This is an optimization exercise on Yosys and OpenROAD, whose aim is small area, a short achievable clock period and few clock cycles per item, not a production implementation. At most, simulation tests tie the RTL to the original design; equivalence was not proved. Not every run is shown, and edits may drop behaviour that the tests do not exercise. Function not checked in run 2: the RTL went through the layout flow alone. No activity file was given, so power comes from the tool's default toggle rates.

run_1/port_nets.png
(1.5 px per µm)
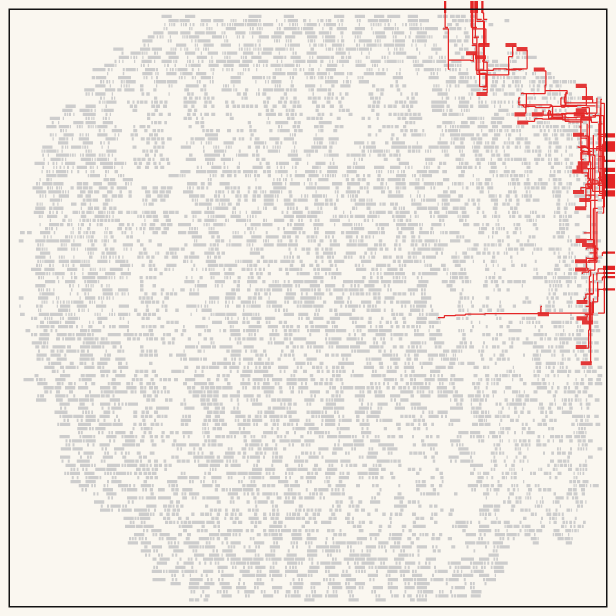
run_1/clock_map.png
(1 px per µm)
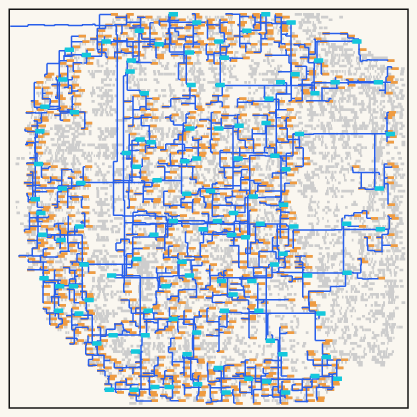
run_1/cts_layout.png
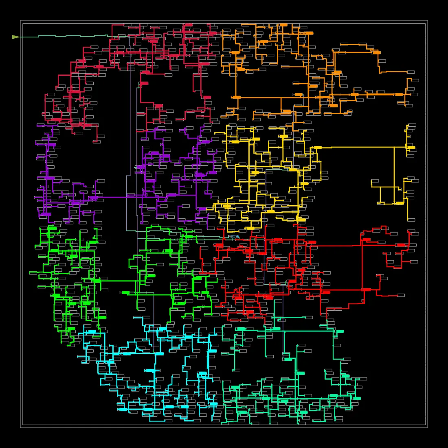
run_1/pins.png
(1 px per µm) Pins as bars across the die edge, other pins in grey.
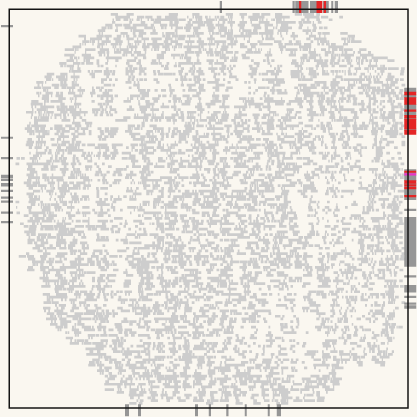
==> flow/design.v <==
module ALU(
    input [2:0] op,
    input [31:0] a,
    input [31:0] b,
    output reg [31:0] x,  
    output reg zero  
);
parameter ALU_CODE_AND = 3'b000;
parameter ALU_CODE_OR = 3'b001;
parameter ALU_CODE_ADD = 3'b010;
parameter ALU_CODE_SUB = 3'b110;
parameter ALU_CODE_SUB_N = 3'b101;  
parameter ALU_CODE_SLT = 3'b111;
always @* begin
    case(op)
        ALU_CODE_AND: begin
            x = a & b;
            zero = 1'bx;
        end
        ALU_CODE_OR: begin
            x = a | b;
            zero = 1'bx;
        end
        ALU_CODE_ADD: begin
            x = a + b;
            zero = 1'bx;
        end
        ALU_CODE_SUB: begin
            x = a - b;
            zero = (a == b);
        end
        ALU_CODE_SUB_N: begin
            x = a - b;
            zero = !(a == b);
        end
        ALU_CODE_SLT: begin
            zero = 1'bx;
            if(a < b) begin
                x = 31'b1;
            end
            else begin
                x = 31'b0;
            end
        end
        default: begin
            x = 3'bx;
            zero = 1'bx;
        end
    endcase
end
endmodule
module ALUCTRL(
    input [2:0] alu_op,  
    input [5:0] func,  
    output reg [2:0] alu_code  
);
parameter ALU_OP_MEM = 3'b000;  
parameter ALU_OP_BEQ = 3'b001;  
parameter ALU_OP_ARITHMETIC = 3'b010;  
parameter ALU_OP_SLTI = 3'b011;  
parameter ALU_OP_BNE = 3'b100;  
parameter ALU_CODE_AND = 3'b000;
parameter ALU_CODE_OR = 3'b001;
parameter ALU_CODE_ADD = 3'b010;
parameter ALU_CODE_SUB = 3'b110;
parameter ALU_CODE_SUB_N = 3'b101;  
parameter ALU_CODE_SLT = 3'b111;
parameter FUNC_AND = 6'b100100;
parameter FUNC_OR =  6'b100101;
parameter FUNC_ADD = 6'b100000;
parameter FUNC_ADDU = 6'b100001;  
parameter FUNC_JR = 6'b001000;  
parameter FUNC_SUB = 6'b100010;
parameter FUNC_SLT = 6'b101010;
always @* begin
    case(alu_op)
        ALU_OP_MEM: alu_code = ALU_CODE_ADD;
        ALU_OP_BEQ: alu_code = ALU_CODE_SUB;
        ALU_OP_SLTI: alu_code = ALU_CODE_SLT;
        ALU_OP_BNE: alu_code = ALU_CODE_SUB_N;
        ALU_OP_ARITHMETIC: begin
            case(func)
                FUNC_AND: alu_code = ALU_CODE_AND;
                FUNC_OR:  alu_code = ALU_CODE_OR;
                FUNC_ADD: alu_code = ALU_CODE_ADD;
                FUNC_ADDU: alu_code = ALU_CODE_ADD;  
                FUNC_JR: alu_code = ALU_CODE_ADD;  
                FUNC_SUB: alu_code = ALU_CODE_SUB;
                FUNC_SLT: alu_code = ALU_CODE_SLT;
                default : alu_code = ALU_CODE_ADD;
            endcase
        end
        default: alu_code = 2'bx;
    endcase
end
endmodule
module DECODER(
    input [5:0] ins_op,
    input [5:0] func_code,
    output reg reg_write,
    output reg reg_dst,
    output reg alu_src,
    output reg [2:0] alu_op,
    output reg mem_read,
    output reg mem_write,
    output reg mem_to_reg,
    output reg branch,
    output reg jmp,
    output reg pc_to_reg,
    output reg pc_src_alu
);
always @* begin
    case(ins_op)
        0: begin  
        if(func_code == 6'b001000) begin
                reg_dst = 1'b1;
                alu_src = 1'b0;
                mem_to_reg = 1'b0;
                reg_write = 1'b0;
                mem_read = 1'b0;
                mem_write = 1'b0;
                branch = 1'b1;
                jmp = 1'b1;
                alu_op = 3'b001;
                pc_to_reg = 1'b0;
                pc_src_alu = 1'b1;
            end
            else begin
                reg_dst = 1'b1;
                alu_src = 1'b0;
                mem_to_reg = 1'b0;
                reg_write = 1'b1;
                mem_read = 1'b0;
                mem_write = 1'b0;
                branch = 1'b0;
                jmp = 1'b0;
                alu_op = 3'b010;
                pc_to_reg = 1'b0;
                pc_src_alu = 1'b0;
            end
        end
        2: begin  
            reg_dst = 1'b1;
            alu_src = 1'b0;
            mem_to_reg = 1'b0;
            reg_write = 1'b0;
            mem_read = 1'b0;
            mem_write = 1'b0;
            branch = 1'b1;
            jmp = 1'b1;
            alu_op = 3'b001;
            pc_to_reg = 1'b0;
            pc_src_alu = 1'b0;
        end
        3:begin  
            reg_dst = 1'b1;
            alu_src = 1'b0;
            mem_to_reg = 1'b0;
            reg_write = 1'b0;
            mem_read = 1'b0;
            mem_write = 1'b0;
            branch = 1'b1;
            jmp = 1'b1;
            alu_op = 3'b001;
            pc_to_reg = 1'b1;
            pc_src_alu = 1'b0;
        end
        4: begin  
            reg_dst = 1'bx;
            alu_src = 1'b0;
            mem_to_reg = 1'bx;
            reg_write = 1'b0;
            mem_read = 1'b0;
            mem_write = 1'b0;
            branch = 1'b1;
            jmp = 1'b0;
            alu_op = 3'b001;
            pc_to_reg = 1'b0;
            pc_src_alu = 1'b0;
        end
        5: begin  
            reg_dst = 1'bx;
            alu_src = 1'b0;
            mem_to_reg = 1'bx;
            reg_write = 1'b0;
            mem_read = 1'b0;
            mem_write = 1'b0;
            branch = 1'b1;
            jmp = 1'b0;
            alu_op = 3'b100;
            pc_to_reg = 1'b0;
            pc_src_alu = 1'b0;
        end
        8: begin  
            reg_dst = 1'b0;
            alu_src = 1'b1;
            mem_to_reg = 1'b0;
            reg_write = 1'b1;
            mem_read = 1'b0;
            mem_write = 1'b0;
            branch = 1'b0;
            jmp = 1'b0;
            alu_op = 3'b000;
            pc_to_reg = 1'b0;
            pc_src_alu = 1'b0;
        end
        9: begin  
            reg_dst = 1'b0;
            alu_src = 1'b1;
            mem_to_reg = 1'b0;
            reg_write = 1'b1;
            mem_read = 1'b0;
            mem_write = 1'b0;
            branch = 1'b0;
            jmp = 1'b0;
            alu_op = 3'b000;
            pc_to_reg = 1'b0;
            pc_src_alu = 1'b0;
        end
        10:begin  
            reg_dst = 1'b0;
            alu_src = 1'b1;
            mem_to_reg = 1'b0;
            reg_write = 1'b1;
            mem_read = 1'b0;
            mem_write = 1'b0;
            branch = 1'b0;
            jmp = 1'b0;
            alu_op = 3'b011;
            pc_to_reg = 1'b0;
            pc_src_alu = 1'b0;
        end
        35: begin  
            reg_dst = 1'b0;
            alu_src = 1'b1;
            mem_to_reg = 1'b1;
            reg_write = 1'b1;
            mem_read = 1'b1;
            mem_write = 1'b0;
            branch = 1'b0;
            jmp = 1'b0;
            alu_op = 3'b000;
            pc_to_reg = 1'b0;
            pc_src_alu = 1'b0;
        end
        43: begin  
            reg_dst = 1'bx;
            alu_src = 1'b1;
            mem_to_reg = 1'bx;
            reg_write = 1'b0;
            mem_read = 1'b0;
            mem_write = 1'b1;
            branch = 1'b0;
            jmp = 1'b0;
            alu_op = 3'b000;
            pc_to_reg = 1'b0;
            pc_src_alu = 1'b0;
        end
        default: begin
            reg_dst = 1'bx;
            alu_src = 1'bx;
            mem_to_reg = 1'bx;
            reg_write = 1'bx;
            mem_read = 1'bx;
            mem_write = 1'bx;
            branch = 1'bx;
            jmp = 1'bx;
            alu_op = 3'bxxx;
            pc_to_reg = 1'bx;
            pc_src_alu = 1'b0;
        end
    endcase
end
endmodule
module REGISTER_32(
    input reset_n,
    input clk,
    input write,
    input [31:0] in_data,
    output reg [31:0] data
);
always @(posedge clk) begin
    if(!reset_n) begin
        data <= 32'b0;
    end
    else begin
        if(write) begin
            data <= in_data;
        end
    end
end
endmodule
module REGFILE(
    input reset_n,
    input clk,
    input reg_write,  
    input reg_write_ra,
    input [4:0] r_reg0,  
    input [4:0] r_reg1,
    input [4:0] w_reg0,  
    input [31:0] w_data,  
    input [31:0] w_ra_data,
    output [31:0] reg0,  
    output [31:0] reg1
);
wire [31:0] _write_sel;
wire [31:0] _r_data[31:0];
wire [31:0] _r0_data;
wire [31:0] _r1_data;
wire [31:0] _r2_data;
wire [31:0] _r3_data;
wire [31:0] _r4_data;
wire [31:0] _r5_data;
wire [31:0] _r6_data;
wire [31:0] _r7_data;
wire [31:0] _r8_data;
wire [31:0] _r9_data;
wire [31:0] _r10_data;
wire [31:0] _r11_data;
wire [31:0] _r12_data;
wire [31:0] _r13_data;
wire [31:0] _r14_data;
wire [31:0] _r15_data;
wire [31:0] _r16_data;
wire [31:0] _r17_data;
wire [31:0] _r18_data;
wire [31:0] _r19_data;
wire [31:0] _r20_data;
wire [31:0] _r21_data;
wire [31:0] _r22_data;
wire [31:0] _r23_data;
wire [31:0] _r24_data;
wire [31:0] _r25_data;
wire [31:0] _r26_data;
wire [31:0] _r27_data;
wire [31:0] _r28_data;
wire [31:0] _r29_data;
wire [31:0] _r30_data;
wire [31:0] _r31_data;
wire [1023:0] regs;
wire [31:0] _r31_w_data;
assign regs = {
    _r31_data,
    _r30_data,
    _r29_data,
    _r28_data,
    _r27_data,
    _r26_data,
    _r25_data,
    _r24_data,
    _r23_data,
    _r22_data,
    _r21_data,
    _r20_data,
    _r19_data,
    _r18_data,
    _r17_data,
    _r16_data,
    _r15_data,
    _r14_data,
    _r13_data,
    _r12_data,
    _r11_data,
    _r10_data,
    _r9_data,
    _r8_data,
    _r7_data,
    _r6_data,
    _r5_data,
    _r4_data,
    _r3_data,
    _r2_data,
    _r1_data,
    _r0_data
};
assign _write_sel = (reg_write == 0) ? 32'b0 : (32'b1 << w_reg0);
assign reg0 = mux_reg(r_reg0, regs);
assign reg1 = mux_reg(r_reg1, regs);
REGISTER_32 r0(reset_n, clk, _write_sel[0], 32'h0, _r0_data);  
REGISTER_32 r1(reset_n, clk, _write_sel[1], w_data, _r1_data);  
REGISTER_32 r2(reset_n, clk, _write_sel[2], w_data, _r2_data);  
REGISTER_32 r3(reset_n, clk, _write_sel[3], w_data, _r3_data);  
REGISTER_32 r4(reset_n, clk, _write_sel[4], w_data, _r4_data);  
REGISTER_32 r5(reset_n, clk, _write_sel[5], w_data, _r5_data);  
REGISTER_32 r6(reset_n, clk, _write_sel[6], w_data, _r6_data);  
REGISTER_32 r7(reset_n, clk, _write_sel[7], w_data, _r7_data);  
REGISTER_32 r8(reset_n, clk, _write_sel[8], w_data, _r8_data);  
REGISTER_32 r9(reset_n, clk, _write_sel[9], w_data, _r9_data);  
REGISTER_32 r10(reset_n, clk, _write_sel[10], w_data, _r10_data);  
REGISTER_32 r11(reset_n, clk, _write_sel[11], w_data, _r11_data);  
REGISTER_32 r12(reset_n, clk, _write_sel[12], w_data, _r12_data);  
REGISTER_32 r13(reset_n, clk, _write_sel[13], w_data, _r13_data);  
REGISTER_32 r14(reset_n, clk, _write_sel[14], w_data, _r14_data);  
REGISTER_32 r15(reset_n, clk, _write_sel[15], w_data, _r15_data);  
REGISTER_32 r16(reset_n, clk, _write_sel[16], w_data, _r16_data);  
REGISTER_32 r17(reset_n, clk, _write_sel[17], w_data, _r17_data);  
REGISTER_32 r18(reset_n, clk, _write_sel[18], w_data, _r18_data);  
REGISTER_32 r19(reset_n, clk, _write_sel[19], w_data, _r19_data);  
REGISTER_32 r20(reset_n, clk, _write_sel[20], w_data, _r20_data);  
REGISTER_32 r21(reset_n, clk, _write_sel[21], w_data, _r21_data);  
REGISTER_32 r22(reset_n, clk, _write_sel[22], w_data, _r22_data);  
REGISTER_32 r23(reset_n, clk, _write_sel[23], w_data, _r23_data);  
REGISTER_32 r24(reset_n, clk, _write_sel[24], w_data, _r24_data);  
REGISTER_32 r25(reset_n, clk, _write_sel[25], w_data, _r25_data);  
REGISTER_32 r26(reset_n, clk, _write_sel[26], w_data, _r26_data);  
REGISTER_32 r27(reset_n, clk, _write_sel[27], w_data, _r27_data);  
REGISTER_32 r28(reset_n, clk, _write_sel[28], w_data, _r28_data);  
REGISTER_32 r29(reset_n, clk, _write_sel[29], w_data, _r29_data);  
REGISTER_32 r30(reset_n, clk, _write_sel[30], w_data, _r30_data);  
REGISTER_32 r31(reset_n, clk, (_write_sel[31] | reg_write_ra), _r31_w_data, _r31_data);  
assign _r31_w_data = (reg_write_ra == 0) ? (w_data) : (w_ra_data);
function [31:0] mux_reg;
    input [4:0] sel;
    input [1023:0] regs;
    begin
        case(sel)
            0: mux_reg = regs[(32*1)-1:32*0];
            1: mux_reg = regs[(32*2)-1:32*1];
            2: mux_reg = regs[(32*3)-1:32*2];
            3: mux_reg = regs[(32*4)-1:32*3];
            4: mux_reg = regs[(32*5)-1:32*4];
            5: mux_reg = regs[(32*6)-1:32*5];
            6: mux_reg = regs[(32*7)-1:32*6];
            7: mux_reg = regs[(32*8)-1:32*7];
            8: mux_reg = regs[(32*9)-1:32*8];
            9: mux_reg = regs[(32*10)-1:32*9];
            10: mux_reg = regs[(32*11)-1:32*10];
            11: mux_reg = regs[(32*12)-1:32*11];
            12: mux_reg = regs[(32*13)-1:32*12];
            13: mux_reg = regs[(32*14)-1:32*13];
            14: mux_reg = regs[(32*15)-1:32*14];
            15: mux_reg = regs[(32*16)-1:32*15];
            16: mux_reg = regs[(32*17)-1:32*16];
            17: mux_reg = regs[(32*18)-1:32*17];
            18: mux_reg = regs[(32*19)-1:32*18];
            19: mux_reg = regs[(32*20)-1:32*19];
            20: mux_reg = regs[(32*21)-1:32*20];
            21: mux_reg = regs[(32*22)-1:32*21];
            22: mux_reg = regs[(32*23)-1:32*22];
            23: mux_reg = regs[(32*24)-1:32*23];
            24: mux_reg = regs[(32*25)-1:32*24];
            25: mux_reg = regs[(32*26)-1:32*25];
            26: mux_reg = regs[(32*27)-1:32*26];
            27: mux_reg = regs[(32*28)-1:32*27];
            28: mux_reg = regs[(32*29)-1:32*28];
            29: mux_reg = regs[(32*30)-1:32*29];
            30: mux_reg = regs[(32*31)-1:32*30];
            31: mux_reg = regs[(32*32)-1:32*31];
        endcase
    end
endfunction
endmodule
module SIGNEXTEND_16_32(
    input [15:0] a,
    output [31:0] x
);
assign x = {
    {16{a[15]}},
    a
};
endmodule
module MIPS(
    input reset_n,
    input clk,
    output [31:0] imem_addr,
    input [31:0] imem_rdata,
    output [31:0] dmem_addr,
    output [31:0] dmem_wdata,
    output dmem_we,
    input [31:0] dmem_rdata
);
parameter ALU_CODE_ADD = 3'b010;
wire [2:0] alu_code;
wire [31:0] alu_result;
wire [4:0] reg_read_sel0;
wire [4:0] reg_read_sel1;
wire [4:0] reg_write_sel0;
wire [31:0] reg_write_data0;
wire [31:0] reg_data0;
wire [31:0] reg_data1;
wire [31:0] ins_data;
wire [31:0] ins_imm;
wire [31:0] alu_in_b;
wire [31:0] pc_data;
wire [31:0] pc_next;
wire [31:0] jmp_to;
wire [31:0] pc_branch_candidate0;
wire [31:0] pc_branch_candidate1;
wire [31:0] mem_data;
wire reg_write;
wire reg_dst;
wire alu_src;
wire [2:0] alu_op;
wire mem_read;
wire mem_write;
wire mem_to_reg;
wire branch;
wire jmp;
wire pc_to_reg;
wire pc_src_alu;
wire alu_zero;
DECODER dec(
    .ins_op(ins_data[31:26]),
    .func_code(ins_data[5:0]),
    .reg_write(reg_write),
    .reg_dst(reg_dst),
    .alu_src(alu_src),
    .alu_op(alu_op),
    .mem_read(mem_read),
    .mem_write(mem_write),
    .mem_to_reg(mem_to_reg),
    .branch(branch),
    .jmp(jmp),
    .pc_to_reg(pc_to_reg),
    .pc_src_alu(pc_src_alu)
);
assign dmem_addr = alu_result;
assign dmem_wdata = reg_data1;
assign dmem_we = mem_write;
assign mem_data = dmem_rdata;
assign reg_write_data0 = (mem_to_reg == 0) ? (alu_result) : (mem_data);
assign imem_addr = pc_data;
assign ins_data = imem_rdata;
assign reg_write_sel0 = (reg_dst == 0) ? (ins_data[20:16]) : (ins_data[15:11]);
assign alu_in_b = (alu_src == 0) ? (reg_data1) : (ins_imm);
SIGNEXTEND_16_32 signextend1(
    .a(ins_data[15:0]),
    .x(ins_imm)
);
REGFILE regfile(
    .reset_n(reset_n),
    .clk(clk),
    .reg_write(reg_write),
    .r_reg0(ins_data[25:21]),
    .r_reg1(ins_data[20:16]),
    .w_reg0(reg_write_sel0),
    .w_data(reg_write_data0),
    .reg0(reg_data0),
    .reg1(reg_data1),
    .w_ra_data(pc_branch_candidate0),
    .reg_write_ra(pc_to_reg)
);
ALUCTRL aluctrl(
    .alu_op(alu_op),
    .func(ins_data[5:0]),
    .alu_code(alu_code)
);
ALU alu(
    .op(alu_code),
    .a(reg_data0),
    .b(alu_in_b),
    .x(alu_result),
    .zero(alu_zero)
);
REGISTER_32 pc(
    .reset_n(reset_n),
    .clk(clk),
    .write(1'b1),
    .in_data((pc_src_alu == 0) ? (pc_next) : (alu_result)),
    .data(pc_data)
);
ALU pc_inc(
    .op(ALU_CODE_ADD),
    .a(pc_data),
    .b(32'h4),
    .x(pc_branch_candidate0)
);
ALU pc_branch(
    .op(ALU_CODE_ADD),
    .a(pc_branch_candidate0),
    .b({ins_imm[29:0], 2'b00}),
    .x(pc_branch_candidate1)
);
wire pc_src;
wire [31:0] branch_to;
assign pc_src = (branch & alu_zero);
assign branch_to = (pc_src == 0) ? (pc_branch_candidate0) : (pc_branch_candidate1);
assign jmp_to = {pc_branch_candidate0[31:28], {ins_imm[25:0], 2'b00}};
assign pc_next = (jmp == 0) ? (branch_to) : (jmp_to);
endmodule
==> flow/run.sh <==
#!/bin/bash
# synth_recipe.tcl (not shown) runs the flow's synth.tcl, then flattens the netlist and writes it again
# the make line also repeats each setting of config.mk as NAME=value (left out here)
make -C /OpenROAD-flow-scripts/flow DESIGN_CONFIG=/design/flow/config.mk WORK_HOME=/design/flow/orfs CLKGATE_MAP_FILE= SYNTH_SCRIPT=/design/flow/synth_recipe.tcl finish
==> flow/config.mk <==
export PLATFORM = sky130hd
export DESIGN_NAME = MIPS
export DESIGN_NICKNAME = MIPS
export VERILOG_FILES = /design/flow/design.v
export SDC_FILE = /design/flow/constraint.sdc
export NUM_CORES = 4
export LEC_CHECK = 0
export CAP_MARGIN = 20
export CORE_MARGIN = 2
export CORE_UTILIZATION = 35
export PLACE_DENSITY = 0.55
export SLEW_MARGIN = 20
==> flow/constraint.sdc <==
create_clock -name core_clock -period 14.0 [get_ports {clk}]
set_input_delay 2.8000 -clock core_clock [delete_from_list [all_inputs] [get_ports {clk}]]
set_output_delay 2.8000 -clock core_clock [all_outputs]
set_load 0.01 [all_outputs]
==> metrics.md, run 1 <==
| Metric | Value |
|---|---|
| Run status | finished clean |
| Fmax | 75.3 MHz |
| Largest net degree at the start of global routing | 159 |
| Antenna violations before repair | 29 |
| DRC errors left | 0 |
| Crit. End Element | primary output |
| Pwr Density | 111 nW/µm² |
| Final nets | 7038 |
| WP data required | 11.20 ns |
| Top cell type's share of synthesized area | 37.9% |
| Initial drt markers | 11.9k |
| Gate count of the mapped netlist | 6990 |
| Top pwr grp | the clock network |
| Tcrit/Tclk final | 94.8% |
| Filler cells | 15.7k |
| Net switching power | 2000 µW |
| Proportion of layout cells with a drive suffix above 1 | 9.19% |
| Crit Path Max Fanout | 19 |
| Pin slew with the least headroom to its limit | 1.33 ns |
| Slew HR | 11.1% |
| Worst Hold Class | flop to flop |
| Sw frac | 28.8% |
| Synth Area per Inst | 7.75 µm² |
| Yosys reg bits | 1024 |
| Final setup TNS | 0 ns |
| Setup slack after layout | 0.725 ns |
| Worst Setup Path Type | input pin to primary output |
| Detail Placement HPWL | 225000 µm |
| Area of the mapped netlist | 54200 µm² |
| DP Area | 58600 µm² |
| RePlAce Congestion | 1.01 |
| Clock Tree Buf Depth | 3 |
| Min Tclk post-route | 13.28 ns |
| Final wirelength | 340000 µm |
| I/O Pins | 163 |
| CP cell instances | clkdlybuf4s50_1, inv_1, or3_1, nor2_4, buf_4, a222oi_1, nand4_1, or3_1, mux2_2, ha_1, fa_1, or2_2, a221oi_1, o311a_1, o311ai_1, nand3_1, nand3_1, a221oi_1, o221ai_1, clkdlybuf4s50_1 |
| Crit-path max cell delay | 1.02 ns |
| Row Count | 144 |
| Drt pass-1 iters | 12 |
| Core ar. | 154000 µm² |
| Compound-Gate Fraction of Synth Area | 31.0% |
| Postcts setup bufs | 0 |
| Most common cell in the netlist | dfxtp_1 |
| Starting Density | 35.2% |
| Synthesis-to-finish area growth | 15.7% |
| EDFF count, synth | 0 |
| Final Core Density | 40.7% |
| Antenna-violating nets left | 0 |
| Bufs and invs on worst path | 4 |
| Largest family of logic cells by synthesized area | compound AO/OA/AOI/OAI gates |
| Sequential power | 2980 µW |
| Sequential share of power | 42.8% |
| Total track usage | 41.2% |
| Cells taking the most area after synthesis | dfxtp_1 (38%), a22oi_1 (8.9%), nand3_1 (7.0%) |
| Final Cell Area | 62700 µm² |
| Vias per cell | 6.93 |
| P_int | 4950 µW |
| CP max stage cell | nor2_4 |
Testbench counts for the RTL of run 1, summed over its fixed seeds: cycles 32,772, insns 32,772.
About port_nets.png:
legend:
  red:
    port: imem_addr
    bits: 32
    direction: output
    end_cells: 32
    buffers: 32
    wire: 2280 µm

About clock_map.png:
legend:
  cyan:
    item: cells driving clock nets
    count: 115
  orange:
    item: flip-flops
    count: 1024
  blue:
    item: clock wires
    length: 14500 µm
routed clock nets: 116
flops lie: widely spread
Clk pwr share: 46.2%
P_clk: 3210 µW
Setup Skew: 0.0417 ns
Worst-Skew Late Latency: 0.79 ns

About cts_layout.png:
root buffer cell: clkbuf_16
CTS Sinks: 1024
FFs & Latches: 1024

About pins.png:
legend:
  red:
    port: imem_addr
    pins: 32
    direction: output
    edge: 26 right, 6 top
  magenta:
    port: dmem_we
    pins: 1
    direction: output
    edge: right
all pins by edge: 103 right, 34 top, 13 left, 13 bottom
Chip Width: 397 µm
Die Y: 397 µm
port buffer count: 162

-- run 1: final cells by class --
class / count / area (µm²) / share of cell area, %
multi-input combinational: 5158 / 31500 / 50.2
sequential: 1024 / 20500 / 32.7
timing repair buffer: 417 / 3680 / 5.88
clock buffer: 167 / 3240 / 5.18
tap: 2044 / 2560 / 4.08
clock inverter: 51 / 674 / 1.08
inverter: 127 / 484 / 0.773
antenna: 16 / 40.0 / 0.0639
-- run 1: stage by stage --
step / cells / hold slack, ns / total power, µW
after detailed placement: 8769 / 0.460 / 3760
after global placement: 8767 / 0.456 / 3760
after global routing: 8990 / 0.495 / 7070
final: 9004 / 0.472 / 6950
after floorplan: 6990 / 0.444 / 3390
after CTS: 8987 / 0.468 / 6910
-- run 1: cell usage in the layout, fill, tap and decap left out, types with 17 or more instances in the layout --
| cell type | instances |
|---|---|
| a211oi_1 | 36 |
| a21o_1 | 27 |
| a21oi_1 | 516 |
| a221oi_1 | 144 |
| a222oi_1 | 64 |
| a22o_1 | 135 |
| a22oi_1 | 644 |
| and2_1 | 45 |
| buf_4 | 245 |
| clkbuf_1 | 35 |
| clkbuf_16 | 115 |
| clkbuf_8 | 17 |
| clkdlybuf4s50_1 | 161 |
| dfxtp_1 | 1024 |
| ha_1 | 126 |
| inv_1 | 126 |
| mux2i_1 | 20 |
| nand2_1 | 579 |
| nand2_4 | 26 |
| nand2b_1 | 25 |
| nand3_1 | 756 |
| nand4_1 | 96 |
| nor2_1 | 591 |
| nor2_4 | 62 |
| nor3_1 | 41 |
| nor4_1 | 32 |
| o211ai_1 | 23 |
| o21a_1 | 58 |
| o21ai_0 | 597 |
| o21bai_1 | 17 |
| o221ai_1 | 83 |
| or2_2 | 25 |
| or3_1 | 24 |
| or4_1 | 31 |
| xnor2_1 | 35 |
| xor2_1 | 26 |
-- run 1: routing by layer --
metal / up-vias / wire length, µm / GRT usage [%]
met5: - / 247 / 0
met4: 24 / 25200 / 24.5
met3: 1527 / 48700 / 16.6
met2: 5219 / 138000 / 59.7
met1: 29900 / 128000 / 51.0
li1: 25800 / - / -
-- run 1: final timing paths --
| kind | end | slack (ns) |
|---|---|---|
| max reg2reg | regfile.r31.data[10]$_SDFFE_PN0P_ | 7.41 |
| max | dmem_addr[24] | 0.72 |
| min | regfile.r23.data[14]$_SDFFE_PN0P_ | 0.47 |
| min reg2reg | regfile.r23.data[14]$_SDFFE_PN0P_ | 0.47 |
run_1/met4.png
(1.5 px per µm)
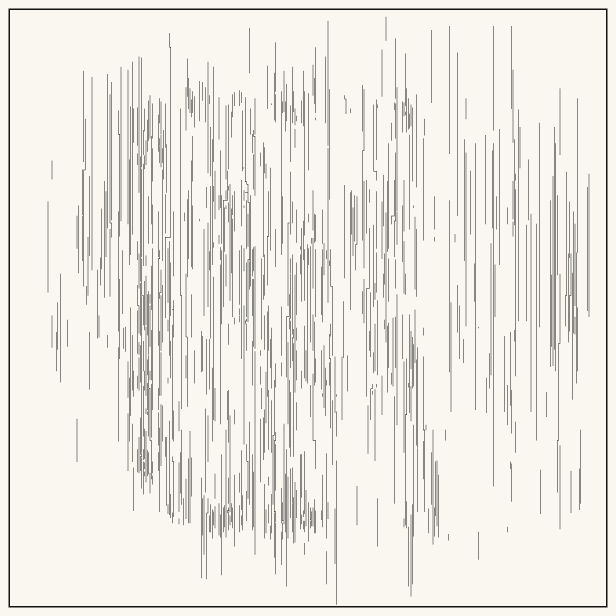

## Run 2: files that changed since run 1, shown whole
removed: flow/run.sh
==> flow/design.v <==
module MIPS(
    input reset_n,
    input clk,
    output [31:0] imem_addr,
    input [31:0] imem_rdata,
    output [31:0] dmem_addr,
    output [31:0] dmem_wdata,
    output dmem_we,
    input [31:0] dmem_rdata
);
reg [29:0] pc;           
reg [31:0] ir;           
reg        xv;           
reg [29:0] xpc1;         
reg [31:0] m_res;        
reg [31:0] m_wd;         
reg        m_we;         
reg        m_ld;         
reg [4:0]  m_rd;         
reg [31:0] rf [1:31];
wire [29:0] pc1 = pc + 30'd1;
assign imem_addr = {pc, 2'b00};
wire f_jmp = (imem_rdata[31:27] == 5'b00001);       
wire [5:0] op = ir[31:26];
wire [5:0] fn = ir[5:0];
wire [4:0] rs = ir[25:21];
wire [4:0] rt = ir[20:16];
wire [4:0] rd = ir[15:11];
wire is_mem  = op[5];                                    
wire is_sw   = op[5] & op[3];
wire is_lw   = op[5] & ~op[3];
wire is_imm  = ~op[5] & op[3];                           
wire is_slti = is_imm & op[1];
wire is_br   = ~op[5] & ~op[3] & op[2];                  
wire is_jj   = ~op[5] & ~op[3] & ~op[2] & op[1];         
wire is_jal  = is_jj & op[0];
wire is_r    = ~op[5] & ~op[3] & ~op[2] & ~op[1];
wire is_jr   = is_r & (fn == 6'b001000);
wire r_log   = fn[2];                                    
wire r_slt   = fn[3];
wire r_sub   = fn[1] & ~fn[3];
wire uses_rt = is_r | is_br | is_sw;
wire uses_rs = ~is_jj;
reg [31:0] rfa, rfb;
integer i;
always @* begin
    rfa = 32'd0;
    rfb = 32'd0;
    for (i = 1; i < 32; i = i + 1) begin
        rfa = rfa | ({32{rs == i}} & rf[i]);
        rfb = rfb | ({32{rt == i}} & rf[i]);
    end
end
wire fwd_a = (m_rd == rs) & (m_rd != 5'd0);
wire fwd_b = (m_rd == rt) & (m_rd != 5'd0);
wire [31:0] a = fwd_a ? m_res : rfa;
wire [31:0] b = fwd_b ? m_res : rfb;
wire [31:0] imm = {{16{ir[15]}}, ir[15:0]};
wire [31:0] opb = (is_imm | is_mem) ? imm : b;
wire sub = is_slti | (is_r & (r_slt | r_sub | is_jr));
wire [32:0] sum = {1'b0, a} + {1'b0, sub ? ~opb : opb} + {32'd0, sub};
wire lt = ~sum[32];
reg [31:0] res;
always @* begin
    if (is_jal)
        res = {xpc1, 2'b00};
    else if (is_slti | (is_r & r_slt))
        res = {31'd0, lt};
    else if (is_r & r_log)
        res = fn[0] ? (a | b) : (a & b);
    else
        res = sum[31:0];
end
reg [4:0] dst;
always @* begin
    if (is_r & ~is_jr) dst = rd;
    else if (is_imm | is_lw) dst = rt;
    else if (is_jal) dst = 5'd31;
    else dst = 5'd0;
end
wire eq = (a == b);
wire taken = xv & ((is_br & (eq ^ op[0])) | is_jr);
wire [29:0] btarget = xpc1 + imm[29:0];
wire [29:0] target = is_jr ? sum[31:2] : btarget;
wire ld_hz = xv & m_ld & (m_rd != 5'd0) &
             ((uses_rs & (rs == m_rd)) | (uses_rt & (rt == m_rd)));
assign dmem_addr  = m_res;
assign dmem_wdata = m_wd;
assign dmem_we    = m_we;
wire [31:0] wb = m_ld ? dmem_rdata : m_res;
always @(posedge clk) begin
    if (!reset_n) begin
        pc   <= 30'd0;
        xv   <= 1'b0;
        m_we <= 1'b0;
        m_ld <= 1'b0;
        m_rd <= 5'd0;
    end else if (ld_hz) begin
        m_we <= 1'b0;
        m_ld <= 1'b0;
        m_rd <= 5'd0;
    end else begin
        m_we <= xv & is_sw;
        m_ld <= xv & is_lw;
        m_rd <= xv ? dst : 5'd0;
        xv   <= ~taken;
        pc   <= taken ? target : (f_jmp ? {pc1[29:26], imem_rdata[25:0]} : pc1);
    end
end
always @(posedge clk) begin
    if (!ld_hz) begin
        ir    <= imem_rdata;
        xpc1  <= pc1;
    end
end
always @(posedge clk) begin
    m_res <= res;
    m_wd  <= b;
end
genvar g;
generate
    for (g = 1; g < 32; g = g + 1) begin : regs
        always @(posedge clk) begin
            if (!reset_n || (m_rd == g))
                rf[g] <= reset_n ? wb : 32'd0;
        end
    end
endgenerate
endmodule
==> flow/flow/run.sh <==
#!/bin/bash
set -o pipefail
bash standard.sh SETUP_SLACK_MARGIN=9.5 TNS_END_PERCENT=100 finish > make_finish.log 2>&1
==> flow/standard.sh <==
#!/bin/bash
# synth_recipe.tcl (not shown) runs the flow's synth.tcl, then flattens the netlist and writes it again
# the make line also repeats each setting of config.mk as NAME=value (left out here)
make -C /OpenROAD-flow-scripts/flow DESIGN_CONFIG=/design/flow/config.mk WORK_HOME=/design/flow/orfs CLKGATE_MAP_FILE= SYNTH_SCRIPT=/design/flow/synth_recipe.tcl "${@:-finish}"
run_2/met4.png
(1.5 px per µm)
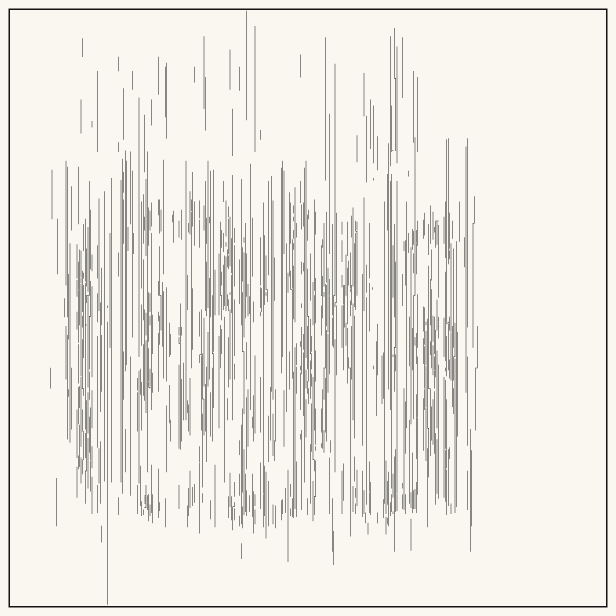
main direction: vertical
share of all routed wire: 8.7%
wire length on this layer: 24.7 mm

run_2/clock_map.png
(1 px per µm)
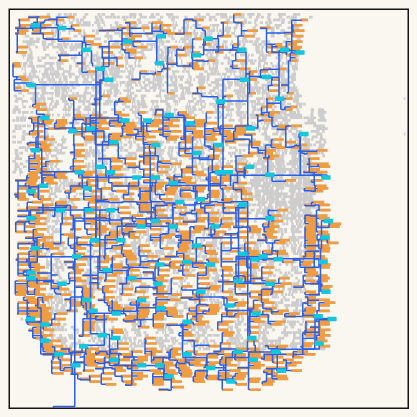
legend:
  blue:
    item: clock wires
    length: 14000 µm
  cyan:
    item: cells driving clock nets
    count: 114
  orange:
    item: flip-flops
    count: 1155
flops lie: widely spread

==> run 2 against run 1 <==
Compared with the run above: fmax up 130%; largest cell class is now registers; critical path depth up 6; clock power up 1%; die area about the same; critical endpoint is now pc[28]$_SDFFE_PN0N_; highest routed layer unchanged.
==> metrics.md, run 2 <==
| Metric | Value |
|---|---|
| Proportion of layout cells with a drive suffix above 1 | 21.7% (+12 points) |
| DR top layer | met5 |
| Hold EP | m_res[2]$_DFF_P_ |
| DRC errors left | 0 (unchanged) |
| Gate count of the mapped netlist | 4288 (-39%) |
| Compound-Gate Fraction of Synth Area | 19.3% (-12 points) |
| Worst-Skew Late Latency | 0.79 ns (about the same) |
| Pwr Density | 156 nW/µm² (+41%) |
| Setup Skew | 0.0772 ns (+0.0355 ns) |
| Tcrit/Tclk final | 41.5% (-53 points) |
| Top cell type's share of synthesized area | 58.4% (+21 points) |
| Vias per cell | 7.09 (+2.4%) |
| Met1 Usage GRT | 44.7% (-6.4 points) |
| Worst Hold Class | flop to flop |
| Starting Density | 35.2% (about the same) |
| Root buffer cell | clkbuf_16 |
| Drt pass-1 iters | 12 (unchanged) |
| Die Y | 397 µm (about the same) |
| Antenna violations before repair | 9 (-69%) |
| FF-to-FF End | pc[28]$_SDFFE_PN0N_ |
| Synth Area per Inst | 12.6 µm² (+63%) |
| Crit Path Max Fanout | 31 (+12) |
| GRT busiest layer | met2 |
| Largest family of logic cells by synthesized area | compound AO/OA/AOI/OAI gates |
| RePlAce Congestion | 0.961 (-4.8%) |
| Run status | finished clean |
| M3 GR Usage | 12.3% (-4.4 points) |
| Post-route insts no fill | 6841 (-24%) |
| Row Count | 144 (unchanged) |
| Area of the mapped netlist | 54200 µm² (about the same) |
| Commonest non-fill, non-tap cell in the layout | edfxtp_1 |
| Largest net degree at the start of global routing | 89 (-44%) |
| Commonest non-fill, non-tap cells in the layout | edfxtp_1 (1053), a22oi_1 (674), buf_4 (270) |
| Setup slack after layout | 8.18 ns (+7.46 ns) |
| Slew HR | 20.1% (+9.0 points) |
| Clock Tree Buf Depth | 3 (unchanged) |
| Antenna-violating nets left | 0 (unchanged) |
run_2/cts_layout.png
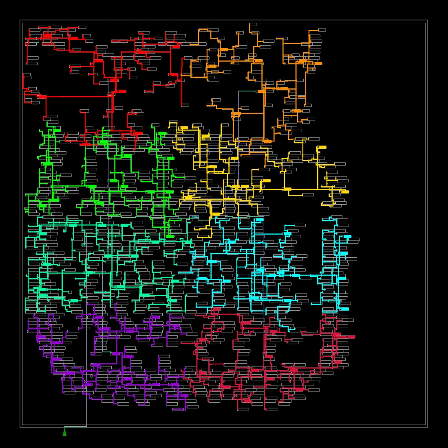
FFs & Latches: 1155
H-tree levels: 3
total CTS buffers: 114
CTS Sinks: 1155

-- run 2: changes by cell type in the layout (fill, tap and decap cells not counted), sizes merged, moves of 389 or more --
cell / delta
edfxtp: +1053
dfxtp: -922
nand3: -623
o21ai: -487
nor2: -402
nand2: -389
-- run 2: logic make-up (layout without fill, tap and decap cells) --
logic type	count (synthesis)	after routing
xor+xnor	114	114
simple gates	957	957
buf+inv	403	903
other cells	1	10
compound gates	1416	1416
mux	111	111
flops	1155	1155
fa+ha+maj	131	131
-- run 2: worst max-delay path by stage --
stage	to	cells after the start
after floorplan	m_res[30]$_DFF_P_	24
after global placement	pc[9]$_SDFFE_PN0N_	18
after detailed placement	pc[9]$_SDFFE_PN0N_	18
after CTS	m_res[0]$_SDFF_PP0_	23
after global routing	pc[28]$_SDFFE_PN0N_	26
final	pc[28]$_SDFFE_PN0N_	26
-- run 2: worst max-delay path, cell delays in order, from the launching register on --
cell and delay [ns]:
edfxtp_1 0.42, buf_6 0.16, buf_4 0.14, nand2b_4 0.15
buf_4 0.16, nor2_4 0.04, buf_8 0.23, a22o_1 0.32
a221oi_2 0.22, nand3_1 0.17, nor3_4 0.66, a21oi_4 0.15
a21oi_2 0.19, xnor2_1 0.13, ha_2 0.33, a21o_1 0.18
a21oi_2 0.15, o21ai_1 0.11, a21o_1 0.22, a221o_1 0.42
a31oi_2 0.25, a21oi_2 0.10, a31o_4 0.26, xor2_2 0.15
buf_4 0.14, nor2_4 0.03, a211oi_2 0.18
-- run 2: power breakdown --
group          internal, µW  switching [µW]
combinational           792            1460
clock                  1850            1410
sequential             4630             532
-- run 2: stage by stage --
stage / hold WS (ns) / utilization [%]
2_1_floorplan: 0.449 / -
3_3_place_gp: 0.468 / 38.6
4_1_cts: 0.491 / 43.2
5_1_grt: 0.526 / 44.3
6_report: 0.494 / 44.3
3_5_place_dp: 0.475 / 38.6
-- run 2: timing repair --
item	CTS	global route
endpoints found under the setup margin	144	61
pin swaps	107	117
cloned	3	7
buffers inserted	172	72
resized for setup	507	211
-- run 2: cell type report --
cell class	instances	area, µm²	area share [%]
Antenna cell	8	20.0	0.0294
Clock buffer	139	2970	4.35
Clock inverter	70	913	1.34
Inverter	120	450	0.661
Multi-Input combinational cell	2731	21600	31.6
Sequential cell	1155	33800	49.5
Tap cell	2044	2560	3.75
Timing Repair Buffer	574	5930	8.69
run_2/port_nets.png
(1.5 px per µm)
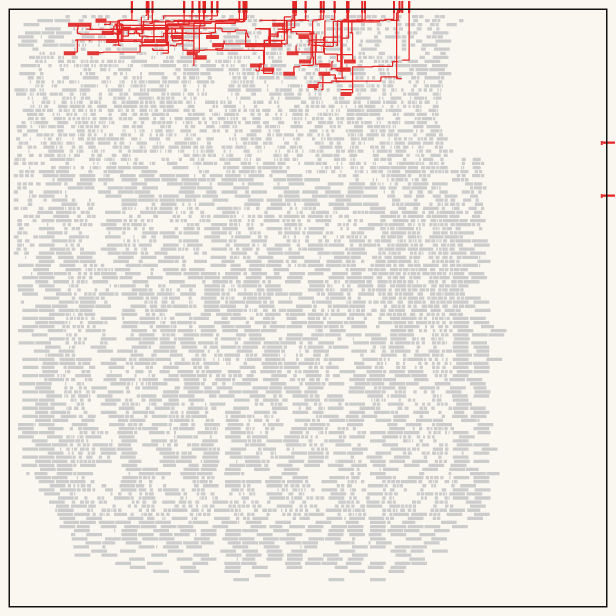

## Run 3: what changed since run 2
--- a/flow/design.v
+++ b/flow/design.v
@@ -111,11 +111,9 @@
     if (!ld_hz) begin
         ir    <= imem_rdata;
         xpc1  <= pc1;
+        m_res <= res;
+        m_wd  <= b;
     end
-end
-always @(posedge clk) begin
-    m_res <= res;
-    m_wd  <= b;
 end
 genvar g;
 generate
==> flow/run.sh (new file) <==
#!/bin/bash
# synth_recipe.tcl (not shown) runs the flow's synth.tcl, then flattens the netlist and writes it again
# the make line also repeats each setting of config.mk as NAME=value (left out here)
make -C /OpenROAD-flow-scripts/flow DESIGN_CONFIG=/design/flow/config.mk WORK_HOME=/design/flow/orfs CLKGATE_MAP_FILE= SYNTH_SCRIPT=/design/flow/synth_recipe.tcl finish
--- a/flow/config.mk
+++ b/flow/config.mk
@@ -5,6 +5,7 @@
 export SDC_FILE = /design/flow/constraint.sdc
 export NUM_CORES = 4
 export LEC_CHECK = 0
+export ABC_CLOCK_PERIOD_IN_PS = 4000
 export CAP_MARGIN = 20
 export CORE_MARGIN = 2
 export CORE_UTILIZATION = 35
removed: flow/flow/run.sh
removed: flow/standard.sh
run_3/port_nets.png
(1.5 px per µm)
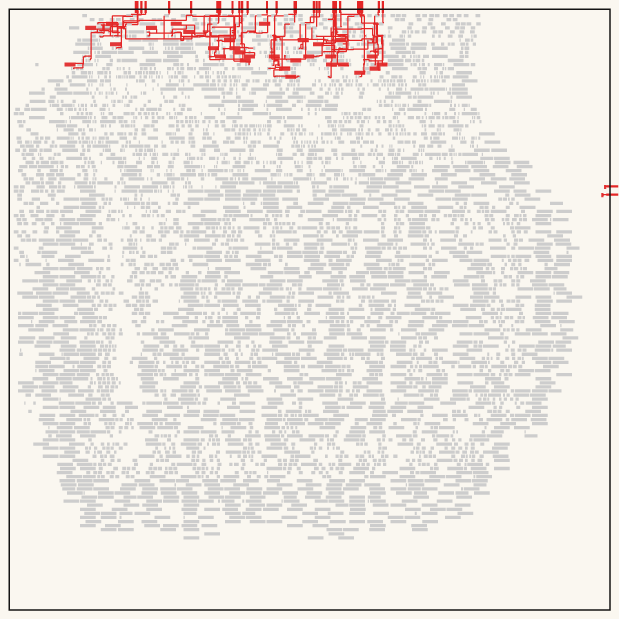
legend:
  red:
    port: imem_addr
    bits: 32
    direction: output
    end_cells: 32
    buffers: 30
    wire: 2080 µm

run_3/clock_map.png
(1 px per µm)
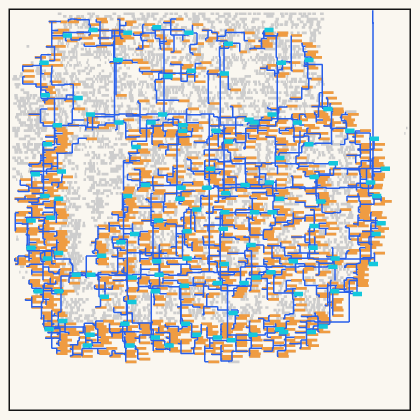
legend:
  orange:
    item: flip-flops
    count: 1155
  blue:
    item: clock wires
    length: 14300 µm
  cyan:
    item: cells driving clock nets
    count: 118
routed clock nets: 119
flops lie: widely spread

==> run 3 against run 2 <==
Compared with the run above: clock skew is 0.012 ns lower; clock-buffer cell count is 4 higher; power down 1.5%; cell count down 5.1%; worst setup slack lost 2.1 ns; cell area shrank 6.1%; first-iteration DRC count decreased by 2.1%; critical path depth down 5; clock power up 4%; sequential share of layout area grew 4.0 points; critical path type unchanged.
==> metrics.md, run 3 <==
| Metric | Value |
|---|---|
| Run status | finished clean |
| Top cell type's share of synthesized area | 61.3% (+2.9 points) |
| Die Y | 400 µm (+0.53%) |
| PostCTS Resize Cnt | 0 (-100%) |
| Clock Tree Buf Depth | 3 (unchanged) |
| Drt pass-1 iters | 11 (-1) |
| Most common cell in the netlist | edfxtp_1 |
| Proportion of layout cells with a drive suffix above 1 | 11.3% (-10 points) |
| Multi-input logic area | 19900 µm² (-7.9%) |
| Root buffer cell | clkbuf_16 |
| Filler cells | 14.4k |
| Crit Path Max Fanout | 32 (+3.2%) |
| Antenna violations before repair | 10 (+1) |
| Overflow after GRT | 0 |
| Antenna-violating nets left | 0 (unchanged) |
| Peak supply drop | 0.125 mV |
| Pwr Density | 164 nW/µm² (+5.0%) |
| Area of the mapped netlist | 54800 µm² (+1.1%) |
| H-tree levels | 3 (unchanged) |
| Tcrit/Tclk final | 56.5% (+15 points) |
| First-pass GRT wire length | 359000 µm |
| Worst-Skew Late Latency | 0.80 ns (about the same) |
| Row Count | 145 (+0.69%) |
| Mux contribution to synthesized area | 1.35% |
| Most used DFF post-synth | edfxtp_1 |
| Largest net degree at the start of global routing | 83 (-6.7%) |
| Commonest non-fill, non-tap cell in the layout | edfxtp_1 |
| Postcts setup bufs | 0 (-100%) |
| DRC errors left | 0 (unchanged) |
| CP cell instances | nand2b_1, nor2_4, buf_4, a22o_1, a221oi_1, nand4_1, nor3_1, nand2_1, o21a_1, ha_1, nor4_1, nand4_1, nor2_1, xnor2_1, nor3_1, o21ai_2, buf_4, nor2_1, nand2_1, o41a_1, o31ai_1 |
| Worst Hold Class | flop to flop |
| Commonest non-fill, non-tap cells in the layout | edfxtp_1 (1117), a22oi_1 (381), a221oi_1 (252) |
| Ys Warns | 2 |
| Total CTS buffers | 118 (+3.5%) |
| Setup Skew | 0.0649 ns (-0.0123 ns) |
| Cell family with most CP delay | simple AND/OR/NAND/NOR gates |
| Compound-Gate Fraction of Synth Area | 20.4% (+1.1 points) |
| Fmax | 126 MHz |
| Register area | 34300 µm² (+1.6%) |
| CP max stage cell | nor3_1 |
| Bufs and invs on worst path | 2 (-3) |
| Vias per cell | 7.14 (+0.61%) |
| Vias in the first global route | 43.3k |
| Slew HR | 13.1% (-7.0 points) |
Testbench counts for the RTL of run 3, summed over its fixed seeds: cycles 36,985, insns 32,772.
run_3/met4.png
(1.5 px per µm)
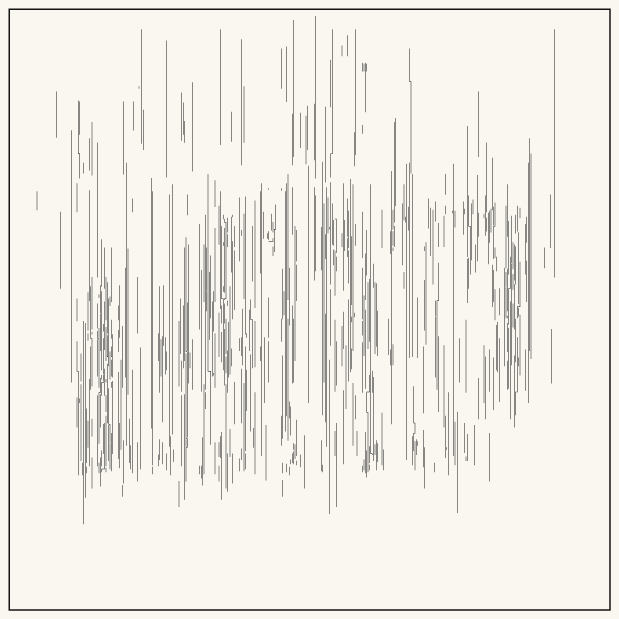
main direction: vertical
wire length on this layer: 19000 µm
longest straight run: 197 µm
share of all routed wire: 7.0%
nets with wire on the layer: 269
total vias in the final route: 46.3k
final wirelength: 269000 µm

==> run 3: metrics by stage <==
step           instance area [µm²]  cells  setup slack, ns  utilization [%]  hold slack, ns
3_5_place_dp                 59800   6266             6.58             38.4           0.502
6_report                     64000   6494             6.09             41.1           0.511
4_1_cts                      64000   6490             6.60             41.0           0.514
5_1_grt                      64000   6491             5.95             41.1           0.523
3_3_place_gp                 59800   6265             6.64             38.4           0.505
2_1_floorplan                54800   4184             8.06                -           0.495
==> run 3: per-layer routing <==
metal  share of wire [%]  routed length, µm  track usage [%]
met2                  41             109000             46.0
met3                  16              42100             11.8
met5               0.013                 35                0
met1                  37              98700             43.7
met4                 7.0              19000             17.4
==> run 3: cells by family after synthesis <==
logic type / after synthesis
AOI/OAI and AO/OA: 1456
xor gates and xnor gates: 121
adders and majority gates: 131
buffers and inverters: 385
DFF: 1155
muxes: 72
other: 1
and+or+nand+nor: 862
==> run 3: worst reg2reg max path, stage by stage (launching register included) <==
cell      delay (ns)
edfxtp_1        0.80
nand2b_1        0.86
nor2_4          0.29
buf_4           0.43
a22o_1          0.35
a221oi_1        0.22
nand4_1         0.16
nor3_1          0.99
nand2_1         0.14
o21a_1          0.19
ha_1            0.34
nor4_1          0.29
nand4_1         0.32
nor2_1          0.28
xnor2_1         0.11
nor3_1          0.20
o21ai_2         0.08
buf_4           0.27
nor2_1          0.67
nand2_1         0.34
o41a_1          0.46
o31ai_1         0.06
==> run 3: layout make-up <==
cell class | count | area share, %
Clock inverter | 81 | 1.62
Inverter | 96 | 0.571
Tap cell | 2058 | 4.02
Antenna cell | 3 | 0.0117
Timing Repair Buffer | 314 | 4.34
Clock buffer | 143 | 4.82
Multi-Input combinational cell | 2644 | 31.0
Sequential cell | 1155 | 53.6
==> run 3: worst paths after layout <==
check / startpoint / end / slack (ns) / cells after the start
setup / recovery: ir[22]$_DFFE_PN_ / pc[29]$_SDFFE_PN0N_ / 6.09 / 21
hold / removal: pc[1]$_SDFFE_PN0N_ / pc[1]$_SDFFE_PN0N_ / 0.51 / 2
setup reg to reg: ir[22]$_DFFE_PN_ / pc[29]$_SDFFE_PN0N_ / 6.09 / 21
hold reg to reg: pc[1]$_SDFFE_PN0N_ / pc[1]$_SDFFE_PN0N_ / 0.51 / 2
==> run 3: power by group <==
part           internal [µW]  switching, µW  total (µW)
sequential              4660            557        5220
clock                   1940           1450        3380
combinational            615           1290        1910
total                   7210           3300       10500
run_3/cts_layout.png
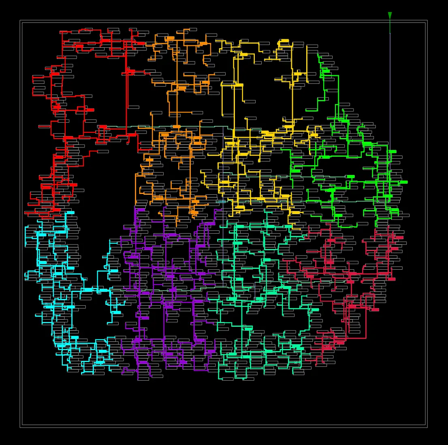

--- run 4 (changed files replaced; the others as in run 3) ---
removed: flow/run.sh
==> flow/design.v <==
module MIPS(
    input reset_n,
    input clk,
    output [31:0] imem_addr,
    input [31:0] imem_rdata,
    output [31:0] dmem_addr,
    output [31:0] dmem_wdata,
    output dmem_we,
    input [31:0] dmem_rdata
);
reg [29:0] pc;           
reg [31:0] ir;           
reg        xv;           
reg        xp;           
reg [31:0] opa, opb_r;   
reg        fa, fb;       
reg [31:0] m_res;        
reg [31:0] m_wd;         
reg        m_we;         
reg        m_ld;         
reg [4:0]  m_rd;         
reg [31:0] rf [1:31];
wire [4:0]  dst;         
wire        taken;       
wire [29:0] target;
wire        ld_hz;       
wire [31:0] wb;          
wire [29:0] pc1 = pc + 30'd1;
assign imem_addr = {pc, 2'b00};
wire [4:0] f_rs = imem_rdata[25:21];
wire [4:0] f_rt = imem_rdata[20:16];
wire f_jmp = (imem_rdata[31:27] == 5'b00001);       
wire f_jal = f_jmp & imem_rdata[26];
wire [31:0] f_ir = f_jal ? {imem_rdata[31:26], pc1[25:0]} : imem_rdata;
wire w31_busy = (xv & (dst == 5'd31)) | (m_rd == 5'd31);
wire f_jr31 = (imem_rdata[31:26] == 6'd0) & (f_rs == 5'd31) & (f_rt == 5'd0) &
              (imem_rdata[5:0] == 6'b001000) & ~w31_busy;
reg [31:0] rfa, rfb;
integer i;
always @* begin
    rfa = 32'd0;
    rfb = 32'd0;
    for (i = 1; i < 32; i = i + 1) begin
        rfa = rfa | ({32{f_rs == i}} & rf[i]);
        rfb = rfb | ({32{f_rt == i}} & rf[i]);
    end
end
wire fm_a = (m_rd != 5'd0) & (m_rd == f_rs);
wire fm_b = (m_rd != 5'd0) & (m_rd == f_rt);
wire fe_a = (dst != 5'd0) & (dst == f_rs);
wire fe_b = (dst != 5'd0) & (dst == f_rt);
wire [31:0] f_a = fm_a ? wb : rfa;
wire [31:0] f_b = fm_b ? wb : rfb;
wire [5:0] op = ir[31:26];
wire [5:0] fn = ir[5:0];
wire [4:0] rt = ir[20:16];
wire [4:0] rd = ir[15:11];
wire is_mem  = op[5];                                    
wire is_sw   = op[5] & op[3];
wire is_lw   = op[5] & ~op[3];
wire is_imm  = ~op[5] & op[3];                           
wire is_slti = is_imm & op[1];
wire is_br   = ~op[5] & ~op[3] & op[2];                  
wire is_jj   = ~op[5] & ~op[3] & ~op[2] & op[1];         
wire is_jal  = is_jj & op[0];
wire is_r    = ~op[5] & ~op[3] & ~op[2] & ~op[1];
wire is_jr   = is_r & (fn == 6'b001000);
wire r_log   = fn[2];                                    
wire r_slt   = fn[3];
wire r_sub   = fn[1] & ~fn[3];
wire uses_rt = is_r | is_br | is_sw;
wire uses_rs = ~is_jj;
wire [31:0] a = fa ? m_res : opa;
wire [31:0] b = fb ? m_res : opb_r;
wire [31:0] imm = {{16{ir[15]}}, ir[15:0]};
wire [31:0] opb = (is_imm | is_mem) ? imm : b;
wire sub = is_slti | (is_r & (r_slt | r_sub | is_jr));
wire [32:0] sum = {1'b0, a} + {1'b0, sub ? ~opb : opb} + {32'd0, sub};
wire lt = ~sum[32];
reg [31:0] res;
always @* begin
    if (is_jal)
        res = {pc[29:26], ir[25:0], 2'b00};
    else if (is_slti | (is_r & r_slt))
        res = {31'd0, lt};
    else if (is_r & r_log)
        res = fn[0] ? (a | b) : (a & b);
    else
        res = sum[31:0];
end
assign dst = ~xv ? 5'd0 :
             (is_r & ~is_jr) ? rd :
             (is_imm | is_lw) ? rt :
             is_jal ? 5'd31 : 5'd0;
wire eq = (a == b);
assign taken = xv & ((is_br & (eq ^ op[0])) | (is_jr & ~xp));
wire [29:0] btarget = pc + imm[29:0];
assign target = is_jr ? sum[31:2] : btarget;
assign ld_hz = xv & m_ld & ((uses_rs & fa) | (uses_rt & fb));
assign dmem_addr  = m_res;
assign dmem_wdata = m_wd;
assign dmem_we    = m_we;
assign wb = m_ld ? dmem_rdata : m_res;
always @(posedge clk) begin
    if (!reset_n) begin
        pc   <= 30'd0;
        xv   <= 1'b0;
        m_we <= 1'b0;
        m_ld <= 1'b0;
        m_rd <= 5'd0;
    end else if (ld_hz) begin
        m_we <= 1'b0;
        m_ld <= 1'b0;
        m_rd <= 5'd0;
    end else begin
        m_we <= xv & is_sw;
        m_ld <= xv & is_lw;
        m_rd <= dst;
        xv   <= ~taken;
        pc   <= taken ? target :
                f_jmp ? {pc1[29:26], imem_rdata[25:0]} :
                f_jr31 ? rf[31][31:2] : pc1;
    end
end
always @(posedge clk) begin
    if (ld_hz) begin
        if (fa) opa <= wb;
        if (fb) opb_r <= wb;
        fa <= 1'b0;
        fb <= 1'b0;
    end else begin
        ir    <= f_ir;
        xp    <= f_jr31;
        opa   <= f_a;
        opb_r <= f_b;
        fa    <= fe_a;
        fb    <= fe_b;
    end
end
always @(posedge clk) begin
    m_res <= res;
    m_wd  <= b;
end
genvar g;
generate
    for (g = 1; g < 32; g = g + 1) begin : regs
        always @(posedge clk) begin
            if (!reset_n || (m_rd == g))
                rf[g] <= reset_n ? wb : 32'd0;
        end
    end
endgenerate
endmodule
==> flow/flow/run.sh <==
#!/bin/bash
# Standard ORFS layout (standard.sh, standard synthesis unchanged), with:
#  - sizing free to pick any footprint of a cell's function;
#  - port buffers made with buf_2 instead of a delay-buffer cell.
set -o pipefail
bash standard.sh SETUP_SLACK_MARGIN=9.6 TNS_END_PERCENT=100 MATCH_CELL_FOOTPRINT=0 \
    "BUFFER_PORTS_ARGS=-buffer_cell sky130_fd_sc_hd__buf_2" finish > make_finish.log 2>&1
==> flow/standard.sh <==
#!/bin/bash
# synth_recipe.tcl (not shown) runs the flow's synth.tcl, then flattens the netlist and writes it again
# the make line also repeats each setting of config.mk as NAME=value (left out here)
make -C /OpenROAD-flow-scripts/flow DESIGN_CONFIG=/design/flow/config.mk WORK_HOME=/design/flow/orfs CLKGATE_MAP_FILE= SYNTH_SCRIPT=/design/flow/synth_recipe.tcl "${@:-finish}"
==> flow/config.mk <==
export PLATFORM = sky130hd
export DESIGN_NAME = MIPS
export DESIGN_NICKNAME = MIPS
export VERILOG_FILES = /design/flow/design.v
export SDC_FILE = /design/flow/constraint.sdc
export NUM_CORES = 4
export LEC_CHECK = 0
export CAP_MARGIN = 20
export CORE_MARGIN = 2
export CORE_UTILIZATION = 50
export CTS_BUF_LIST = sky130_fd_sc_hd__clkbuf_4 sky130_fd_sc_hd__clkbuf_8
export PLACE_DENSITY = 0.65
export SLEW_MARGIN = 20
run_4/cts_layout.png
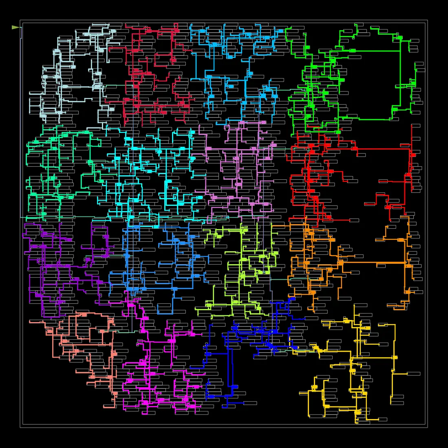
CTS Sinks: 1192
total CTS buffers: 194
H-tree levels: 4
root buffer cell: clkbuf_8
FFs & Latches: 1192

run_4/met4.png
(1.5 px per µm)
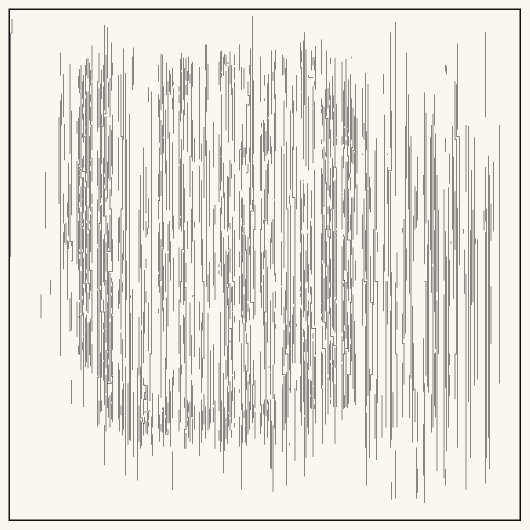
final wirelength: 286000 µm
total vias in the final route: 51.3k

run_4/clock_map.png
(1 px per µm)
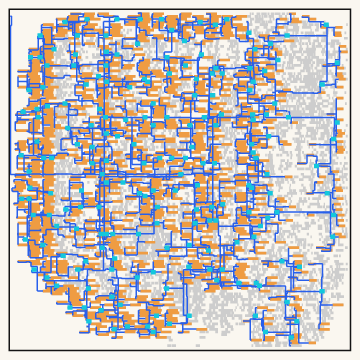
legend:
  cyan:
    item: cells driving clock nets
    count: 194
  orange:
    item: flip-flops
    count: 1192
  blue:
    item: clock wires
    length: 15100 µm
routed clock nets: 195
flops lie: widely spread

==> run 4 against run 3 <==
Compared with the run above: still clean; worst setup slack improved by 3.3 ns; clock power shrank 3%; sequential power rose by 4.2%; critical path type is now input pin to flop.
==> metrics.md, run 4 <==
| Metric | Value |
|---|---|
| First-pass GRT wire length | 382000 µm (+6.2%) |
| Ys Warns | 2 (unchanged) |
| Area of the mapped netlist | 56300 µm² (+2.9%) |
| Commonest non-fill, non-tap cells in the layout | edfxtp_1 (1088), a22oi_1 (443), a22o_1 (232) |
| R2R setup slack | 9.65 ns (+3.56 ns) |
| Cell family with most CP delay | buffers and inverters |
| DRC errors left | 0 (unchanged) |
| Die Y | 340 µm (-15%) |
| Peak supply drop | 0.109 mV (-12%) |
| M3 GR Usage | 24.4% (+13 points) |
| Most common cell in the netlist | edfxtp_1 |
| Commonest non-fill, non-tap cell in the layout | edfxtp_1 |
| Combinational share of power | 21.0% (+2.9 points) |
| Met1 Usage GRT | 56.1% (+12 points) |
| GRT busiest layer | met2 |
| P_int | 7250 µW (+0.56%) |
| Final Cell Area | 66500 µm² (+3.9%) |
| Proportion of layout cells with a drive suffix above 1 | 22.2% (+11 points) |
| Met2 usage | 66.5% (+21 points) |
| Filler cells | 8857 (-38%) |
| Run status | finished clean |
| CP cell instances | buf_4, nand3b_1, buf_12, nor2_4, buf_4, a22oi_1, nand4_1, nor4_2, a21oi_1 |
| Sequential share of power | 49.3% (-0.4 points) |
| Top pwr grp | sequential cells |
| Crit Path Max Fanout | 20 (-38%) |
| Sw frac | 34.2% (+2.9 points) |
| Setup Skew | 0.0556 ns (-0.00934 ns) |
| Antenna-violating nets left | 0 (unchanged) |
| Net switching power | 3770 µW (+14%) |
| Clock Tree Buf Depth | 3 (unchanged) |
Testbench counts for the RTL of run 4, summed over its fixed seeds: cycles 36,086, insns 32,772.
[run 4: changes by cell type in the layout (fill, tap and decap cells not counted), moves of 33 or more]
cell             change
buf_2              +149
clkbuf_16          -114
mux2_2              +33
a22oi_1             +62
dfxtp_2             +33
clkbuf_4            +34
clkbuf_8           +192
buf_6               +39
a221oi_1            -40
nand3_1             +37
clkdlybuf4s50_1    -159
[run 4: cell families after synthesis]
kind of cell	Yosys count	synth area share, %
adder cells (fa/ha/maj)	131	2.94
AO/OA/AOI/OAI	1540	20.5
multiplexers	125	2.31
buffers and inverters	405	2.74
XOR/XNOR	117	1.82
AND/OR/NAND/NOR	917	8.04
flip-flops	1192	61.7
other	1	0.00666
[run 4: final timing paths]
path	start	endpoint	cells after the start
worst max register to register	ir[29]$_DFFE_PN_	m_res[25]$_DFF_P_	17
worst min-delay path	ir[21]$_DFFE_PN_	m_res[23]$_DFF_P_	2
worst min register to register	ir[21]$_DFFE_PN_	m_res[23]$_DFF_P_	2
worst max-delay path	imem_rdata[24]	opa[27]$_DFFE_PP_	9
[run 4: layer usage]
| metal | vias up | wire, µm |
|---|---|---|
| met2 | 6256 | 113000 |
| li1 | 18800 | - |
| met3 | 2188 | 51100 |
| met1 | 24100 | 89800 |
| met4 | 22 | 32200 |
| met5 | - | 224 |
[run 4: stage by stage]
step	hold slack [ns]	utilization, %	setup WS, ns	power (µW)	instances
after global routing	0.513	59.3	9.58	11200	6374
after detailed placement	0.460	53.4	7.80	7360	5908
after global placement	0.459	53.3	7.79	7370	5907
final	0.490	59.3	9.42	11000	6397
after floorplan	0.415	-	9.38	6180	4429
after CTS	0.488	58.4	9.60	10700	6327
[run 4: repair_timing]
| action | in CTS | in global routing |
|---|---|---|
| gates resized for setup | 221 | 147 |
| endpoints found under the setup margin | 536 | 121 |
| gates cloned | 2 | 3 |
| pin swaps | 31 | 47 |
| setup buffers | 66 | 40 |
[run 4: worst min-delay path, delay by kind of cell (launching register included)]
kind            cells  cell delay, ns
flops               1            0.32
compound gates      2            0.12
[run 4: final cells by class]
cell class | instances | area, µm² | area share (%)
inverter | 94 | 353 | 0.530
sequential | 1192 | 34800 | 52.3
tap | 1500 | 1880 | 2.82
antenna | 27 | 67.6 | 0.102
clock inverter | 123 | 1150 | 1.73
timing repair buffer | 401 | 3190 | 4.79
multi-input combinational | 2832 | 22200 | 33.3
clock buffer | 228 | 2930 | 4.40
run_4/pins.png
(1 px per µm) Pins as bars across the die edge, other pins in grey.
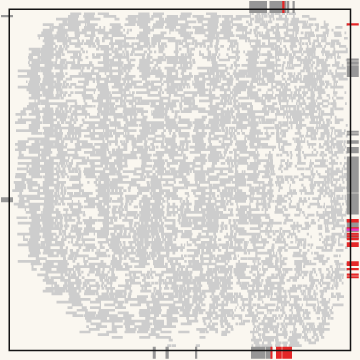

## Run 5: what changed since run 4
--- a/flow/config.mk
+++ b/flow/config.mk
@@ -7,7 +7,7 @@
 export LEC_CHECK = 0
 export CAP_MARGIN = 20
 export CORE_MARGIN = 2
-export CORE_UTILIZATION = 50
+export CORE_UTILIZATION = 35
 export CTS_BUF_LIST = sky130_fd_sc_hd__clkbuf_4 sky130_fd_sc_hd__clkbuf_8
-export PLACE_DENSITY = 0.65
+export PLACE_DENSITY = 0.55
 export SLEW_MARGIN = 20
run_5/pins.png
(1 px per µm) Pins as bars across the die edge, other pins in grey.
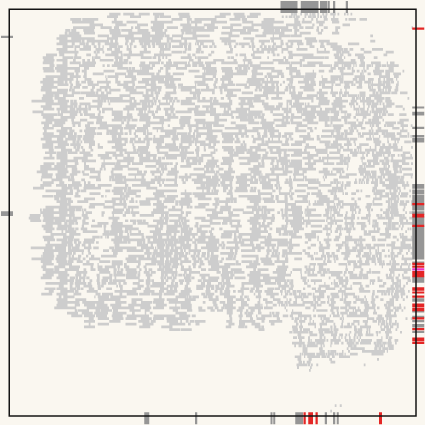
port buffer count: 160
Die Y: 405 µm
Chip Width: 405 µm

run_5/port_nets.png
(1.5 px per µm)
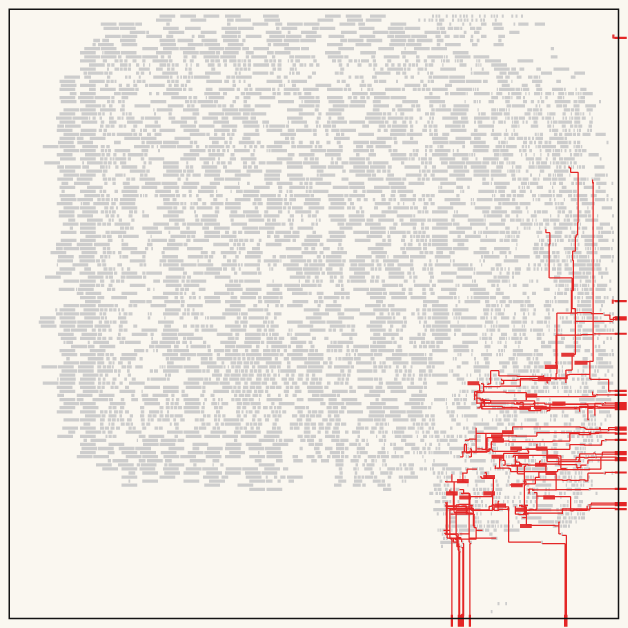
legend:
  red:
    port: imem_addr
    bits: 32
    direction: output
    end_cells: 32
    buffers: 30
    wire: 3850 µm
I/O Pins: 163

run_5/cts_layout.png
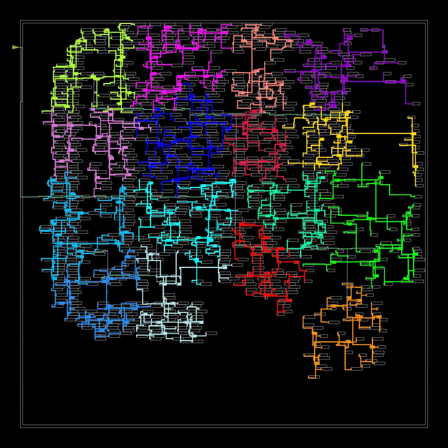
total CTS buffers: 193

==> run 5 against run 4 <==
Compared with the run above: sequential cell count did not move; worst setup slack got worse by 0.055 ns; hold slack got worse by 0.0034 ns; routed wire length rose by 4.4%; clock power fell by 3%; sequential share of layout area fell by 0.47 points; non-clock buffer count fell by 18; clock-buffer cell count rose by 34; via count fell by 2.0%.
==> metrics.md, run 5 <==
| Metric | Value |
|---|---|
| Run status | finished clean |
| Hold slack | 0.487 ns (-0.00339 ns) |
| Fmax | 216 MHz |
| Combinational share of power | 21.5% (+0.5 points) |
| Area of the mapped netlist | 56300 µm² (unchanged) |
| Commonest non-fill, non-tap cell in the layout | edfxtp_1 |
| Antenna-violating nets left | 0 (unchanged) |
| Final Core Density | 41.9% (-17 points) |
| CP cell instances | buf_6, or2_4, buf_4, nor2_4, buf_12, a22o_1, a221oi_1, nand3_1, nor4_4, a21oi_2 |
| Clock Tree Buf Depth | 3 (unchanged) |
| Crit Path Max Fanout | 25 (+25%) |
| Clk pwr share | 28.9% |
| P_int | 7160 µW (-1.2%) |
| Cell family with most CP delay | simple AND/OR/NAND/NOR gates |
| Worst Hold Class | flop to flop |
| Top pwr grp | sequential cells |
| Min Tclk post-route | 4.63 ns |
| Root buffer cell | clkbuf_8 |
| Commonest non-fill, non-tap cells in the layout | edfxtp_1 (1088), a22oi_1 (443), a22o_1 (232) |
| Drt pass-1 iters | 14 |
| Post-synthesis async set-or-reset flop share | 0% |
| Net switching power | 3760 µW (-0.27%) |
| Setup Skew | 0.0646 ns (+0.00901 ns) |
| Ys Warns | 2 (unchanged) |
| Cells taking the most area after synthesis | edfxtp_1 (58%), a22oi_1 (5.9%), dfxtp_1 (3.7%) |
| Total vias in the final route | 50.3k (-2.0%) |
| Yosys reg bits | 1192 |
| Final wirelength | 299000 µm (+4.4%) |
| DRC errors left | 0 (unchanged) |
| H-tree levels | 4 (unchanged) |
| Peak supply drop | 0.108 mV (-1.5%) |
| Tcrit/Tclk final | 33.1% |
| Sw frac | 34.4% (+0.21 points) |
| Synth unique cells | 86 |
| First-pass GRT wire length | 393000 µm (+2.9%) |
| Sequential share of power | 49.6% (+0.3 points) |
| Most common cell in the netlist | edfxtp_1 |
==> run 5: cell counts after synthesis <==
No cell type changed its count.
==> run 5: final cells by class <==
cell class | instances | area (µm²)
Fill cell | 14800 | 93000
Sequential cell | 1192 | 34800
Multi-Input combinational cell | 2832 | 22200
Clock buffer | 262 | 3220
Timing Repair Buffer | 383 | 3100
Tap cell | 2160 | 2700
Clock inverter | 88 | 673
Inverter | 94 | 353
Antenna cell | 16 | 40.0
==> run 5: final timing paths <==
kind | to | startpoint | slack [ns] | depth (start not counted)
setup / recovery | opa[18]$_DFFE_PP_ | imem_rdata[22] | 9.37 | 10
hold / removal | m_res[23]$_DFF_P_ | ir[21]$_DFFE_PN_ | 0.49 | 2
setup reg to reg | pc[29]$_SDFFE_PN0N_ | ir[31]$_DFFE_PN_ | 9.62 | 16
hold reg to reg | m_res[23]$_DFF_P_ | ir[21]$_DFFE_PN_ | 0.49 | 2
==> run 5: kinds of logic (layout without fill, tap and decap cells) <==
logic type,Yosys count,after routing,synth area share (%)
AOI/OAI and AO/OA,1540,1540,20.5
xor gates and xnor gates,117,117,1.82
adders and majority gates,131,131,2.94
buffers and inverters,405,827,2.74
DFF,1192,1192,61.7
muxes,125,125,2.31
other,1,18,0.00666
and+or+nand+nor,917,917,8.04
==> run 5: worst min-delay path: cells and delay by family (launching register included) <==
kind | cells | cell delay (ns)
AOI/OAI and AO/OA | 2 | 0.12
DFF | 1 | 0.33
==> run 5: per-stage QoR <==
step                      std cells  total power (µW)  worst slack, ns  cell area [µm²]
final                          7027             10900             9.37            67200
after global routing           7012             11200             9.60            67100
after CTS                      6992             10700             9.51            66200
after detailed placement       6572              7420             7.78            60700
after global placement         6572              7440             7.82            60700
after floorplan                4429              6180             9.38            57000
==> run 5: timing repair <==
item                                    in CTS  in global routing
cloned                                       0                  5
buffers inserted                            70                 13
gates resized for setup                    255                145
endpoints found under the setup margin     951                110
pin swaps                                   42                 41
hold buffers                                 0                  0
==> run 5: routing by layer <==
layer	vias to the layer above	global-route usage (%)	routed length (µm)
met5	-	1.61	632
met4	42	22.7	26600
met3	1681	15.0	48200
met2	5355	50.0	121000
met1	24500	42.7	102000
li1	18700	-	-
run_5/met4.png
(1.5 px per µm)
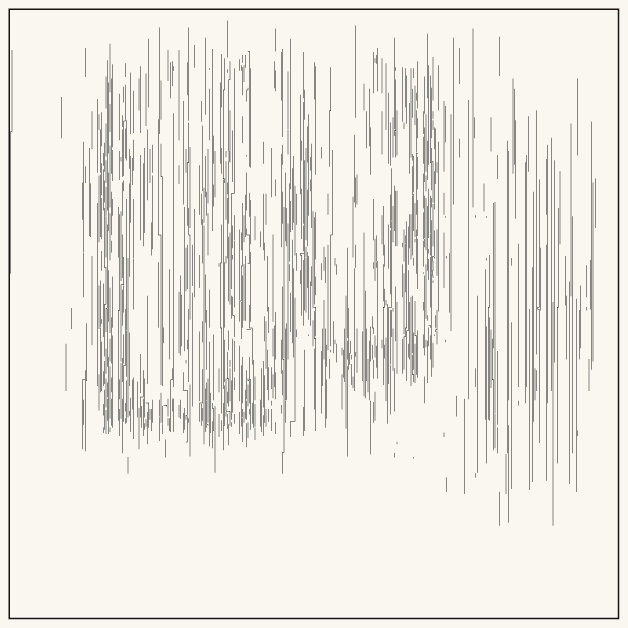

## Run 6: what changed since run 5
--- a/flow/design.v
+++ b/flow/design.v
@@ -71,11 +71,12 @@
 wire uses_rt = is_r | is_br | is_sw;
 wire uses_rs = ~is_jj;
 wire [31:0] a = fa ? m_res : opa;
+wire [31:0] alu_a = is_br ? {pc, 2'b00} : a;
 wire [31:0] b = fb ? m_res : opb_r;
 wire [31:0] imm = {{16{ir[15]}}, ir[15:0]};
-wire [31:0] opb = (is_imm | is_mem) ? imm : b;
+wire [31:0] opb = (is_imm | is_mem) ? imm : is_br ? {imm[29:0], 2'b00} : b;
 wire sub = is_slti | (is_r & (r_slt | r_sub | is_jr));
-wire [32:0] sum = {1'b0, a} + {1'b0, sub ? ~opb : opb} + {32'd0, sub};
+wire [32:0] sum = {1'b0, alu_a} + {1'b0, sub ? ~opb : opb} + {32'd0, sub};
 wire lt = ~sum[32];
 reg [31:0] res;
 always @* begin
@@ -94,8 +95,7 @@
              is_jal ? 5'd31 : 5'd0;
 wire eq = (a == b);
 assign taken = xv & ((is_br & (eq ^ op[0])) | (is_jr & ~xp));
-wire [29:0] btarget = pc + imm[29:0];
-assign target = is_jr ? sum[31:2] : btarget;
+assign target = sum[31:2];
 assign ld_hz = xv & m_ld & ((uses_rs & fa) | (uses_rt & fb));
 assign dmem_addr  = m_res;
 assign dmem_wdata = m_wd;
run_6/met4.png
(1.5 px per µm)
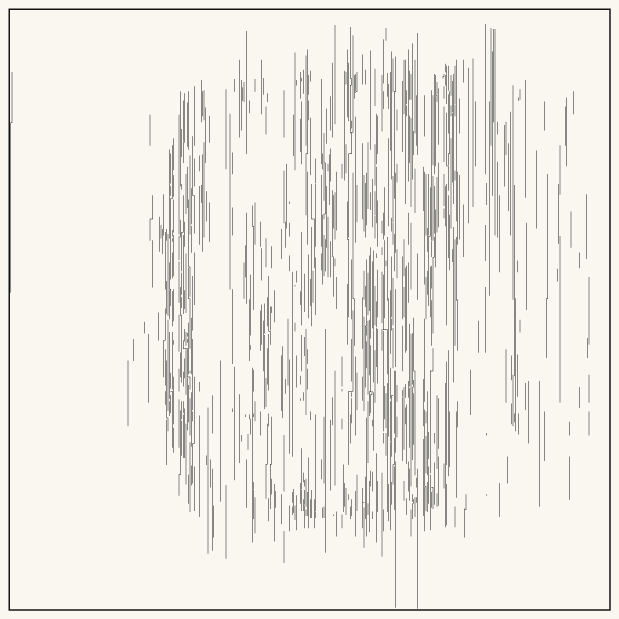
longest straight run: 149 µm
nets with wire on the layer: 279
share of all routed wire: 8.0%
wire length on this layer: 22.1 mm
main direction: vertical
final wirelength: 278000 µm
total vias in the final route: 48.0k

run_6/clock_map.png
(1 px per µm)
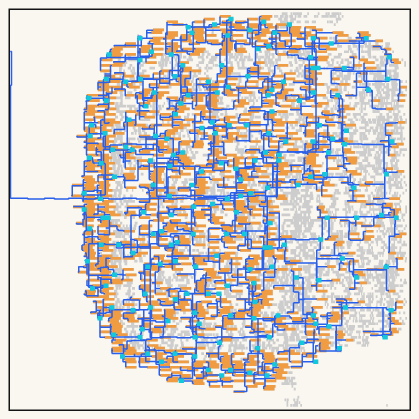
Setup Skew: 0.0471 ns
Clk pwr share: 30.1%

run_6/pins.png
(1 px per µm) Pins as bars across the die edge, other pins in grey.
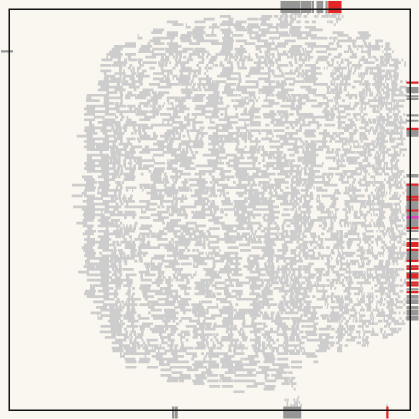
legend:
  red:
    port: imem_addr
    pins: 32
    direction: output
    edge: 20 right, 11 top, 1 bottom
  magenta:
    port: dmem_we
    pins: 1
    direction: output
    edge: right
all pins by edge: 90 right, 50 top, 22 bottom, 1 left
Die Y: 399 µm
Chip Width: 399 µm

==> run 6 against run 5 <==
Compared with the run above: clock power about the same; synthesized cell count down 4.8%; synthesized area down 2.9%; worst setup slack better by 0.12 ns; critical path type unchanged; die area down 2.8%; sequential cell count unchanged; hold slack worse by 0.043 ns; cell count down 4.2%; critical path depth down 2; sequential power about the same.
==> metrics.md, run 6 <==
| Metric | Value |
|---|---|
| Register area | 34900 µm² (about the same) |
| Filler cells | 14.3k (-3.1%) |
| CP cell instances | buf_2, nand3_1, nor2_4, buf_4, a221oi_1, nand4_1, nor3_1, a31oi_1 |
| Final Core Density | 41.7% (-0.19 points) |
| Multi-input logic area | 20100 µm² (-9.5%) |
| Hold_buf cts | 0 (unchanged) |
| Worst Hold Class | flop to flop |
| XOR/XNOR Fraction of Synth Area | 1.73% (-0.090 points) |
| I/O Pins | 163 (unchanged) |
| Commonest non-fill, non-tap cell in the layout | edfxtp_1 |
| Total CTS buffers | 192 (-0.52%) |
| Area of the mapped netlist | 54700 µm² (-2.9%) |
| Power Total | 10500 µW (-3.7%) |
| Cell family with most CP delay | buffers and inverters |
| Net switching power | 3440 µW (-8.6%) |
| Dpl ws | 8.11 ns (+0.332 ns) |
| Synth unique cells | 76 (-12%) |
| Placed Cells | 6261 (-4.7%) |
| Sequential share of power | 51.4% (+1.8 points) |
| Root buffer cell | clkbuf_8 |
| Setup slack after layout | 9.48 ns (+0.117 ns) |
| Cells taking the most area after synthesis | edfxtp_1 (60%), a22oi_1 (7.1%), dfxtp_1 (3.8%) |
| Yosys reg bits | 1192 (unchanged) |
| Ys Warns | 2 (unchanged) |
| Most common cell in the netlist | edfxtp_1 |
| Crit Path Max Fanout | 32 (+28%) |
| Min Tclk post-route | 4.52 ns (-0.117 ns) |
| Port buffer count | 160 (unchanged) |
| Antenna-violating nets left | 0 (unchanged) |
| Run status | finished clean |
| Clock Tree Buf Depth | 3 (unchanged) |
| Final Cell Area | 65000 µm² (-3.3%) |
| DP Area | 58900 µm² (-3.0%) |
| Simple-gate share of the synthesized area | 7.64% (-0.40 points) |
| First-pass GRT wire length | 369000 µm (-5.9%) |
| Adder-cell share of the synthesized area | 2.32% (-0.61 points) |
| Fmax | 221 MHz (+2.6%) |
Testbench counts for the RTL of run 6, summed over its fixed seeds: cycles 36,086, insns 32,772.
run 6: changes by cell type after synthesis, moves of 30 or more:
cell / previous run / this run
nand4_1: 116 / 146
o21ai_0: 111 / 147
a22oi_1: 443 / 515
nand3_1: 151 / 95
a221oi_1: 229 / 199
a21oi_1: 201 / 153
a22o_1: 232 / 196
run 6: final timing paths:
| check | from | cells past startpoint | slack (ns) | endpoint |
|---|---|---|---|---|
| setup / recovery | imem_rdata[20] | 8 | 9.48 | opb_r[25]$_DFFE_PP_ |
| hold / removal | ir[25]$_DFFE_PN_ | 2 | 0.44 | m_res[27]$_DFF_P_ |
| setup reg to reg | ir[31]$_DFFE_PN_ | 19 | 9.54 | pc[29]$_SDFFE_PN0N_ |
| hold reg to reg | ir[25]$_DFFE_PN_ | 2 | 0.44 | m_res[27]$_DFF_P_ |
run 6: logic make-up (layout without fill, tap and decap cells):
kind of cell	after synthesis	count (layout)
AO/OA/AOI/OAI	1446	1446
XOR/XNOR	108	108
flip-flops	1192	1192
buffers and inverters	395	836
AND/OR/NAND/NOR	852	852
other	1	20
multiplexers	122	122
adder cells (fa/ha/maj)	101	101
run 6: per-layer routing:
metal | part of all wire (%) | track usage (%) | vias up
met3 | 18 | 16.5 | 1566
met1 | 34 | 40.9 | 23200
li1 | - | - | 17800
met2 | 40 | 47.8 | 5387
met5 | 0.18 | 1.60 | -
met4 | 8.0 | 20.1 | 20
run 6: layout make-up:
class	instances	area share, %
Antenna cell	18	0.0693
Clock buffer	251	4.83
Clock inverter	103	1.19
Inverter	88	0.512
Multi-Input combinational cell	2631	31.0
Sequential cell	1192	53.7
Tap cell	2058	3.96
Timing Repair Buffer	394	4.79
run 6: timing repair:
item / 4_1_cts / 5_1_grt
gates resized for setup: 185 / 138
endpoints found under the setup margin: 1046 / 370
setup buffers: 50 / 49
gates cloned: 2 / 1
pin swaps: 34 / 39
run 6: power by group through the flow:
stage / Sequential, µW / Clock, µW / Combinational (µW)
after floorplan: 5130 / 0 / 945
after global placement: 5410 / 0 / 1690
after detailed placement: 5400 / 0 / 1700
after CTS: 5350 / 3150 / 1790
after global routing: 5430 / 3300 / 2050
final: 5410 / 3160 / 1950
run_6/port_nets.png
(1.5 px per µm)
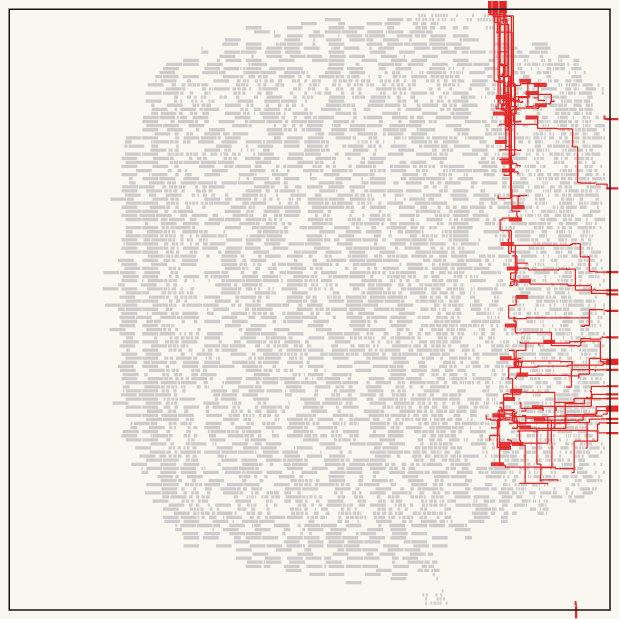

## Run 7: what changed since run 6
--- a/flow/config.mk
+++ b/flow/config.mk
@@ -7,7 +7,7 @@
 export LEC_CHECK = 0
 export CAP_MARGIN = 20
 export CORE_MARGIN = 2
-export CORE_UTILIZATION = 35
+export CORE_UTILIZATION = 50
 export CTS_BUF_LIST = sky130_fd_sc_hd__clkbuf_4 sky130_fd_sc_hd__clkbuf_8
-export PLACE_DENSITY = 0.55
+export PLACE_DENSITY = 0.65
 export SLEW_MARGIN = 20
run_7/port_nets.png
(1.5 px per µm)
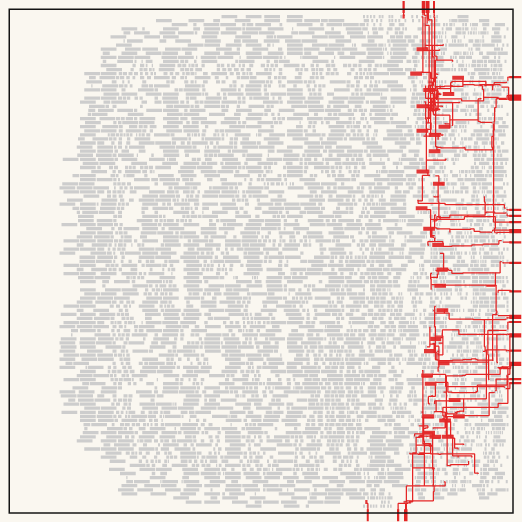

run_7/pins.png
(1 px per µm) Pins as bars across the die edge, other pins in grey.
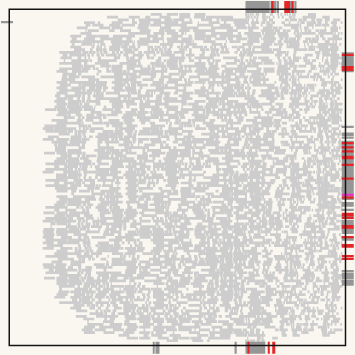
legend:
  magenta:
    port: dmem_we
    pins: 1
    direction: output
    edge: right
  red:
    port: imem_addr
    pins: 32
    direction: output
    edge: 22 right, 6 top, 4 bottom
all pins by edge: 95 right, 40 top, 27 bottom, 1 left
Die Y: 335 µm
Chip Width: 335 µm

run_7/cts_layout.png
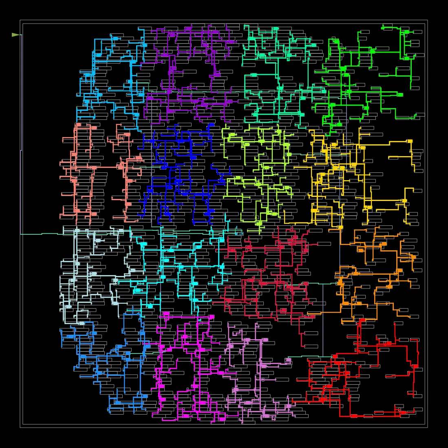
total CTS buffers: 184

==> run 7 against run 6 <==
Compared with the run above: power down 2.3%; routed wire length down 5.4%; still clean on timing, DRC and antenna; fmax down 2.7%.
==> metrics.md, run 7 <==
| Metric | Value |
|---|---|
| Run status | finished clean |
| Port buffer count | 160 (unchanged) |
| Hold_buf cts | 0 (unchanged) |
| Dpl ws | 7.88 ns (-0.233 ns) |
| DP Area | 58100 µm² (-1.5%) |
| Setup slack after layout | 9.36 ns (-0.123 ns) |
| Largest register FFs | 992 |
| Antenna violations before repair | 19 |
| GRT busiest layer | met2 |
| Net switching power | 3330 µW (-3.1%) |
| Worst-Skew Late Latency | 0.95 ns |
| R2R setup slack | 9.60 ns (+0.06 ns) |
| Sequential share of power | 52.1% (+0.7 points) |
| Antenna-violating nets left | 0 (unchanged) |
| Met2 usage | 61.6% (+14 points) |
| Clk pwr share | 29.2% (-0.9 points) |
| Fmax | 216 MHz (-2.7%) |
| Die area | 112000 µm² |
| H-tree levels | 4 |
| Routed len/inst | 43.5 µm |
| Root buffer cell | clkbuf_8 |
| M3 GR Usage | 26.8% (+10 points) |
| First-pass GRT wire length | 353000 µm (-4.4%) |
| Final setup TNS | 0 ns |
| Total track usage | 45.6% |
| Power Total | 10300 µW (-2.3%) |
| Top cell type's share of synthesized area | 59.7% |
| Crit-path max cell delay | 0.55 ns |
| Drt pass-1 iters | 21 |
| Final Cell Area | 63800 µm² (-1.8%) |
| Filler cells | 8558 (-40%) |
| I/O Pins | 163 (unchanged) |
| Min Tclk post-route | 4.64 ns (+0.123 ns) |
| Leak pwr | 0.0227 µW |
| Pin slew with the least headroom to its limit | 1.16 ns |
| Met1 Usage GRT | 54.3% (+13 points) |
| Setup Skew | 0.0685 ns (+0.0214 ns) |
| Clock Tree Buf Depth | 3 (unchanged) |
| Ys Warns | 2 (unchanged) |
| Crit Path Max Fanout | 23 (-28%) |
| Final wirelength | 263000 µm (-5.4%) |
| Synth unique cells | 76 (unchanged) |
| Initial drt markers | 13.0k |
| Cells taking the most area after synthesis | edfxtp_1 (60%), a22oi_1 (7.1%), dfxtp_1 (3.8%) |
| Commonest non-fill, non-tap cell in the layout | edfxtp_1 |
| Total vias in the final route | 48.7k (+1.4%) |
| DRC errors left | 0 |
| Vias per cell | 8.04 |
| Top cells by count, synth | edfxtp_1 (1088), a22oi_1 (515), clkbuf_1 (263), nor2_1 (257), a221oi_1 (199) |
| Cell family with most CP delay | simple AND/OR/NAND/NOR gates |
| Worst Hold Class | flop to flop |
| Area of the mapped netlist | 54700 µm² (unchanged) |
| CP cell instances | clkbuf_4, nand3b_1, buf_4, nor2_4, buf_6, a22oi_1, nand3_1, nor4_4, a21oi_1 |
| Yosys reg bits | 1192 (unchanged) |
| Most common cell in the netlist | edfxtp_1 |
| WP data arrival | 5.34 ns |
| Proportion of layout cells with a drive suffix above 1 | 21.7% |
## run 7: cell counts after synthesis
No cell type changed its count.
## run 7: kinds of logic after synthesis
kind of cell | Yosys count | synth area share, %
muxes | 122 | 2.35
DFF | 1192 | 63.5
buffers and inverters | 395 | 2.76
xor gates and xnor gates | 108 | 1.73
and+or+nand+nor | 852 | 7.64
other | 1 | 0.00685
AOI/OAI and AO/OA | 1446 | 19.7
adders and majority gates | 101 | 2.32
## run 7: worst paths after layout
kind / end / start / cells after the start
setup / recovery: opa[19]$_DFFE_PP_ / imem_rdata[24] / 9
hold / removal: m_res[27]$_DFF_P_ / ir[25]$_DFFE_PN_ / 2
setup reg to reg: m_res[31]$_DFF_P_ / ir[29]$_DFFE_PN_ / 20
hold reg to reg: m_res[27]$_DFF_P_ / ir[25]$_DFFE_PN_ / 2
## run 7: layer usage
metal  vias up  wire, µm
met4        35     25000
met2      6080    102000
li1      17800         -
met5         -       766
met1     22800     83500
met3      2004     52500
## run 7: power by group through the flow
stage          combinational, µW  clock (µW)  sequential (µW)
2_1_floorplan                945           0             5130
3_3_place_gp                1670           0             5350
3_5_place_dp                1670           0             5340
4_1_cts                     1770        2970             5280
5_1_grt                     2000        3120             5370
6_report                    1930        3000             5360
## run 7: area by class of cell
class / instances / area [µm²] / share of cell area [%]
antenna: 19 / 47.5 / 0.0745
clock buffer: 251 / 3070 / 4.80
sequential: 1192 / 34800 / 54.5
clock inverter: 83 / 596 / 0.933
timing repair buffer: 375 / 2980 / 4.66
inverter: 88 / 330 / 0.517
tap: 1414 / 1770 / 2.77
multi-input combinational: 2633 / 20200 / 31.7
## run 7: per-stage QoR
stage / util [%] / cells
floorplan: - / 4218
global placement: 53.4 / 5607
detailed placement: 53.4 / 5608
CTS: 57.9 / 5994
global route: 58.7 / 6040
finish: 58.7 / 6055
## run 7: tightest hold or removal path, delay by kind of cell, from the launching register on
kind	cells	cell delay (ns)
simple gates	1	0.06
compound gates	1	0.06
flops	1	0.33
## run 7: repair_timing
action,in CTS,in global routing
setup buffers,49,40
gates cloned,3,2
resized for setup,180,124
pin swaps,33,32
endpoints found under the setup margin,1397,109

-- afterwards: timing with drivers on the ports --
The flow's constraints put no driver on any port. The routed layouts listed below were extracted and timed again, unchanged, in two steps.
Step 1 sets driving cells, clkbuf_16 on the clock port and buf_2 on the other inputs (assumed; they add their load-dependent delay and slew).
Step 2 moves the port delays by t, midway between the first and last clock arrival at a register: inputs arrive t later, outputs are due t later. That takes back most of the time a late clock gives input paths.
Three values: no drivers, after step 1, after step 2; two values: the first two.
run	shift t [ns]	slack for setup (ns)	worst data-port slew with drivers (ns)
run 1	0.866	0.725 / 0.687 / 0.687	0.10
run 2	0.829	8.184 / 8.184 / 8.184	0.09
run 3	0.844	6.094 / 6.094 / 6.094	0.06
run 4	0.982	9.422 / 9.324 / 8.342	0.17
run 5	1.010	9.367 / 9.321 / 8.311	0.21
run 6	1.025	9.485 / 9.407 / 8.382	0.20
run 7	0.989	9.362 / 9.364 / 8.375	0.10
After both steps every run listed still meets setup and hold. For run 6, which loses most, drivers alone change the setup slack by -0.078 ns; drivers and shift together by -1.103 ns.
